This is an optimization exercise on Yosys and OpenROAD, whose aim is small area and a short achievable clock period, not a production implementation. Function was checked by simulation only, so behaviour that the tests miss may differ from the original. Some runs may be left out. An edit can pass the tests and still lose a function that they never use. Power figures rest on the tool's default switching activity, not on a simulated workload.

[flow/run.sh]
#!/bin/bash
# synth_recipe.tcl (not shown) runs the flow's synth.tcl, then flattens the netlist and writes it again
# the make line also repeats each setting of config.mk as NAME=value (left out here)
make -C /OpenROAD-flow-scripts/flow DESIGN_CONFIG=/design/flow/config.mk WORK_HOME=/design/flow/orfs CLKGATE_MAP_FILE= SYNTH_SCRIPT=/design/flow/synth_recipe.tcl finish
[flow/config.mk]
export PLATFORM = sky130hd
export DESIGN_NAME = processor
export DESIGN_NICKNAME = processor
export VERILOG_FILES = /design/flow/design.v
export SDC_FILE = /design/flow/constraint.sdc
export NUM_CORES = 4
export LEC_CHECK = 0
export CAP_MARGIN = 20
export CORE_MARGIN = 2
export CORE_UTILIZATION = 40
export PLACE_DENSITY = 0.6
export SLEW_MARGIN = 20
[flow/constraint.sdc]
create_clock -name core_clock -period 9.0 [get_ports {clock}]
set_input_delay 1.8000 -clock core_clock [delete_from_list [all_inputs] [get_ports {clock}]]
set_output_delay 1.8000 -clock core_clock [all_outputs]
set_load 0.01 [all_outputs]
[flow/design.v]
`timescale 1ns/100ps
module processor (clock, reset, PC, Inst, MemRead, MemWrite, Addr, Din, Dout);
input clock, reset;
input [31:0] Inst, Dout;
output MemRead, MemWrite;
output [31:0] PC, Addr, Din;
reg [31:0] pc_val;
reg [31:0] fd_Inst;
reg [31:0] dx_rd1;       
reg [31:0] dx_rd2;       
reg [15:0] dx_imm;
reg [4:0]  dx_rt;
reg [4:0]  dx_wr;        
reg        dx_fvx;       
reg        dx_fvw;       
reg        dx_load, dx_store, dx_rw, dx_isJAL, dx_stall;
reg        dx_f1x, dx_f1w, dx_f2x, dx_f2w;
reg        dx_R, dx_shift;
reg        dx_sub, dx_s_add, dx_s_and, dx_s_or, dx_s_xor, dx_s_slt, dx_s_sll, dx_s_srl;
reg [31:0] xm_ALU;
reg [31:0] xm_STORE;
reg [4:0]  xm_rt;
reg [4:0]  xm_wr;
reg        xm_fvx, xm_fvw, xm_load, xm_rw, xm_isJAL, xm_rd, xm_wrm;
reg [31:0] mw_val;
reg [4:0]  mw_wr;
reg        mw_fvw, mw_rw, mw_isJAL;
reg [31:0] gpr [1:31];
wire [5:0] fd_op = fd_Inst[31:26];
wire [5:0] fd_fn = fd_Inst[5:0];
wire [4:0] fd_rs = fd_Inst[25:21];
wire [4:0] fd_rt = fd_Inst[20:16];
wire [4:0] fd_rd = fd_Inst[15:11];
wire d_R     = (fd_op == 6'd0);
wire d_shift = d_R && ((fd_fn == 6'b000000) || (fd_fn == 6'b000010));
wire d_JR    = d_R && (fd_fn == 6'b001000);
wire d_JAL   = (fd_op == 6'b000011);
wire d_J     = (fd_op == 6'b000010) || d_JAL;
wire d_beq   = (fd_op == 6'b000100);
wire d_bne   = (fd_op == 6'b000101);
wire d_br    = d_beq || d_bne;
wire d_load  = (fd_op[5:3] == 3'b100);
wire d_store = (fd_op[5:3] == 3'b101);
wire [4:0] ra1 = d_shift ? fd_rt : fd_rs;
wire [31:0] rf1 = (ra1   == 5'd0) ? 32'd0 : gpr[ra1];
wire [31:0] rf2 = (fd_rt == 5'd0) ? 32'd0 : gpr[fd_rt];
wire d2en = (d_R && !d_shift) || d_br;
wire f1x = xm_fvx && (xm_wr == ra1);
wire f1w = mw_fvw && (mw_wr == ra1);
wire f2x = d2en && xm_fvx && (xm_wr == fd_rt);
wire f2w = d2en && mw_fvw && (mw_wr == fd_rt);
wire [31:0] d1 = f1x ? xm_ALU : f1w ? mw_val : rf1;
wire [31:0] d2 = f2x ? xm_ALU : f2w ? mw_val : rf2;
wire eq    = (d1 == d2);
wire bcond = (d_beq && eq) || (d_bne && !eq);
wire d_stall = (dx_load &&
                ((d_R && ((dx_rt == ra1) || (!d_JR && (dx_rt == fd_rt)))) ||
                 (!d_R && !d_J && (dx_rt == fd_rs)) ||
                 (d_br && (dx_rt == fd_rt)))) ||
               (xm_load &&
                (((d_br || d_JR) && (xm_rt == fd_rs)) ||
                 (d_br && (xm_rt == fd_rt))));
wire kill = d_J || bcond || d_JR;
wire [31:0] pc4   = pc_val + 32'd4;
wire [31:0] brtgt = pc_val + {{14{fd_Inst[15]}}, fd_Inst[15:0], 2'b00};
wire [4:0] d_wr  = d_JAL ? 5'd31 : (d_R ? fd_rd : fd_rt);
wire d_wrnz      = (d_wr != 5'd0);
wire d_fvx       = !fd_op[5] && d_wrnz;
wire d_fvw       = !(fd_op[5] && fd_op[3]) && d_wrnz;
wire d_rw        = !d_store && !d_br && (fd_op != 6'b000010) && !d_JR && d_wrnz;
wire d_add  = d_R ? ((fd_fn != 6'b100100) && (fd_fn != 6'b100101) && (fd_fn != 6'b000000) &&
                     (fd_fn != 6'b101010) && (fd_fn != 6'b000010) && (fd_fn != 6'b100010) &&
                     (fd_fn != 6'b100110))
                  : ((fd_op != 6'b001100) && (fd_op != 6'b001101) && (fd_op != 6'b001010) &&
                     (fd_op != 6'b001110));
wire d_and  = d_R ? (fd_fn == 6'b100100) : (fd_op == 6'b001100);
wire d_or   = d_R ? (fd_fn == 6'b100101) : (fd_op == 6'b001101);
wire d_xor  = d_R ? (fd_fn == 6'b100110) : (fd_op == 6'b001110);
wire d_slt  = d_R ? (fd_fn == 6'b101010) : (fd_op == 6'b001010);
wire d_subo = d_R && (fd_fn == 6'b100010);
wire d_sll  = d_R && (fd_fn == 6'b000000);
wire d_srl  = d_R && (fd_fn == 6'b000010);
always @(posedge clock or posedge reset) begin
  if (reset) begin
    pc_val  <= 32'd0;
    fd_Inst <= 32'd0;
  end else begin
    if (!d_stall) begin
      if (d_J)        pc_val <= {pc_val[31:28], fd_Inst[25:0], 2'b00};
      else if (bcond) pc_val <= brtgt;
      else if (d_JR)  pc_val <= d1;
      else            pc_val <= pc4;
    end
    fd_Inst <= kill ? 32'd0 : (d_stall ? fd_Inst : Inst);
  end
end
always @(posedge clock or posedge reset) begin
  if (reset) begin
    dx_rt <= 5'd0; dx_wr <= 5'd0;
    dx_fvx <= 1'b0; dx_fvw <= 1'b0;
    dx_load <= 1'b0; dx_store <= 1'b0; dx_rw <= 1'b0; dx_isJAL <= 1'b0; dx_stall <= 1'b0;
    dx_f1x <= 1'b0; dx_f1w <= 1'b0; dx_f2x <= 1'b0; dx_f2w <= 1'b0;
    dx_R <= 1'b0; dx_shift <= 1'b0;
    dx_sub <= 1'b0; dx_s_add <= 1'b0; dx_s_and <= 1'b0; dx_s_or <= 1'b0;
    dx_s_xor <= 1'b0; dx_s_slt <= 1'b0; dx_s_sll <= 1'b0; dx_s_srl <= 1'b0;
  end else begin
    dx_rt    <= fd_rt;
    dx_wr    <= d_wr;
    dx_fvx   <= d_fvx;
    dx_fvw   <= d_fvw;
    dx_load  <= d_load;
    dx_store <= d_store;
    dx_rw    <= d_rw;
    dx_isJAL <= d_JAL;
    dx_stall <= d_stall;
    dx_f1x   <= dx_fvx && (dx_wr == ra1);
    dx_f1w   <= xm_fvw && (xm_wr == ra1);
    dx_f2x   <= d_R && !d_shift && dx_fvx && (dx_wr == fd_rt);
    dx_f2w   <= d_R && !d_shift && xm_fvw && (xm_wr == fd_rt);
    dx_R     <= d_R;
    dx_shift <= d_shift;
    dx_sub   <= d_subo || d_slt;
    dx_s_add <= d_add || d_subo;
    dx_s_and <= d_and;
    dx_s_or  <= d_or;
    dx_s_xor <= d_xor;
    dx_s_slt <= d_slt;
    dx_s_sll <= d_sll;
    dx_s_srl <= d_srl;
  end
end
always @(posedge clock) begin
  dx_rd1 <= dx_isJAL ? dx_rd2 : d1;
  dx_rd2 <= d_JAL ? pc4 : d2;
  dx_imm <= fd_Inst[15:0];
end
wire [31:0] A = dx_f1x ? xm_ALU : (dx_f1w ? mw_val : dx_rd1);
wire [31:0] Bn = dx_R ? dx_rd2 : {{16{dx_imm[15]}}, dx_imm};
wire [31:0] B = dx_f2x ? xm_ALU : (dx_f2w ? mw_val : Bn);
wire [4:0]  shamt = dx_imm[10:6];
wire [31:0] sum = A + (dx_sub ? ~B : B) + {31'd0, dx_sub};
wire lt = (A[31] != B[31]) ? A[31] : sum[31];
wire [31:0] A_rev;
genvar gi;
generate
  for (gi = 0; gi < 32; gi = gi + 1) begin : g_rev
    assign A_rev[gi] = A[31-gi];
  end
endgenerate
wire [31:0] sh_in  = dx_s_srl ? A_rev : A;
wire [31:0] sh_out = sh_in << shamt;
wire [31:0] sh_rev;
generate
  for (gi = 0; gi < 32; gi = gi + 1) begin : g_rev2
    assign sh_rev[gi] = sh_out[31-gi];
  end
endgenerate
wire [31:0] result = ({32{dx_s_add}} & sum) |
                     ({32{dx_s_and}} & (A & B)) |
                     ({32{dx_s_or}}  & (A | B)) |
                     ({32{dx_s_xor}} & (A ^ B)) |
                     ({32{dx_s_slt}} & {31'd0, lt}) |
                     ({32{dx_s_sll}} & sh_out) |
                     ({32{dx_s_srl}} & sh_rev);
always @(posedge clock or posedge reset) begin
  if (reset) begin
    xm_rt <= 5'd0; xm_wr <= 5'd0;
    xm_fvx <= 1'b0; xm_fvw <= 1'b0; xm_load <= 1'b0; xm_rw <= 1'b0; xm_isJAL <= 1'b0;
    xm_rd <= 1'b0; xm_wrm <= 1'b0;
  end else begin
    xm_rt    <= dx_rt;
    xm_wr    <= dx_wr;
    xm_fvx   <= dx_fvx;
    xm_fvw   <= dx_fvw;
    xm_load  <= dx_load;
    xm_rw    <= dx_rw && !dx_stall;
    xm_isJAL <= dx_isJAL;
    xm_rd    <= dx_load && !dx_stall;
    xm_wrm   <= dx_store && !dx_stall;
  end
end
always @(posedge clock) begin
  xm_ALU   <= result;
  xm_STORE <= dx_rd2;
end
assign PC       = pc_val;
assign Addr     = xm_ALU;
assign Din      = xm_STORE;
assign MemRead  = xm_rd;
assign MemWrite = xm_wrm;
always @(posedge clock or posedge reset) begin
  if (reset) begin
    mw_wr <= 5'd0; mw_fvw <= 1'b0; mw_rw <= 1'b0; mw_isJAL <= 1'b0;
  end else begin
    mw_wr    <= xm_wr;
    mw_fvw   <= xm_fvw;
    mw_rw    <= xm_rw;
    mw_isJAL <= xm_isJAL;
  end
end
always @(posedge clock) begin
  mw_val <= xm_load ? Dout : xm_ALU;
end
wire [31:0] wb_data = mw_isJAL ? xm_ALU : mw_val;
always @(posedge clock) begin
  if (mw_rw) gpr[mw_wr] <= wb_data;
end
endmodule
==> run notes, run 1 <==
dpl ws: 1.33 ns
simple logic cell fraction of the synthesized area: 0.0965
pwr/cell area: 246 nW/µm²
combinational power share: 0.269
HP Class: flop to flop
layout cell share with drive strength beyond 1: 0.155
root buffer cell: clkbuf_16
status: no timing/DRC/antenna violations
Worst Path Class, Setup: flop to flop
Placeable Area: 172,000 µm²
Cell Area, Synth: 69,300 µm²
grt met2 use: 0.516
clock-cell share of area: 0.0583
Post-Syn Nets: 6,061
DRT iter0 DRCs: 8,491
Final Hold Viols: 0
# fillers: 15,600
via/cell ratio: 6.66
met3 wire len: 35.1 mm
final-layout non-clock buffer area share: 0.0456
DP Area: 74,500 µm²
Worst setup endpoint: pc_val[27]$_DFFE_PP0P_
die outline area: 177,000 µm²
Mapped Cells: 5,869
Area-dominant class: registers
Unique masters post-synth: 94
worst-path cell chain: nor4_4 -> a211oi_1 -> o211ai_1 -> nand2_1 -> buf_4 -> nor3_1 -> a21oi_1 -> o21ai_0 -> nor2_1 -> or4_1 -> nor4_1 -> o2111ai_1 -> or4_4 -> and3_1 -> buf_4 -> mux2_1 -> o21ai_1
maximum vdd drop: 0.154 mV
final setup margin: 0.941 ns
R2R setup slack: 0.94 ns
post-CTS resize count: 0
comb_multi_in: 4,019
setup TNS: 0 ns
-- run 1: cells in the mapped netlist, types with 29 or more instances --
| master | count | area [µm²] |
|---|---|---|
| edfxtp_1 | 992 | 29800 |
| nand2_1 | 642 | 2410 |
| mux2i_1 | 461 | 4610 |
| nor2_1 | 356 | 1340 |
| a21oi_1 | 333 | 1670 |
| clkbuf_1 | 244 | 916 |
| o21ai_0 | 234 | 1170 |
| mux4_2 | 222 | 5000 |
| dfxtp_1 | 176 | 3520 |
| mux2_2 | 149 | 1680 |
| inv_1 | 126 | 473 |
| nand3_1 | 125 | 626 |
| ha_1 | 124 | 1550 |
| xnor2_1 | 123 | 1080 |
| dfrtp_1 | 119 | 2980 |
| buf_2 | 113 | 566 |
| a211oi_1 | 104 | 781 |
| and3_1 | 92 | 576 |
| a31oi_1 | 91 | 569 |
| a32oi_1 | 70 | 613 |
| o221ai_1 | 70 | 613 |
| a22oi_1 | 65 | 488 |
| nor3_1 | 62 | 310 |
| buf_1 | 60 | 225 |
| xor2_1 | 58 | 508 |
| a221oi_1 | 47 | 412 |
| a221o_1 | 45 | 450 |
| o22ai_1 | 45 | 282 |
| nor2b_1 | 38 | 238 |
| o211ai_1 | 33 | 248 |
| nand4_1 | 29 | 181 |
-- run 1: power groups by stage --
stage	Clock (mW)	Combinational, mW	Sequential (mW)
2_1_floorplan	0	2.84	7.99
3_3_place_gp	0	4.99	8.40
3_5_place_dp	0	5.04	8.40
4_1_cts	5.91	5.06	8.28
5_1_grt	6.16	5.45	8.34
6_report	5.89	5.24	8.34
-- run 1: worst register-to-register path, cell delays in order, from the launching register on --
cell,delay (ns)
dfrtp_1,0.54
nor4_4,0.71
a211oi_1,0.28
o211ai_1,0.86
nand2_1,0.43
buf_4,0.41
nor3_1,0.97
a21oi_1,0.11
o21ai_0,0.53
nor2_1,0.11
or4_1,0.55
nor4_1,0.29
o2111ai_1,0.37
or4_4,0.67
and3_1,0.40
buf_4,0.27
mux2_1,0.33
o21ai_1,0.14
-- run 1: state kept, by name, indices dropped and copies added (netlist names), 5 cells and up --
name / flops
dx_imm: 16
dx_rd1: 32
dx_rd2: 32
dx_rt: 5
dx_wr: 5
fd_Inst: 32
gpr: 992
mw_val: 32
mw_wr: 5
pc_val: 32
xm_ALU: 32
xm_STORE: 32
xm_rt: 5
xm_wr: 5
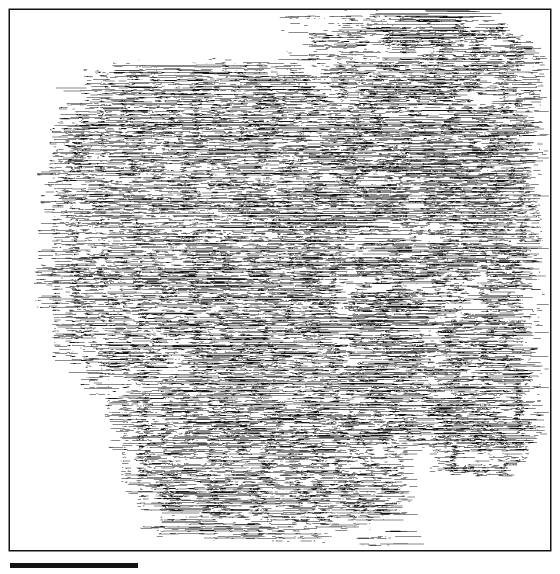
run_1/met1.png
Bar = 100 µm.
The layer carries 109 mm of wire. The longest straight run is 162 µm.
vias: 56,100
WL final: 301 mm
met1 usage: 0.419

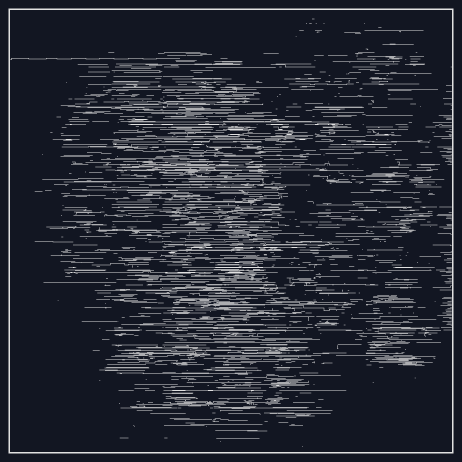
run_1/met3.png
The wires run mostly horizontal. The layer holds 12% of the routed length.

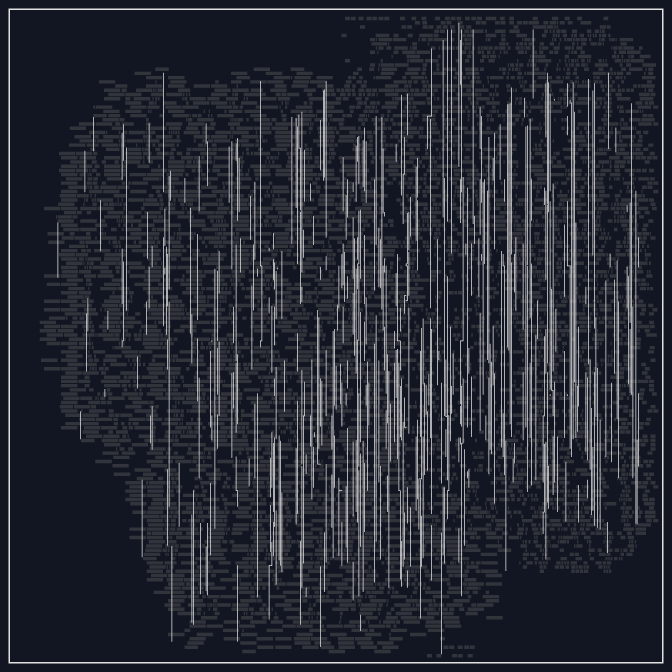
run_1/met4.png
The longest straight run is 230 µm. The wires run mostly vertical. The layer holds 7.6% of the routed length.

run_1/pins.png
Pins as bars across the die edge, other pins in gray.
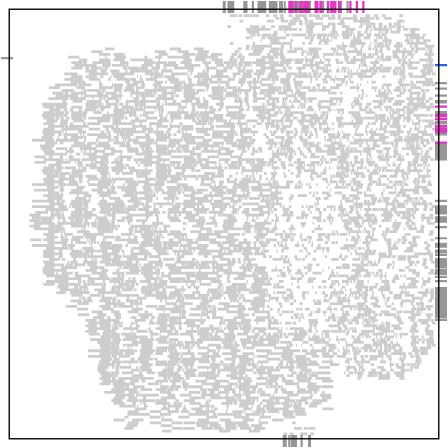

## Run 2: files that changed since run 1, shown whole
==> flow/design.v <==
`timescale 1ns/100ps
module processor (clock, reset, PC, Inst, MemRead, MemWrite, Addr, Din, Dout);
input clock, reset;
input [31:0] Inst, Dout;
output MemRead, MemWrite;
output [31:0] PC, Addr, Din;
reg [31:0] pc_val;
reg [31:0] fd_Inst;
reg        fd_v;         
reg [4:0]  fd_ra1;       
reg [31:0] dx_rd1;       
reg [31:0] dx_rd2;       
reg [15:0] dx_imm;
reg [4:0]  dx_rt;
reg [4:0]  dx_wr;        
reg        dx_fvx;       
reg        dx_fvw;       
reg        dx_load, dx_store, dx_rw, dx_isJAL, dx_stall;
reg        dx_f1x, dx_f1w, dx_f2x, dx_f2w;
reg        dx_R, dx_shift;
reg        dx_sub, dx_s_add, dx_s_and, dx_s_or, dx_s_xor, dx_s_slt, dx_s_sll, dx_s_srl;
reg [31:0] xm_ALU;
reg [31:0] xm_STORE;
reg [4:0]  xm_rt;
reg [4:0]  xm_wr;
reg        xm_fvx, xm_fvw, xm_load, xm_rw, xm_isJAL, xm_rd, xm_wrm;
reg [31:0] mw_val;
reg [4:0]  mw_wr;
reg        mw_fvw, mw_rw, mw_isJAL;
reg [31:0] gpr [1:31];
wire [5:0] fd_op = fd_Inst[31:26];
wire [5:0] fd_fn = fd_Inst[5:0];
wire [4:0] fd_rs = fd_Inst[25:21];
wire [4:0] fd_rt = fd_Inst[20:16];
wire [4:0] fd_rd = fd_Inst[15:11];
wire d_R     = !fd_v || (fd_op == 6'd0);
wire d_shift = !fd_v || (d_R && ((fd_fn == 6'b000000) || (fd_fn == 6'b000010)));
wire d_JR    = fd_v && (fd_op == 6'd0) && (fd_fn == 6'b001000);
wire d_JAL   = fd_v && (fd_op == 6'b000011);
wire d_J     = fd_v && ((fd_op == 6'b000010) || (fd_op == 6'b000011));
wire d_beq   = fd_v && (fd_op == 6'b000100);
wire d_bne   = fd_v && (fd_op == 6'b000101);
wire d_br    = d_beq || d_bne;
wire d_load  = fd_v && (fd_op[5:3] == 3'b100);
wire d_store = fd_v && (fd_op[5:3] == 3'b101);
wire [4:0] ra1 = fd_ra1;
wire [31:0] rf1 = (ra1   == 5'd0) ? 32'd0 : gpr[ra1];
wire [31:0] rf2 = (fd_rt == 5'd0) ? 32'd0 : gpr[fd_rt];
wire d2en = (d_R && !d_shift) || d_br;
wire f1x = xm_fvx && (xm_wr == ra1);
wire f1w = mw_fvw && (mw_wr == ra1);
wire f2x = d2en && xm_fvx && (xm_wr == fd_rt);
wire f2w = d2en && mw_fvw && (mw_wr == fd_rt);
wire [31:0] d1 = f1x ? xm_ALU : f1w ? mw_val : rf1;
wire [31:0] d2 = f2x ? xm_ALU : f2w ? mw_val : rf2;
wire eq    = (d1 == d2);
wire bcond = (d_beq && eq) || (d_bne && !eq);
wire d_stall = fd_v && ((dx_load &&
                ((d_R && ((dx_rt == ra1) || (!d_JR && (dx_rt == fd_rt)))) ||
                 (!d_R && !d_J && (dx_rt == fd_rs)) ||
                 (d_br && (dx_rt == fd_rt)))) ||
               (xm_load &&
                (((d_br || d_JR) && (xm_rt == fd_rs)) ||
                 (d_br && (xm_rt == fd_rt)))));
wire kill = d_J || bcond || d_JR;
wire [31:0] pc4   = pc_val + 32'd4;
wire [31:0] brtgt = pc_val + {{14{fd_Inst[15]}}, fd_Inst[15:0], 2'b00};
wire [4:0] d_wr  = d_JAL ? 5'd31 : (d_R ? fd_rd : fd_rt);
wire d_wrnz      = fd_v && (d_wr != 5'd0);
wire d_fvx       = !fd_op[5] && d_wrnz;
wire d_fvw       = !(fd_op[5] && fd_op[3]) && d_wrnz;
wire d_rw        = !d_store && !d_br && (fd_op != 6'b000010) && !d_JR && d_wrnz;
wire d_add  = !fd_v ? 1'b0 : d_R ? ((fd_fn != 6'b100100) && (fd_fn != 6'b100101) && (fd_fn != 6'b000000) &&
                     (fd_fn != 6'b101010) && (fd_fn != 6'b000010) && (fd_fn != 6'b100010) &&
                     (fd_fn != 6'b100110))
                  : ((fd_op != 6'b001100) && (fd_op != 6'b001101) && (fd_op != 6'b001010) &&
                     (fd_op != 6'b001110));
wire d_and  = fd_v && (d_R ? (fd_fn == 6'b100100) : (fd_op == 6'b001100));
wire d_or   = fd_v && (d_R ? (fd_fn == 6'b100101) : (fd_op == 6'b001101));
wire d_xor  = fd_v && (d_R ? (fd_fn == 6'b100110) : (fd_op == 6'b001110));
wire d_slt  = fd_v && (d_R ? (fd_fn == 6'b101010) : (fd_op == 6'b001010));
wire d_subo = fd_v && d_R && (fd_fn == 6'b100010);
wire d_sll  = !fd_v || (d_R && (fd_fn == 6'b000000));
wire d_srl  = fd_v && d_R && (fd_fn == 6'b000010);
wire i_shift = (Inst[31:26] == 6'd0) && ((Inst[5:0] == 6'b000000) || (Inst[5:0] == 6'b000010));
wire [4:0] i_ra1 = i_shift ? Inst[20:16] : Inst[25:21];
wire [31:0] pc_nb = d_stall ? pc_val :
                    d_J     ? {pc_val[31:28], fd_Inst[25:0], 2'b00} :
                    d_JR    ? d1 : pc4;
always @(posedge clock or posedge reset) begin
  if (reset) begin
    pc_val <= 32'd0;
    fd_v   <= 1'b0;
    fd_ra1 <= 5'd0;
  end else begin
    pc_val <= (bcond && !d_stall) ? brtgt : pc_nb;
    fd_v   <= !kill;
    if (!d_stall) fd_ra1 <= i_ra1;
  end
end
always @(posedge clock) begin
  if (!d_stall) fd_Inst <= Inst;
end
always @(posedge clock or posedge reset) begin
  if (reset) begin
    dx_rt <= 5'd0; dx_wr <= 5'd0;
    dx_fvx <= 1'b0; dx_fvw <= 1'b0;
    dx_load <= 1'b0; dx_store <= 1'b0; dx_rw <= 1'b0; dx_isJAL <= 1'b0; dx_stall <= 1'b0;
    dx_f1x <= 1'b0; dx_f1w <= 1'b0; dx_f2x <= 1'b0; dx_f2w <= 1'b0;
    dx_R <= 1'b0; dx_shift <= 1'b0;
    dx_sub <= 1'b0; dx_s_add <= 1'b0; dx_s_and <= 1'b0; dx_s_or <= 1'b0;
    dx_s_xor <= 1'b0; dx_s_slt <= 1'b0; dx_s_sll <= 1'b0; dx_s_srl <= 1'b0;
  end else begin
    dx_rt    <= fd_rt;
    dx_wr    <= d_wr;
    dx_fvx   <= d_fvx;
    dx_fvw   <= d_fvw;
    dx_load  <= d_load;
    dx_store <= d_store;
    dx_rw    <= d_rw;
    dx_isJAL <= d_JAL;
    dx_stall <= d_stall;
    dx_f1x   <= fd_v && dx_fvx && (dx_wr == ra1);
    dx_f1w   <= fd_v && xm_fvw && (xm_wr == ra1);
    dx_f2x   <= d_R && !d_shift && dx_fvx && (dx_wr == fd_rt);
    dx_f2w   <= d_R && !d_shift && xm_fvw && (xm_wr == fd_rt);
    dx_R     <= d_R;
    dx_shift <= d_shift;
    dx_sub   <= d_subo || d_slt;
    dx_s_add <= d_add || d_subo;
    dx_s_and <= d_and;
    dx_s_or  <= d_or;
    dx_s_xor <= d_xor;
    dx_s_slt <= d_slt;
    dx_s_sll <= d_sll;
    dx_s_srl <= d_srl;
  end
end
always @(posedge clock) begin
  dx_rd1 <= dx_isJAL ? dx_rd2 : d1;
  dx_rd2 <= d_JAL ? pc4 : d2;
  dx_imm <= fd_v ? fd_Inst[15:0] : 16'd0;
end
wire [31:0] A = dx_f1x ? xm_ALU : (dx_f1w ? mw_val : dx_rd1);
wire [31:0] Bn = dx_R ? dx_rd2 : {{16{dx_imm[15]}}, dx_imm};
wire [31:0] B = dx_f2x ? xm_ALU : (dx_f2w ? mw_val : Bn);
wire [4:0]  shamt = dx_imm[10:6];
wire [32:0] sum33 = {A, 1'b1} + {B ^ {32{dx_sub}}, dx_sub};
wire [31:0] sum = sum33[32:1];
wire lt = (A[31] != B[31]) ? A[31] : sum[31];
wire [31:0] A_rev;
genvar gi;
generate
  for (gi = 0; gi < 32; gi = gi + 1) begin : g_rev
    assign A_rev[gi] = A[31-gi];
  end
endgenerate
wire [31:0] sh_in  = dx_s_srl ? A_rev : A;
wire [31:0] sh_out = sh_in << shamt;
wire [31:0] sh_rev;
generate
  for (gi = 0; gi < 32; gi = gi + 1) begin : g_rev2
    assign sh_rev[gi] = sh_out[31-gi];
  end
endgenerate
wire [31:0] result = ({32{dx_s_add}} & sum) |
                     ({32{dx_s_and}} & (A & B)) |
                     ({32{dx_s_or}}  & (A | B)) |
                     ({32{dx_s_xor}} & (A ^ B)) |
                     ({32{dx_s_slt}} & {31'd0, lt}) |
                     ({32{dx_s_sll}} & sh_out) |
                     ({32{dx_s_srl}} & sh_rev);
always @(posedge clock or posedge reset) begin
  if (reset) begin
    xm_rt <= 5'd0; xm_wr <= 5'd0;
    xm_fvx <= 1'b0; xm_fvw <= 1'b0; xm_load <= 1'b0; xm_rw <= 1'b0; xm_isJAL <= 1'b0;
    xm_rd <= 1'b0; xm_wrm <= 1'b0;
  end else begin
    xm_rt    <= dx_rt;
    xm_wr    <= dx_wr;
    xm_fvx   <= dx_fvx;
    xm_fvw   <= dx_fvw;
    xm_load  <= dx_load;
    xm_rw    <= dx_rw && !dx_stall;
    xm_isJAL <= dx_isJAL;
    xm_rd    <= dx_load && !dx_stall;
    xm_wrm   <= dx_store && !dx_stall;
  end
end
always @(posedge clock) begin
  xm_ALU   <= result;
  xm_STORE <= dx_rd2;
end
assign PC       = pc_val;
assign Addr     = xm_ALU;
assign Din      = xm_STORE;
assign MemRead  = xm_rd;
assign MemWrite = xm_wrm;
always @(posedge clock or posedge reset) begin
  if (reset) begin
    mw_wr <= 5'd0; mw_fvw <= 1'b0; mw_rw <= 1'b0; mw_isJAL <= 1'b0;
  end else begin
    mw_wr    <= xm_wr;
    mw_fvw   <= xm_fvw;
    mw_rw    <= xm_rw;
    mw_isJAL <= xm_isJAL;
  end
end
always @(posedge clock) begin
  mw_val <= xm_load ? Dout : xm_ALU;
end
wire [31:0] wb_data = mw_isJAL ? xm_ALU : mw_val;
always @(posedge clock) begin
  if (mw_rw) gpr[mw_wr] <= wb_data;
end
endmodule
==> flow/config.mk <==
export PLATFORM = sky130hd
export DESIGN_NAME = processor
export DESIGN_NICKNAME = processor
export VERILOG_FILES = /design/flow/design.v
export SDC_FILE = /design/flow/constraint.sdc
export NUM_CORES = 4
export LEC_CHECK = 0
export CAP_MARGIN = 20
export CORE_MARGIN = 2
export CORE_UTILIZATION = 40
export PLACE_DENSITY = 0.6
export SETUP_SLACK_MARGIN = 5
export SLEW_MARGIN = 20
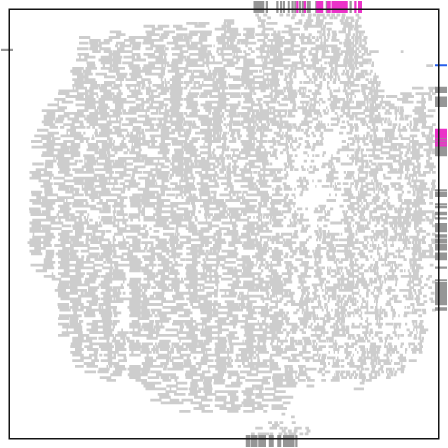
run_2/pins.png
Pins as bars across the die edge, other pins in gray.
Blue shows reset, pins 1, direction input, edge right. Magenta shows PC, pins 32, direction output, edge 23 top, 9 right.
All pins by edge: 80 right, 50 top, 33 bottom, 1 left.
Die X: 414 µm
IO buf count: 163
Die Y-Extent: 414 µm

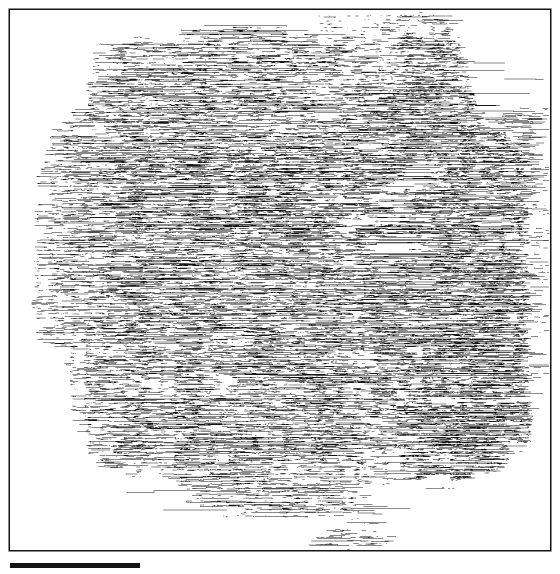
run_2/met1.png
Bar = 100 µm.
The layer holds 36% of the routed length. The layer carries 97.4 mm of wire. The wires run mostly horizontal. The longest straight run is 102 µm.
met1 usage: 0.387
vias: 48,900
WL final: 271 mm

==> run notes, run 2 <==
status: no timing/DRC/antenna violations (unchanged)
Seq pwr share: 0.438 (was 0.428)
Worst Path Class, Setup: flop to flop (unchanged)
DRT iter0 DRCs: 6,906 (was 8,491)
# fillers: 14,400 (was 15,600)
Hold Buf Count CTS: 0 (unchanged)
final setup margin: 3.67 ns (was 0.941 ns)
Top reg by flops: gpr (unchanged)
Worst setup EP type: flop (unchanged)
Ys Warns: 1 (unchanged)
via/cell ratio: 6.56 (was 6.66)
TritonCTS buffer count: 145 (was 144)
cell area after layout: 80,200 µm² (was 79,200 µm²)
Final Hold Viols: 0 (unchanged)
maximum vdd drop: 0.153 mV (was 0.154 mV)
max reg flops: 992 (unchanged)
HP Class: flop to flop (unchanged)
setup TNS: 0 ns (unchanged)
register area: 36,800 µm² (was 36,300 µm²)
Synth area leader: edfxtp_1 (unchanged)
worst-path cell chain: buf_12 -> nor2b_1 -> nand2_1 -> o22ai_1 -> a21oi_1 -> a32oi_1 -> xor2_2 -> nand4_1 -> or3_1 -> or4_4 -> nor2_4 -> o22ai_4 -> buf_12 -> buf_12 -> buf_16 -> buf_4 -> buf_4 -> nor3_1 -> a211oi_1 (was nor4_4 -> a211oi_1 -> o211ai_1 -> nand2_1 -> buf_4 -> nor3_1 -> a21oi_1 -> o21ai_0 -> nor2_1 -> or4_1 -> nor4_1 -> o2111ai_1 -> or4_4 -> and3_1 -> buf_4 -> mux2_1 -> o21ai_1)
clk sinks: 1,298 (was 1,287)
combinational power share: 0.251 (was 0.269)
post-route antenna net violation count: 0 (unchanged)
pwr/cell area: 242 nW/µm² (was 246 nW/µm²)
EDFF count, synth: 1,024 (was 992)
Min Hold Slack: 0.353 ns (was 0.352 ns)
post-synth top area share: 0.457 (was 0.430)
layout cell share with drive strength beyond 1: 0.263 (was 0.155)
DP Area: 71,900 µm² (was 74,500 µm²)
top cells by area, synth: edfxtp_1 46%, mux4_2 13%, dfxtp_1 5.4%, mux2i_1 5.1%, dfrtp_1 3.5% (was edfxtp_1 43%, mux4_2 7.2%, mux2i_1 6.7%, dfxtp_1 5.1%, dfrtp_1 4.3%)
Placeable Area: 167,000 µm² (was 172,000 µm²)
Unique masters post-synth: 83 (was 94)
Post-Syn Nets: 5,023 (was 6,061)
top-count cell post-synth: edfxtp_1 (unchanged)
Cell Area, Synth: 67,300 µm² (was 69,300 µm²)
die outline area: 172,000 µm² (was 177,000 µm²)
Mapped Cells: 4,831 (was 5,869)
dpl ws: 2.67 ns (was 1.33 ns)
Synth Flop Type: edfxtp_1 (unchanged)
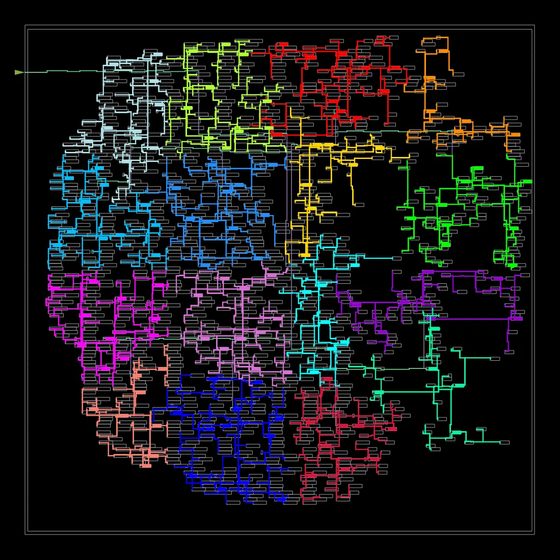
run_2/cts_layout.png
root buffer cell: clkbuf_16
Clock H-tree levels: 4

==> run 2: cell count changes after synthesis, moves of 68 or more <==
cell      before  now
nand2_1      642  204
mux4_2       222  397
mux2i_1      461  345
o21ai_0      234  145
a21oi_1      333  252
clkbuf_1     244  170
a31oi_1       91   18
nor2_1       356  288
==> run 2: repair_timing <==
action | 4_1_cts | 5_1_grt
resized for setup | 258 | 72
pin swaps | 39 | 40
setup endpoints to repair | 129 | 50
cloned | 15 | 2
buffers inserted | 125 | 32
==> run 2: cell families (layout without fill, tap and decap cells) <==
logic type / after synthesis / count (layout) / synth area share
xor gates and xnor gates: 200 / 200 / 0.0260
muxes: 917 / 917 / 0.213
adders and majority gates: 126 / 126 / 0.0235
DFF: 1298 / 1298 / 0.545
other: 0 / 1 / 0
buffers and inverters: 450 / 865 / 0.0305
AOI/OAI and AO/OA: 989 / 989 / 0.101
and+or+nand+nor: 851 / 851 / 0.0601
==> run 2: layer usage <==
layer  vias to the layer above  share of wire  track usage
li1                      19800              -            -
met2                      3244           0.45        0.482
met3                       792           0.11       0.0751
met1                     25000           0.36        0.387
met5                         -        0.00051            0
met4                        20          0.076        0.196
==> run 2: final cells by class <==
class                   instances  area share
inverters                     101     0.00515
well taps                    2204      0.0344
repair inverters                1   0.0000624
repair buffers                494      0.0669
clock buffers                 184      0.0489
diodes                          1   0.0000312
multi-input cells            3083       0.375
clock inverters                85      0.0109
flip-flops and latches       1298       0.459
==> run 2: final timing paths <==
check,slack [ns],cells past startpoint,to,startpoint
hold / removal,0.35,0,xm_fvw$_DFF_PP0_,dx_fvw$_DFF_PP0_
min in group asynchronous,1.42,2,pc_val[21]$_DFFE_PP0P_,reset
hold reg to reg,0.35,0,xm_fvw$_DFF_PP0_,dx_fvw$_DFF_PP0_
max in group asynchronous,6.08,3,dx_R$_DFF_PP0_,reset
setup / recovery,3.67,19,pc_val[26]$_DFFE_PP0P_,flop
setup reg to reg,3.67,19,pc_val[26]$_DFFE_PP0P_,flop
==> run 2: power groups by stage <==
stage | Combinational [mW] | Sequential, mW | Clock [mW]
after floorplan | 2.61 | 8.06 | 0
after global placement | 4.33 | 8.56 | 0
after detailed placement | 4.37 | 8.56 | 0
after CTS | 4.66 | 8.43 | 6.05
after global routing | 5.10 | 8.49 | 6.30
final | 4.86 | 8.49 | 6.01
run_2/met4.png
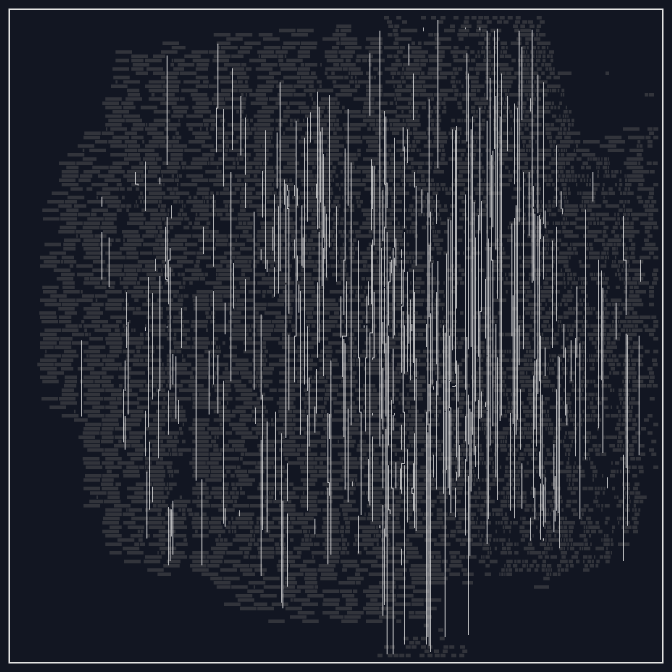

## Run 3: what changed since run 2
--- a/flow/config.mk
+++ b/flow/config.mk
@@ -8,6 +8,6 @@
 export CAP_MARGIN = 20
 export CORE_MARGIN = 2
-export CORE_UTILIZATION = 40
-export PLACE_DENSITY = 0.6
+export CORE_UTILIZATION = 60
+export PLACE_DENSITY = 0.75
 export SETUP_SLACK_MARGIN = 5
 export SLEW_MARGIN = 20
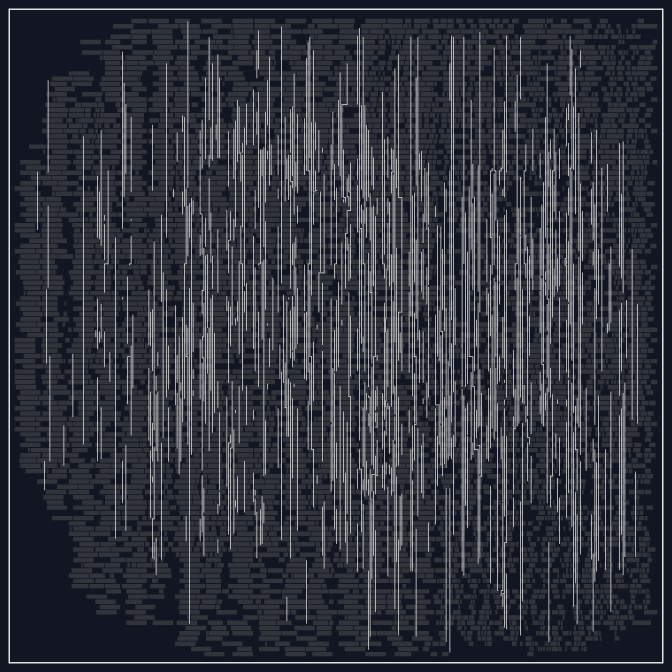
run_3/met4.png
400 nets have wire on it. The layer carries 25.6 mm of wire. The longest straight run is 184 µm. The wires run mostly vertical.
vias: 51,600
WL final: 266 mm

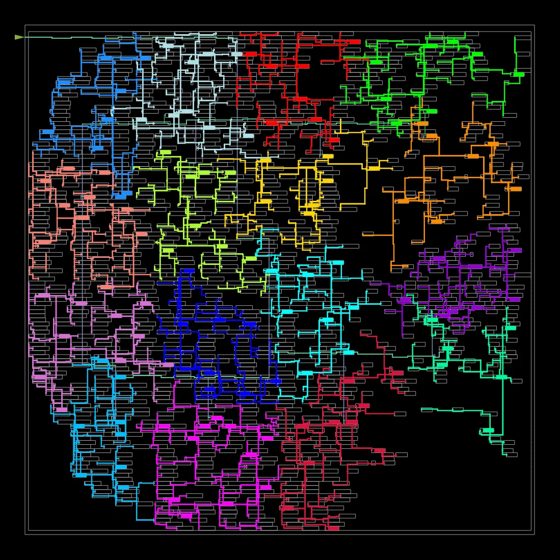
run_3/cts_layout.png
TritonCTS buffer count: 137
clk sinks: 1,298
FFs & Latches: 1,298

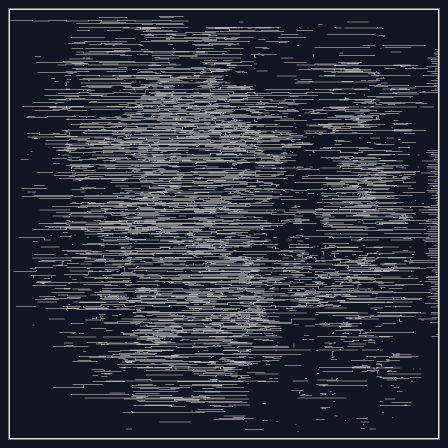
run_3/met3.png
The wires run mostly horizontal. 1,115 nets have wire on it.

==> run notes, run 3 <==
# fillers: 7,112 (was 14,400)
Placeable Area: 111,000 µm² (was 167,000 µm²)
Cell Area, Synth: 67,300 µm² (unchanged)
CP most frequent cell: buf_4 (was buf_12)
top cells by area, synth: edfxtp_1 46%, mux4_2 13%, dfxtp_1 5.4%, mux2i_1 5.1%, dfrtp_1 3.5% (unchanged)
HP Class: flop to flop (unchanged)
Hold Buf Count CTS: 0 (unchanged)
flops & latches, synth: 1,298 (unchanged)
setup TNS: 0 ns (unchanged)
post-route antenna net violation count: 0 (unchanged)
EDFF count, synth: 1,024 (unchanged)
Die X: 339 µm (was 414 µm)
maximum vdd drop: 0.171 mV (was 0.153 mV)
RD Place Congestion: 1.06 (was 1.02)
final core utilization: 0.720 (was 0.479)
DRT iter0 DRCs: 9,308 (was 6,906)
Worst Path Class, Setup: flop to flop (unchanged)
Die Y-Extent: 339 µm (was 414 µm)
root buffer cell: clkbuf_16 (unchanged)
pwr/cell area: 239 nW/µm² (was 242 nW/µm²)
# IOs: 164 (unchanged)
Worst setup EP type: flop (unchanged)
Final Non-Filler Cells: 6,771 (was 7,451)
Slew HR: 0.117 (was 0.201)
via/cell ratio: 7.62 (was 6.56)
Ys Warns: 1 (unchanged)
fmax: 193 MHz (was 188 MHz)
endpoints failing setup: 0 (unchanged)
DR WL/cell: 39.3 µm (was 36.4 µm)
clk_skew: 0.0302 ns (was 0.0558 ns)
die outline area: 115,000 µm² (was 172,000 µm²)
status: no timing/DRC/antenna violations (unchanged)
Crit path buffers/inverters: 6 (unchanged)
Final Hold Viols: 0 (unchanged)
worst-path cell chain: buf_8 -> nand2b_2 -> nor2_1 -> buf_4 -> a22oi_1 -> nand4_1 -> a22oi_2 -> xnor2_2 -> nor4_2 -> nand4_1 -> or4_4 -> nor2_4 -> o22ai_4 -> buf_12 -> buf_4 -> buf_12 -> buf_4 -> a2111oi_4 -> a221oi_2 (was buf_12 -> nor2b_1 -> nand2_1 -> o22ai_1 -> a21oi_1 -> a32oi_1 -> xor2_2 -> nand4_1 -> or3_1 -> or4_4 -> nor2_4 -> o22ai_4 -> buf_12 -> buf_12 -> buf_16 -> buf_4 -> buf_4 -> nor3_1 -> a211oi_1)
Crit path max-delay family: simple AND/OR/NAND/NOR gates (unchanged)
top-count cell post-synth: edfxtp_1 (unchanged)
Min Hold Slack: 0.347 ns (was 0.353 ns)
Critical Path RT: 9.62 ns (was 9.65 ns)
Unique masters post-synth: 83 (unchanged)
max reg flops: 992 (unchanged)
Synth top cells by count: 1,024 x edfxtp_1, 397 x mux4_2, 345 x mux2i_1 (unchanged)
layout cell share with drive strength beyond 1: 0.270 (was 0.263)
Area Growth Syn to Fin: 18.6% (was 19.1%)
cell total after placement: 6,269 (was 7,007)
Mapped Cells: 4,831 (unchanged)
post-synth top area share: 0.457 (unchanged)
CTS tree: done (unchanged)
Total Routing Usage GR: 0.456 (was 0.309)
Crit path largest cell delay: 0.57 ns (was 0.53 ns)
IO buf count: 163 (unchanged)
worst skew pair latency: 0.79 ns (was 0.82 ns)
Crit-path slowest cell: a22oi_2 (was nor2b_1)
CP startpoint kind: flop (unchanged)
Clock H-tree levels: 4 (unchanged)
Top reg by flops: gpr (unchanged)
Synth Flop Type: edfxtp_1 (unchanged)
Post-Syn Nets: 5,023 (unchanged)
Synth area leader: edfxtp_1 (unchanged)
[run 3: cell counts after synthesis]
No cell type changed its count.
[run 3: through the flow]
step / setup WS (ns) / cell area, µm² / power (mW)
after floorplan: 4.79 / 67800 / 10.7
after detailed placement: 2.52 / 70800 / 12.8
after global routing: 3.85 / 79800 / 19.5
after CTS: 4.06 / 78900 / 18.6
after global placement: 2.42 / 70700 / 12.7
final: 3.83 / 79900 / 19.1
[run 3: final timing paths]
kind | slack [ns] | cells after the start | start | endpoint
min | 0.35 | 0 | xm_isJAL$_DFF_PP0_ | mw_isJAL$_DFF_PP0_
min reg2reg | 0.35 | 0 | xm_isJAL$_DFF_PP0_ | mw_isJAL$_DFF_PP0_
max in group asynchronous | 6.09 | 3 | reset | fd_ra1[1]$_DFFE_PP0N_
max | 3.83 | 19 | flop | pc_val[21]$_DFFE_PP0P_
max reg2reg | 3.83 | 19 | flop | pc_val[21]$_DFFE_PP0P_
min in group asynchronous | 1.53 | 2 | reset | xm_wrm$_DFF_PP0_
[run 3: cell type report]
| type | count | area (µm²) | share of cell area |
|---|---|---|---|
| sequential | 1298 | 36800 | 0.460 |
| antenna | 13 | 32.5 | 0.000407 |
| tap | 1488 | 1860 | 0.0233 |
| clock inverter | 71 | 668 | 0.00837 |
| inverter | 101 | 387 | 0.00484 |
| multi-input combinational | 3086 | 30200 | 0.378 |
| clock buffer | 179 | 3730 | 0.0467 |
| timing repair buffer | 535 | 6210 | 0.0777 |
[run 3: repair_timing]
action	in CTS	in global routing
pin swaps	55	45
setup buffers	147	53
cloned	33	5
gates resized for setup	298	88
endpoints found under the setup margin	117	91
[run 3: cells by family after synthesis]
| kind of cell | count (synthesis) | synth area share |
|---|---|---|
| and+or+nand+nor | 851 | 0.0601 |
| DFF | 1298 | 0.545 |
| muxes | 917 | 0.213 |
| adders and majority gates | 126 | 0.0235 |
| buffers and inverters | 450 | 0.0305 |
| AOI/OAI and AO/OA | 989 | 0.101 |
| xor gates and xnor gates | 200 | 0.0260 |
[run 3: where the power goes]
part / internal, mW / switching, mW
Combinational: 1.92 / 3.09
Sequential: 7.56 / 0.901
Clock: 3.15 / 2.48
[run 3: metal layers]
| metal | global-route usage | wire length [µm] |
|---|---|---|
| met1 | 0.545 | 83100 |
| met2 | 0.665 | 115000 |
| met3 | 0.177 | 42300 |
| met4 | 0.352 | 25600 |
| met5 | 0.00375 | 182 |
run_3/met1.png
Bar = 100 µm.
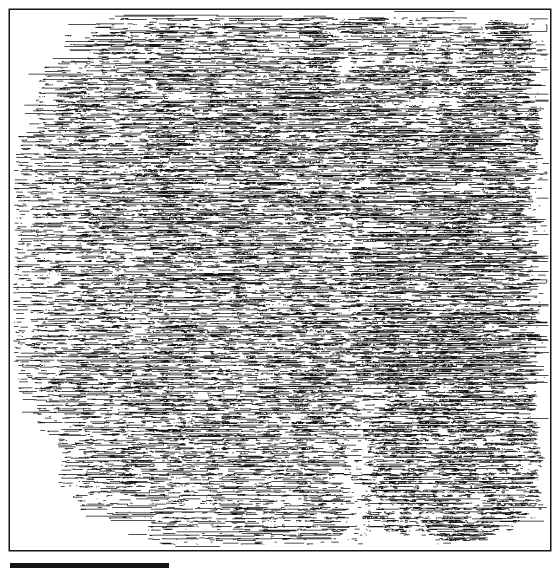

==> run 4: a larger rewrite; changed files in full <==
removed: flow/run.sh
==> flow/design.v <==
`timescale 1ns/100ps
module processor (clock, reset, PC, Inst, MemRead, MemWrite, Addr, Din, Dout);
input clock, reset;
input [31:0] Inst, Dout;
output MemRead, MemWrite;
output [31:0] PC, Addr, Din;
localparam OP_R    = 6'b000000;
localparam OP_J    = 6'b000010;
localparam OP_JAL  = 6'b000011;
localparam OP_BEQ  = 6'b000100;
localparam OP_BNE  = 6'b000101;
localparam OP_SLTI = 6'b001010;
localparam OP_ANDI = 6'b001100;
localparam OP_ORI  = 6'b001101;
localparam OP_XORI = 6'b001110;
localparam FN_SLL  = 6'b000000;
localparam FN_SRL  = 6'b000010;
localparam FN_JR   = 6'b001000;
localparam FN_ADD  = 6'b100000;
localparam FN_SUB  = 6'b100010;
localparam FN_AND  = 6'b100100;
localparam FN_OR   = 6'b100101;
localparam FN_XOR  = 6'b100110;
localparam FN_SLT  = 6'b101010;
reg [31:0] pc_val;
reg [31:0] fd_Inst;
reg        fd_v;         
reg [4:0]  fd_ra1;       
reg [31:0] fd_rd1;       
reg [31:0] fd_rd2;       
reg        fd_f1x, fd_f1w, fd_f2x, fd_f2w;   
reg [31:0] dx_A;         
reg [31:0] dx_B;         
reg [31:0] dx_rd2;       
reg [4:0]  dx_sh;        
reg [4:0]  dx_rt;
reg [4:0]  dx_wr;        
reg        dx_fvx;       
reg        dx_fvw;       
reg        dx_load, dx_store, dx_rw, dx_isJAL, dx_stall;
reg        dx_sub, dx_s_add, dx_s_and, dx_s_or, dx_s_xor, dx_s_slt, dx_s_sll, dx_s_srl;
reg [31:0] xm_ALU;
reg [31:0] xm_STORE;
reg [4:0]  xm_rt;
reg [4:0]  xm_wr;
reg        xm_fvx, xm_fvw, xm_load, xm_rw, xm_isJAL, xm_rd, xm_wrm;
reg [31:0] mw_val;
reg [4:0]  mw_wr;
reg        mw_fvw, mw_rw, mw_isJAL;
reg [31:0] gpr [1:31];
wire [5:0] i_op    = Inst[31:26];
wire [5:0] i_fn    = Inst[5:0];
wire       i_R     = (i_op == OP_R);
wire       i_shift = i_R && ((i_fn == FN_SLL) || (i_fn == FN_SRL));
wire       i_d2en  = (i_R && !i_shift) || (i_op == OP_BEQ) || (i_op == OP_BNE);
wire [4:0] i_ra1   = i_shift ? Inst[20:16] : Inst[25:21];
wire [4:0] i_ra2   = Inst[20:16];
reg [31:0] ir1, ir2;
integer ri;
always @(*) begin
  ir1 = 32'd0;
  ir2 = 32'd0;
  for (ri = 1; ri < 32; ri = ri + 1) begin
    ir1 = ir1 | ({32{Inst[25:21] == ri}} & gpr[ri]);
    ir2 = ir2 | ({32{i_ra2 == ri}} & gpr[ri]);
  end
end
wire [5:0] fd_op = fd_Inst[31:26];
wire [5:0] fd_fn = fd_Inst[5:0];
wire [4:0] fd_rs = fd_Inst[25:21];
wire [4:0] fd_rt = fd_Inst[20:16];
wire [4:0] fd_rd = fd_Inst[15:11];
wire d_R     = !fd_v || (fd_op == OP_R);
wire d_shift = !fd_v || (d_R && ((fd_fn == FN_SLL) || (fd_fn == FN_SRL)));
wire d_JR    = fd_v && (fd_op == OP_R) && (fd_fn == FN_JR);
wire d_JAL   = fd_v && (fd_op == OP_JAL);
wire d_J     = fd_v && ((fd_op == OP_J) || (fd_op == OP_JAL));
wire d_beq   = fd_v && (fd_op == OP_BEQ);
wire d_bne   = fd_v && (fd_op == OP_BNE);
wire d_br    = d_beq || d_bne;
wire d_load  = fd_v && (fd_op[5:3] == 3'b100);
wire d_store = fd_v && (fd_op[5:3] == 3'b101);
wire d_d2en  = (d_R && !d_shift) || d_br;
wire [31:0] d1 = fd_f1x ? xm_ALU : (fd_f1w ? mw_val : fd_rd1);
wire [31:0] d2 = fd_f2x ? xm_ALU : (fd_f2w ? mw_val : fd_rd2);
wire eq    = (d1 == d2);
wire bcond = (d_beq && eq) || (d_bne && !eq);
wire d_stall = fd_v && (
               (dx_load &&
                ((d_R && ((dx_rt == fd_ra1) || (!d_JR && (dx_rt == fd_rt)))) ||
                 (!d_R && !d_J && (dx_rt == fd_rs)) ||
                 (d_br && (dx_rt == fd_rt)))) ||
               (xm_load &&
                (((d_br || d_JR) && (xm_rt == fd_rs)) ||
                 (d_br && (xm_rt == fd_rt)))));
wire kill = d_J || bcond || d_JR;
wire [31:0] pc4   = pc_val + 32'd4;
wire [31:0] brtgt = pc_val + {{14{fd_Inst[15]}}, fd_Inst[15:0], 2'b00};
wire [4:0] d_wr  = d_JAL ? 5'd31 : (d_R ? fd_rd : fd_rt);
wire d_wrnz      = fd_v && (d_wr != 5'd0);
wire d_fvx       = !fd_op[5] && d_wrnz;
wire d_fvw       = !(fd_op[5] && fd_op[3]) && d_wrnz;
wire d_rw        = !d_store && !d_br && (fd_op != OP_J) && !d_JR && d_wrnz;
wire d_add  = fd_v && (d_R ? ((fd_fn != FN_AND) && (fd_fn != FN_OR) && (fd_fn != FN_SLL) &&
                              (fd_fn != FN_SLT) && (fd_fn != FN_SRL) && (fd_fn != FN_SUB) &&
                              (fd_fn != FN_XOR))
                           : ((fd_op != OP_ANDI) && (fd_op != OP_ORI) && (fd_op != OP_SLTI) &&
                              (fd_op != OP_XORI)));
wire d_and  = fd_v && (d_R ? (fd_fn == FN_AND) : (fd_op == OP_ANDI));
wire d_or   = fd_v && (d_R ? (fd_fn == FN_OR)  : (fd_op == OP_ORI));
wire d_xor  = fd_v && (d_R ? (fd_fn == FN_XOR) : (fd_op == OP_XORI));
wire d_slt  = fd_v && (d_R ? (fd_fn == FN_SLT) : (fd_op == OP_SLTI));
wire d_subo = fd_v && d_R && (fd_fn == FN_SUB);
wire d_sub  = d_subo || d_slt;
wire d_sll  = !fd_v || (d_R && (fd_fn == FN_SLL));
wire d_srl  = fd_v && d_R && (fd_fn == FN_SRL);
wire x1x = fd_v && dx_fvx && (dx_wr == fd_ra1);
wire x1w = fd_v && xm_fvw && (xm_wr == fd_ra1);
wire x2x = d_R && !d_shift && dx_fvx && (dx_wr == fd_rt);
wire x2w = d_R && !d_shift && xm_fvw && (xm_wr == fd_rt);
wire [31:0] wb_data = mw_isJAL ? xm_ALU : mw_val;
wire wbi1 = mw_rw && (mw_wr == Inst[25:21]);
wire wbi2 = mw_rw && (mw_wr == i_ra2);
wire [31:0] ib1 = wbi1 ? wb_data : ir1;
wire [31:0] ib2 = wbi2 ? wb_data : ir2;
wire wbf1 = mw_rw && (mw_wr == fd_ra1);
wire wbf2 = mw_rw && (mw_wr == fd_rt);
always @(posedge clock) begin
  if (mw_rw) gpr[mw_wr] <= wb_data;
end
wire [31:0] pc_nb = d_stall ? pc_val :
                    d_J     ? {pc_val[31:28], fd_Inst[25:0], 2'b00} :
                    d_JR    ? d1 : pc4;
always @(posedge clock or posedge reset) begin
  if (reset) begin
    pc_val <= 32'd0;
    fd_v   <= 1'b0;
    fd_ra1 <= 5'd0;
    fd_f1x <= 1'b0; fd_f1w <= 1'b0; fd_f2x <= 1'b0; fd_f2w <= 1'b0;
  end else begin
    pc_val <= (bcond && !d_stall) ? brtgt : pc_nb;
    fd_v   <= !kill;
    if (d_stall) begin
      fd_f1x <= dx_fvx && (dx_wr == fd_ra1);
      fd_f1w <= xm_fvw && (xm_wr == fd_ra1);
      fd_f2x <= d_d2en && dx_fvx && (dx_wr == fd_rt);
      fd_f2w <= d_d2en && xm_fvw && (xm_wr == fd_rt);
    end else begin
      fd_ra1 <= i_ra1;
      fd_f1x <= dx_fvx && (dx_wr == i_ra1);
      fd_f1w <= xm_fvw && (xm_wr == i_ra1);
      fd_f2x <= i_d2en && dx_fvx && (dx_wr == i_ra2);
      fd_f2w <= i_d2en && xm_fvw && (xm_wr == i_ra2);
    end
  end
end
always @(posedge clock) begin
  if (d_stall) begin
    if (wbf1) fd_rd1 <= wb_data;
    if (wbf2) fd_rd2 <= wb_data;
  end else begin
    fd_Inst <= Inst;
    fd_rd1  <= i_shift ? ib2 : ib1;
    fd_rd2  <= ib2;
  end
end
always @(posedge clock or posedge reset) begin
  if (reset) begin
    dx_rt <= 5'd0; dx_wr <= 5'd0;
    dx_fvx <= 1'b0; dx_fvw <= 1'b0;
    dx_load <= 1'b0; dx_store <= 1'b0; dx_rw <= 1'b0; dx_isJAL <= 1'b0; dx_stall <= 1'b0;
    dx_sub <= 1'b0; dx_s_add <= 1'b0; dx_s_and <= 1'b0; dx_s_or <= 1'b0;
    dx_s_xor <= 1'b0; dx_s_slt <= 1'b0; dx_s_sll <= 1'b0; dx_s_srl <= 1'b0;
  end else begin
    dx_rt    <= fd_rt;
    dx_wr    <= d_wr;
    dx_fvx   <= d_fvx;
    dx_fvw   <= d_fvw;
    dx_load  <= d_load;
    dx_store <= d_store;
    dx_rw    <= d_rw;
    dx_isJAL <= d_JAL;
    dx_stall <= d_stall;
    dx_sub   <= d_sub;
    dx_s_add <= d_add || d_subo;
    dx_s_and <= d_and;
    dx_s_or  <= d_or;
    dx_s_xor <= d_xor;
    dx_s_slt <= d_slt;
    dx_s_sll <= d_sll;
    dx_s_srl <= d_srl;
  end
end
wire [31:0] A = dx_A;
wire [31:0] B = dx_B;
wire [31:0] Bx = B;      
wire [31:0] g0 = A & Bx;
wire [31:0] p0 = A ^ Bx;
wire [31:0] gk [0:5];
wire [31:0] pk [0:5];
assign gk[0] = {g0[31:1], g0[0] | (p0[0] & dx_sub)};
assign pk[0] = p0;
genvar lv, bi;
generate
  for (lv = 0; lv < 5; lv = lv + 1) begin : g_lv
    for (bi = 0; bi < 32; bi = bi + 1) begin : g_bi
      if (bi >= (1 << lv)) begin : g_c
        assign gk[lv+1][bi] = gk[lv][bi] | (pk[lv][bi] & gk[lv][bi - (1 << lv)]);
        assign pk[lv+1][bi] = pk[lv][bi] & pk[lv][bi - (1 << lv)];
      end else begin : g_p
        assign gk[lv+1][bi] = gk[lv][bi];
        assign pk[lv+1][bi] = pk[lv][bi];
      end
    end
  end
endgenerate
wire [31:0] sum = p0 ^ {gk[5][30:0], dx_sub};
wire lt = (A[31] == B[31]) ? A[31] : sum[31];    
wire [31:0] A_rev, sh_rev;
wire [31:0] sh_out = (dx_s_srl ? A_rev : A) << dx_sh;
genvar ri2;
generate
  for (ri2 = 0; ri2 < 32; ri2 = ri2 + 1) begin : g_rev
    assign A_rev[ri2]  = A[31-ri2];
    assign sh_rev[ri2] = sh_out[31-ri2];
  end
endgenerate
wire [31:0] result = ({32{dx_s_add}} & sum) |
                     ({32{dx_s_and}} & (A & B)) |
                     ({32{dx_s_or}}  & (A | B)) |
                     ({32{dx_s_xor}} & (A ^ B)) |
                     ({32{dx_s_slt}} & {31'd0, lt}) |
                     ({32{dx_s_sll}} & sh_out) |
                     ({32{dx_s_srl}} & sh_rev);
wire [31:0] mw_next = xm_load ? Dout : xm_ALU;
always @(posedge clock) begin
  dx_A   <= x1x      ? result :
            dx_isJAL ? dx_rd2 :
            x1w      ? mw_next : d1;
  dx_B   <= {32{d_sub}} ^ (x2x ? result :
                          x2w ? mw_next :
                          d_R ? d2 : {{16{fd_Inst[15]}}, fd_Inst[15:0]});
  dx_rd2 <= d_JAL ? pc4 : d2;
  dx_sh  <= fd_v ? fd_Inst[10:6] : 5'd0;
end
always @(posedge clock or posedge reset) begin
  if (reset) begin
    xm_rt <= 5'd0; xm_wr <= 5'd0;
    xm_fvx <= 1'b0; xm_fvw <= 1'b0; xm_load <= 1'b0; xm_rw <= 1'b0; xm_isJAL <= 1'b0;
    xm_rd <= 1'b0; xm_wrm <= 1'b0;
  end else begin
    xm_rt    <= dx_rt;
    xm_wr    <= dx_wr;
    xm_fvx   <= dx_fvx;
    xm_fvw   <= dx_fvw;
    xm_load  <= dx_load;
    xm_rw    <= dx_rw && !dx_stall;
    xm_isJAL <= dx_isJAL;
    xm_rd    <= dx_load && !dx_stall;
    xm_wrm   <= dx_store && !dx_stall;
  end
end
always @(posedge clock) begin
  xm_ALU   <= result;
  xm_STORE <= dx_rd2;
end
assign PC       = pc_val;
assign Addr     = xm_ALU;
assign Din      = xm_STORE;
assign MemRead  = xm_rd;
assign MemWrite = xm_wrm;
always @(posedge clock or posedge reset) begin
  if (reset) begin
    mw_wr <= 5'd0; mw_fvw <= 1'b0; mw_rw <= 1'b0; mw_isJAL <= 1'b0;
  end else begin
    mw_wr    <= xm_wr;
    mw_fvw   <= xm_fvw;
    mw_rw    <= xm_rw;
    mw_isJAL <= xm_isJAL;
  end
end
always @(posedge clock) begin
  mw_val <= mw_next;
end
endmodule
==> flow/flow/run.sh <==
#!/bin/bash
# Standard layout (standard.sh, unchanged synthesis) with
# - a tighter setup repair target: repair_timing aims for slack >= SETUP_SLACK_MARGIN;
# - plain buf_2 cells as the port buffers (every port still gets its buffer).
# Each tool's full output stays in orfs/logs/; make's own output goes to make.log.
set -euo pipefail
bash standard.sh SETUP_SLACK_MARGIN=5.4 "BUFFER_PORTS_ARGS=-buffer_cell sky130_fd_sc_hd__buf_2" finish > make.log 2>&1
==> flow/standard.sh <==
#!/bin/bash
# synth_recipe.tcl (not shown) runs the flow's synth.tcl, then flattens the netlist and writes it again
# the make line also repeats each setting of config.mk as NAME=value (left out here)
make -C /OpenROAD-flow-scripts/flow DESIGN_CONFIG=/design/flow/config.mk WORK_HOME=/design/flow/orfs CLKGATE_MAP_FILE= SYNTH_SCRIPT=/design/flow/synth_recipe.tcl "${@:-finish}"
==> flow/config.mk <==
export PLATFORM = sky130hd
export DESIGN_NAME = processor
export DESIGN_NICKNAME = processor
export VERILOG_FILES = /design/flow/design.v
export SDC_FILE = /design/flow/constraint.sdc
export NUM_CORES = 4
export LEC_CHECK = 0
export CAP_MARGIN = 20
export CELL_PAD_IN_SITES_DETAIL_PLACEMENT = 1
export CORE_MARGIN = 2
export CORE_UTILIZATION = 40
export CTS_CLUSTER_DIAMETER = 70
export CTS_CLUSTER_SIZE = 24
export PLACE_DENSITY = 0.6
export SLEW_MARGIN = 20
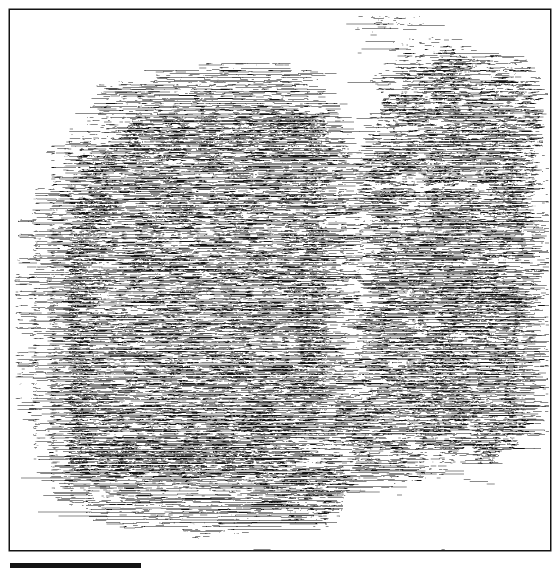
run_4/met1.png
Bar = 100 µm.
5,560 nets have wire on it. The layer holds 33% of the routed length. The longest straight run is 123 µm. The layer carries 117 mm of wire.

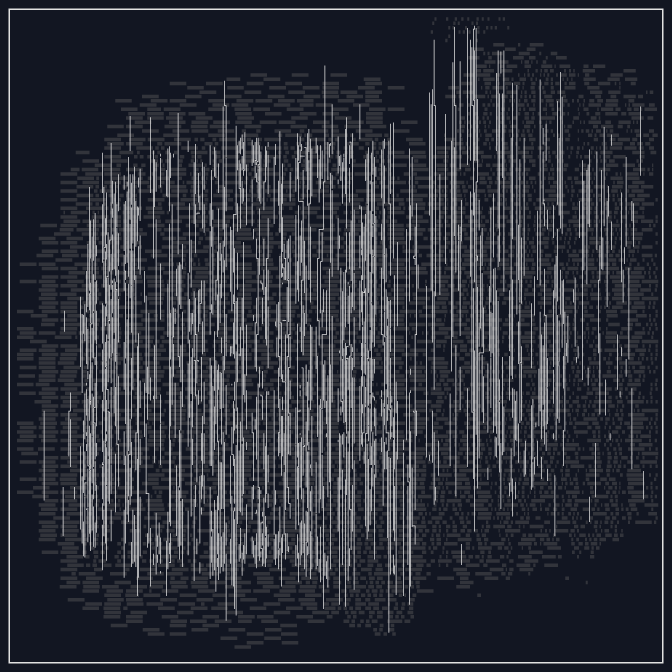
run_4/met4.png
The layer holds 10% of the routed length. The layer carries 35.0 mm of wire. The longest straight run is 188 µm.
vias: 61,100
WL final: 350 mm

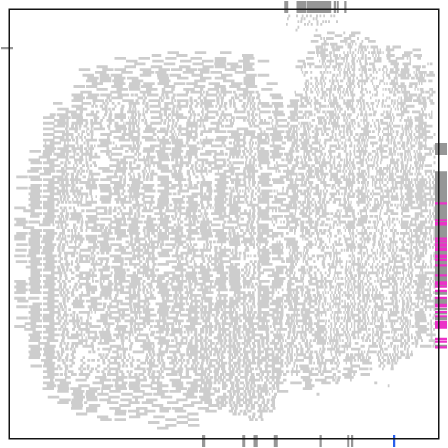
run_4/pins.png
Pins as bars across the die edge, other pins in gray.
Magenta shows PC, pins 32, direction output, edge right. Blue shows reset, pins 1, direction input, edge bottom.
All pins by edge: 115 right, 35 top, 13 bottom, 1 left.
Die Y-Extent: 412 µm
Die X: 412 µm

==> run notes, run 4 <==
Placeable Area: 165,000 µm² (was 111,000 µm²)
Crit path buffers/inverters: 5 (was 6)
maximum vdd drop: 0.172 mV (was 0.171 mV)
CP startpoint kind: primary input (was flop)
main combinational cell family by area after synthesis: compound AO/OA/AOI/OAI gates (was multiplexers)
Post-Syn Nets: 5,705 (was 5,023)
PnR Total Power: 19.0 mW (was 19.1 mW)
Post-Synth XOR/XNOR Area: 0.0277 (was 0.0260)
Crit-path slowest cell: a221oi_1 (was a22oi_2)
# IOs: 164 (unchanged)
Top reg by flops: gpr (unchanged)
EDFF count, synth: 1,088 (was 1,024)
root buffer cell: clkbuf_16 (unchanged)
DP Area: 70,900 µm² (was 70,800 µm²)
Synth Flop Type: edfxtp_1 (unchanged)
post-synthesis compound-gate area fraction: 0.193 (was 0.101)
top-count cell post-synth: edfxtp_1 (unchanged)
cell total after placement: 7,646 (was 6,269)
flops & latches, synth: 1,375 (was 1,298)
Ys Warns: 1 (unchanged)
Crit path largest cell delay: 0.34 ns (was 0.57 ns)
Critical Path RT: 9.47 ns (was 9.62 ns)
worst skew pair latency: 0.87 ns (was 0.79 ns)
post-synth top area share: 0.490 (was 0.457)
Worst Path Class, Setup: primary input to flop (was flop to flop)
CTS tree: done (unchanged)
drc violations: 0 (unchanged)
Cell Area, Synth: 66,700 µm² (was 67,300 µm²)
Hold Buf Count CTS: 0 (unchanged)
die outline area: 170,000 µm² (was 115,000 µm²)
Total Routing Usage GR: 0.390 (was 0.456)
via/cell ratio: 7.62 (about the same)
post-route antenna net violation count: 0 (unchanged)
endpoints failing setup: 0 (unchanged)
RD Place Congestion: 0.993 (was 1.06)
max reg flops: 992 (unchanged)
clk sinks: 1,375 (was 1,298)
status: no timing/DRC/antenna violations (unchanged)
Slew HR: 0.113 (was 0.117)
HP Class: flop to flop (unchanged)
simple logic cell fraction of the synthesized area: 0.0874 (was 0.0601)
Clock H-tree levels: 3 (was 4)
Synth area leader: edfxtp_1 (unchanged)
clk_skew: 0.120 ns (was 0.0302 ns)
Worst setup EP type: flop (unchanged)
final setup margin: 5.10 ns (was 3.83 ns)
setup TNS: 0 ns (unchanged)
DR WL/cell: 43.7 µm (was 39.3 µm)
DRT iter0 DRCs: 12,100 (was 9,308)
Crit path max-delay family: simple AND/OR/NAND/NOR gates (unchanged)
IO buf count: 163 (unchanged)
worst-path cell chain: buf_16 -> clkbuf_4 -> nand3b_1 -> buf_6 -> nor2_4 -> buf_12 -> buf_4 -> a22o_1 -> a221oi_1 -> nand3_1 -> nor3_4 -> mux2i_1 -> nand2_1 -> o21ai_0 (was buf_8 -> nand2b_2 -> nor2_1 -> buf_4 -> a22oi_1 -> nand4_1 -> a22oi_2 -> xnor2_2 -> nor4_2 -> nand4_1 -> or4_4 -> nor2_4 -> o22ai_4 -> buf_12 -> buf_4 -> buf_12 -> buf_4 -> a2111oi_4 -> a221oi_2)
cell area after layout: 78,000 µm² (was 79,900 µm²)
pwr/cell area: 243 nW/µm² (was 239 nW/µm²)
dpl ws: 3.69 ns (was 2.52 ns)
Area Growth Syn to Fin: 17.0% (was 18.6%)
[run 4: changes by cell type after synthesis, moves of 99 or more]
cell	delta
mux2i_1	-179
mux4_2	-349
a21oi_1	-103
a22o_1	+166
mux2_2	-114
nand4_1	+99
o21ai_0	+108
a22oi_1	+414
a221oi_1	+156
nand2_1	+130
clkbuf_1	+183
[run 4: path summary, 6_finish.rpt]
kind,startpoint,end,slack (ns),cells after the start
max reg2reg,dx_A[6]$_DFF_P_,dx_B[31]$_DFF_P_,5.32,11
min in group asynchronous,reset,fd_ra1[2]$_DFFE_PP0N_,1.24,2
min,xm_rw$_DFF_PP0_,mw_rw$_DFF_PP0_,0.36,0
min reg2reg,xm_rw$_DFF_PP0_,mw_rw$_DFF_PP0_,0.36,0
max,Inst[18],fd_rd2[28]$_DFFE_PP_,5.10,14
max in group asynchronous,reset,pc_val[15]$_DFFE_PP0P_,6.52,3
[run 4: report_power, final]
part	leakage [nW]	internal [mW]	switching, mW
Combinational	12.7	1.57	3.34
Clock	1.68	2.30	2.71
Sequential	12.7	8.09	0.974
Total	27.1	12.0	7.03
[run 4: through the flow]
step | utilization | hold slack [ns]
final | 0.472 | 0.358
after global routing | 0.472 | 0.359
after CTS | 0.459 | 0.356
after detailed placement | 0.429 | 0.336
after global placement | 0.429 | 0.337
after floorplan | - | 0.331
[run 4: area by class of cell]
type                    count  area, µm²
fillers                 17000      87300
flip-flops and latches   1375      38900
multi-input cells        3585      27600
repair buffers            497       4590
well taps                2189       2740
clock buffers             100       2460
clock inverters            78       1050
inverters                 167        647
diodes                     25       62.6
[run 4: routing by layer]
metal,up-vias,GRT usage,routed length (µm)
li1,22400,-,-
met1,29900,0.470,117000
met3,2257,0.172,58100
met4,26,0.274,35000
met5,-,0.00367,292
met2,6525,0.554,141000
[run 4: repair_timing]
action                                  in CTS  in global routing
cloned                                       4                 12
setup buffers                               58                 93
endpoints found under the setup margin     253                150
pin swaps                                   22                 66
gates resized for setup                    209                256
[run 4: kinds of logic after synthesis]
| group | after synthesis |
|---|---|
| adders and majority gates | 97 |
| buffers and inverters | 585 |
| AOI/OAI and AO/OA | 1753 |
| and+or+nand+nor | 1224 |
| muxes | 297 |
| DFF | 1375 |
| xor gates and xnor gates | 211 |
run_4/cts_layout.png
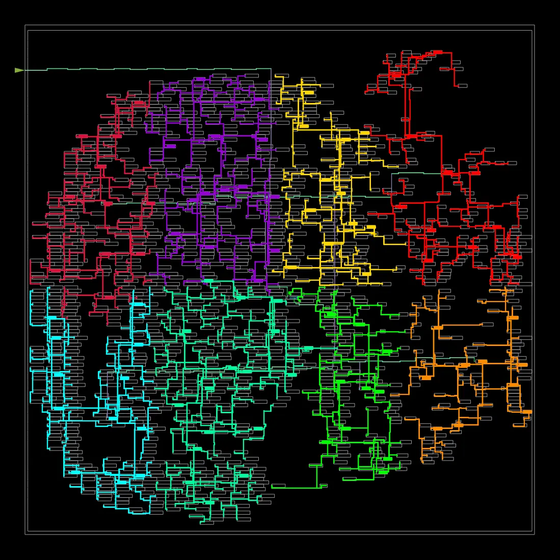

## Run 5: what changed since run 4
==> flow/run.sh (new file) <==
#!/bin/bash
# synth_recipe.tcl (not shown) runs the flow's synth.tcl, then flattens the netlist and writes it again
# the make line also repeats each setting of config.mk as NAME=value (left out here)
make -C /OpenROAD-flow-scripts/flow DESIGN_CONFIG=/design/flow/config.mk WORK_HOME=/design/flow/orfs CLKGATE_MAP_FILE= SYNTH_SCRIPT=/design/flow/synth_recipe.tcl finish
--- a/flow/config.mk
+++ b/flow/config.mk
@@ -7,9 +7,7 @@
 export LEC_CHECK = 0
 export CAP_MARGIN = 20
-export CELL_PAD_IN_SITES_DETAIL_PLACEMENT = 1
 export CORE_MARGIN = 2
 export CORE_UTILIZATION = 40
-export CTS_CLUSTER_DIAMETER = 70
-export CTS_CLUSTER_SIZE = 24
 export PLACE_DENSITY = 0.6
+export SETUP_SLACK_MARGIN = 5
 export SLEW_MARGIN = 20
removed: flow/flow/run.sh
removed: flow/standard.sh
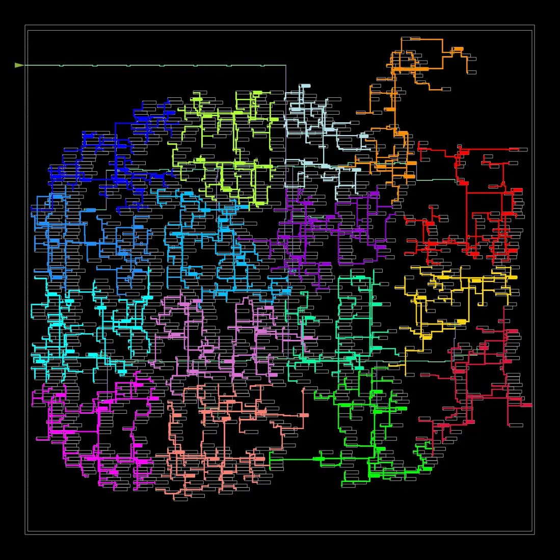
run_5/cts_layout.png
clk sinks: 1,375
FFs & Latches: 1,375
TritonCTS buffer count: 145

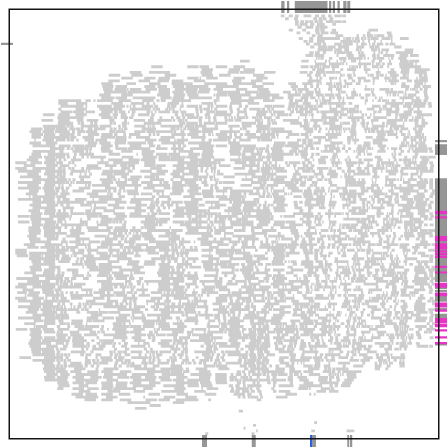
run_5/pins.png
Pins as bars across the die edge, other pins in gray.
Magenta shows PC, pins 32, direction output, edge right. Blue shows reset, pins 1, direction input, edge bottom.

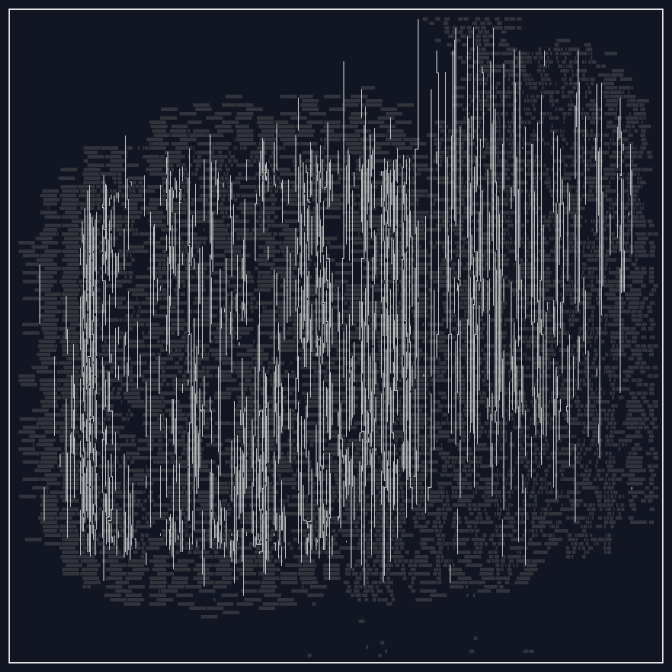
run_5/met4.png
The layer carries 31.1 mm of wire. The longest straight run is 199 µm. 367 nets have wire on it. The layer holds 9.6% of the routed length.
vias: 58,700
WL final: 325 mm

==> run notes, run 5 <==
CP most frequent cell: buf_4
maximum vdd drop: 0.181 mV (was 0.172 mV)
Synth Flop Type: edfxtp_1 (unchanged)
Synth area leader: edfxtp_1 (unchanged)
drc violations: 0 (unchanged)
DR WL/cell: 40.7 µm (was 43.7 µm)
Total Routing Usage GR: 0.372 (was 0.390)
EDFF count, synth: 1,088 (unchanged)
Final Non-Filler Cells: 7,980 (was 8,016)
HP Class: flop to flop (unchanged)
Crit path largest cell delay: 0.34 ns (about the same)
post-route antenna net violation count: 0 (unchanged)
Worst setup EP type: flop (unchanged)
via/cell ratio: 7.36 (was 7.62)
max reg flops: 992 (unchanged)
flops & latches, synth: 1,375 (unchanged)
Hold Buf Count CTS: 0 (unchanged)
IO buf count: 163 (unchanged)
Unique masters post-synth: 85 (unchanged)
status: no timing/DRC/antenna violations (unchanged)
Worst Path Class, Setup: primary input to flop (unchanged)
setup TNS: 0 ns (unchanged)
Clock H-tree levels: 4 (was 3)
Crit path max-delay family: buffers and inverters (was simple AND/OR/NAND/NOR gates)
cell total after placement: 7,635 (was 7,646)
Area Growth Syn to Fin: 15.6% (was 17.0%)
PnR Total Power: 20.1 mW (was 19.0 mW)
cell area after layout: 77,100 µm² (was 78,000 µm²)
top cells by area, synth: edfxtp_1 49%, a22oi_1 5.9%, dfxtp_1 5.9%, dfrtp_1 3.4%, a221oi_1 2.8% (unchanged)
fmax: 247 MHz (was 256 MHz)
Post-Syn Nets: 5,705 (unchanged)
final core utilization: 0.467 (was 0.472)
clk_skew: 0.0385 ns (was 0.120 ns)
worst skew pair latency: 0.83 ns (was 0.87 ns)
CP startpoint kind: primary input (unchanged)
highest layer used for signal routing: met5 (unchanged)
DP Area: 71,300 µm² (was 70,900 µm²)
met2 wire length: 129 mm (was 141 mm)
Mapped Cells: 5,542 (unchanged)
Top reg by flops: gpr (unchanged)
top-count cell post-synth: edfxtp_1 (unchanged)
Crit path buffers/inverters: 4 (was 5)
met3 wire len: 56.1 mm (was 58.1 mm)
RD Place Congestion: 1.02 (was 0.993)
post-synth top area share: 0.490 (unchanged)
-- run 5: cell counts after synthesis --
Identical to the previous run, type by type.
-- run 5: kinds of logic (layout without fill, tap and decap cells) --
family,Yosys count,count (layout),share of synthesized area
simple gates,1224,1225,0.0874
xor+xnor,211,211,0.0277
other cells,0,20,0
mux,297,297,0.0563
compound gates,1753,1753,0.193
buf+inv,585,813,0.0345
flops,1375,1375,0.583
fa+ha+maj,97,97,0.0185
-- run 5: final timing paths --
check	from	endpoint	slack, ns	cells after the start
max	Inst[20]	fd_rd1[25]$_DFFE_PP_	4.95	13
min	xm_rw$_DFF_PP0_	mw_rw$_DFF_PP0_	0.35	0
max reg2reg	fd_f2w$_DFF_PP0_	pc_val[24]$_DFFE_PP0P_	5.01	11
min reg2reg	xm_rw$_DFF_PP0_	mw_rw$_DFF_PP0_	0.35	0
max in group asynchronous	reset	dx_s_srl$_DFF_PP0_	6.22	3
min in group asynchronous	reset	xm_rt[1]$_DFF_PP0_	1.52	2
-- run 5: power breakdown --
group	switching, mW	internal [mW]
clock	2.67	3.65
combinational	3.15	1.61
sequential	0.960	8.10
total	6.78	13.4
-- run 5: area by class of cell --
| cell class | instances | area [µm²] |
|---|---|---|
| antenna | 20 | 50.0 |
| clock buffer | 184 | 3870 |
| clock inverter | 82 | 1050 |
| fill | 14600 | 88200 |
| inverter | 167 | 647 |
| multi-input combinational | 3583 | 26500 |
| sequential | 1375 | 38900 |
| tap | 2189 | 2740 |
| timing repair buffer | 380 | 3400 |
-- run 5: metrics by stage --
stage | hold WS, ns | setup slack [ns]
after global routing | 0.365 | 4.89
after CTS | 0.354 | 4.94
after global placement | 0.335 | 3.13
final | 0.346 | 4.95
after floorplan | 0.331 | 5.04
after detailed placement | 0.340 | 2.97
-- run 5: metal layers --
| layer | vias to the layer above | GRT usage |
|---|---|---|
| li1 | 22300 | - |
| met1 | 28100 | 0.445 |
| met2 | 6375 | 0.519 |
| met3 | 1959 | 0.182 |
| met4 | 26 | 0.260 |
| met5 | - | 0.0105 |
-- run 5: repair_timing --
item / CTS / global route
gates resized for setup: 82 / 80
setup buffers: 50 / 8
pin swaps: 25 / 4
gates cloned: 1 / 0
setup endpoints to repair: 216 / 147

==> gallery <==
M3 wires.
Plate I
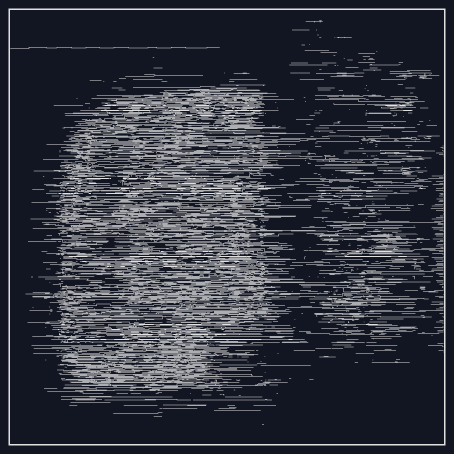
Plate II
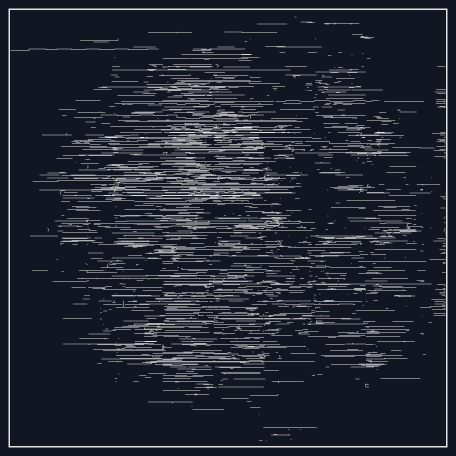
Plate II: run 2
Plate I: run 4

separate check: timing with driven ports:
How much do the figures lean on ideal ports? The routed layouts below were timed once more, with nothing changed but the port constraints. Step 1 (the two cells are an assumption about what drives the block):
set clk [get_ports {clock}]
set_driving_cell -lib_cell sky130_fd_sc_hd__clkbuf_16 $clk
set_driving_cell -lib_cell sky130_fd_sc_hd__buf_2 [delete_from_list [all_inputs] $clk]
Step 2 adds t to the input delays and takes it off the output delays; t is the mean of the earliest and latest rising clock arrival at the registers after step 1. Input paths then give back, and output paths get back, about the clock's delay inside the block. Three values: no drivers, after step 1, after step 2; two values: the first two.
run	shift t [ns]	setup WS [ns]	worst slew at a driven data input, ns	pins driven straight from the clock port
run 1	0.891	0.941 / 0.941 / 0.941	0.07	1
run 2	0.877	3.669 / 3.669 / 3.669	0.05	1
run 3	0.851	3.832 / 3.832 / 3.832	0.06	1
run 4	0.894	5.098 / 5.115 / 4.221	0.20	1
run 5	0.883	4.950 / 4.926 / 4.120	0.05	1
After both steps setup and hold are still met in every run listed. The setup slack of run 4, which loses most, moves by +0.017 ns with the drivers and by -0.877 ns with both steps.
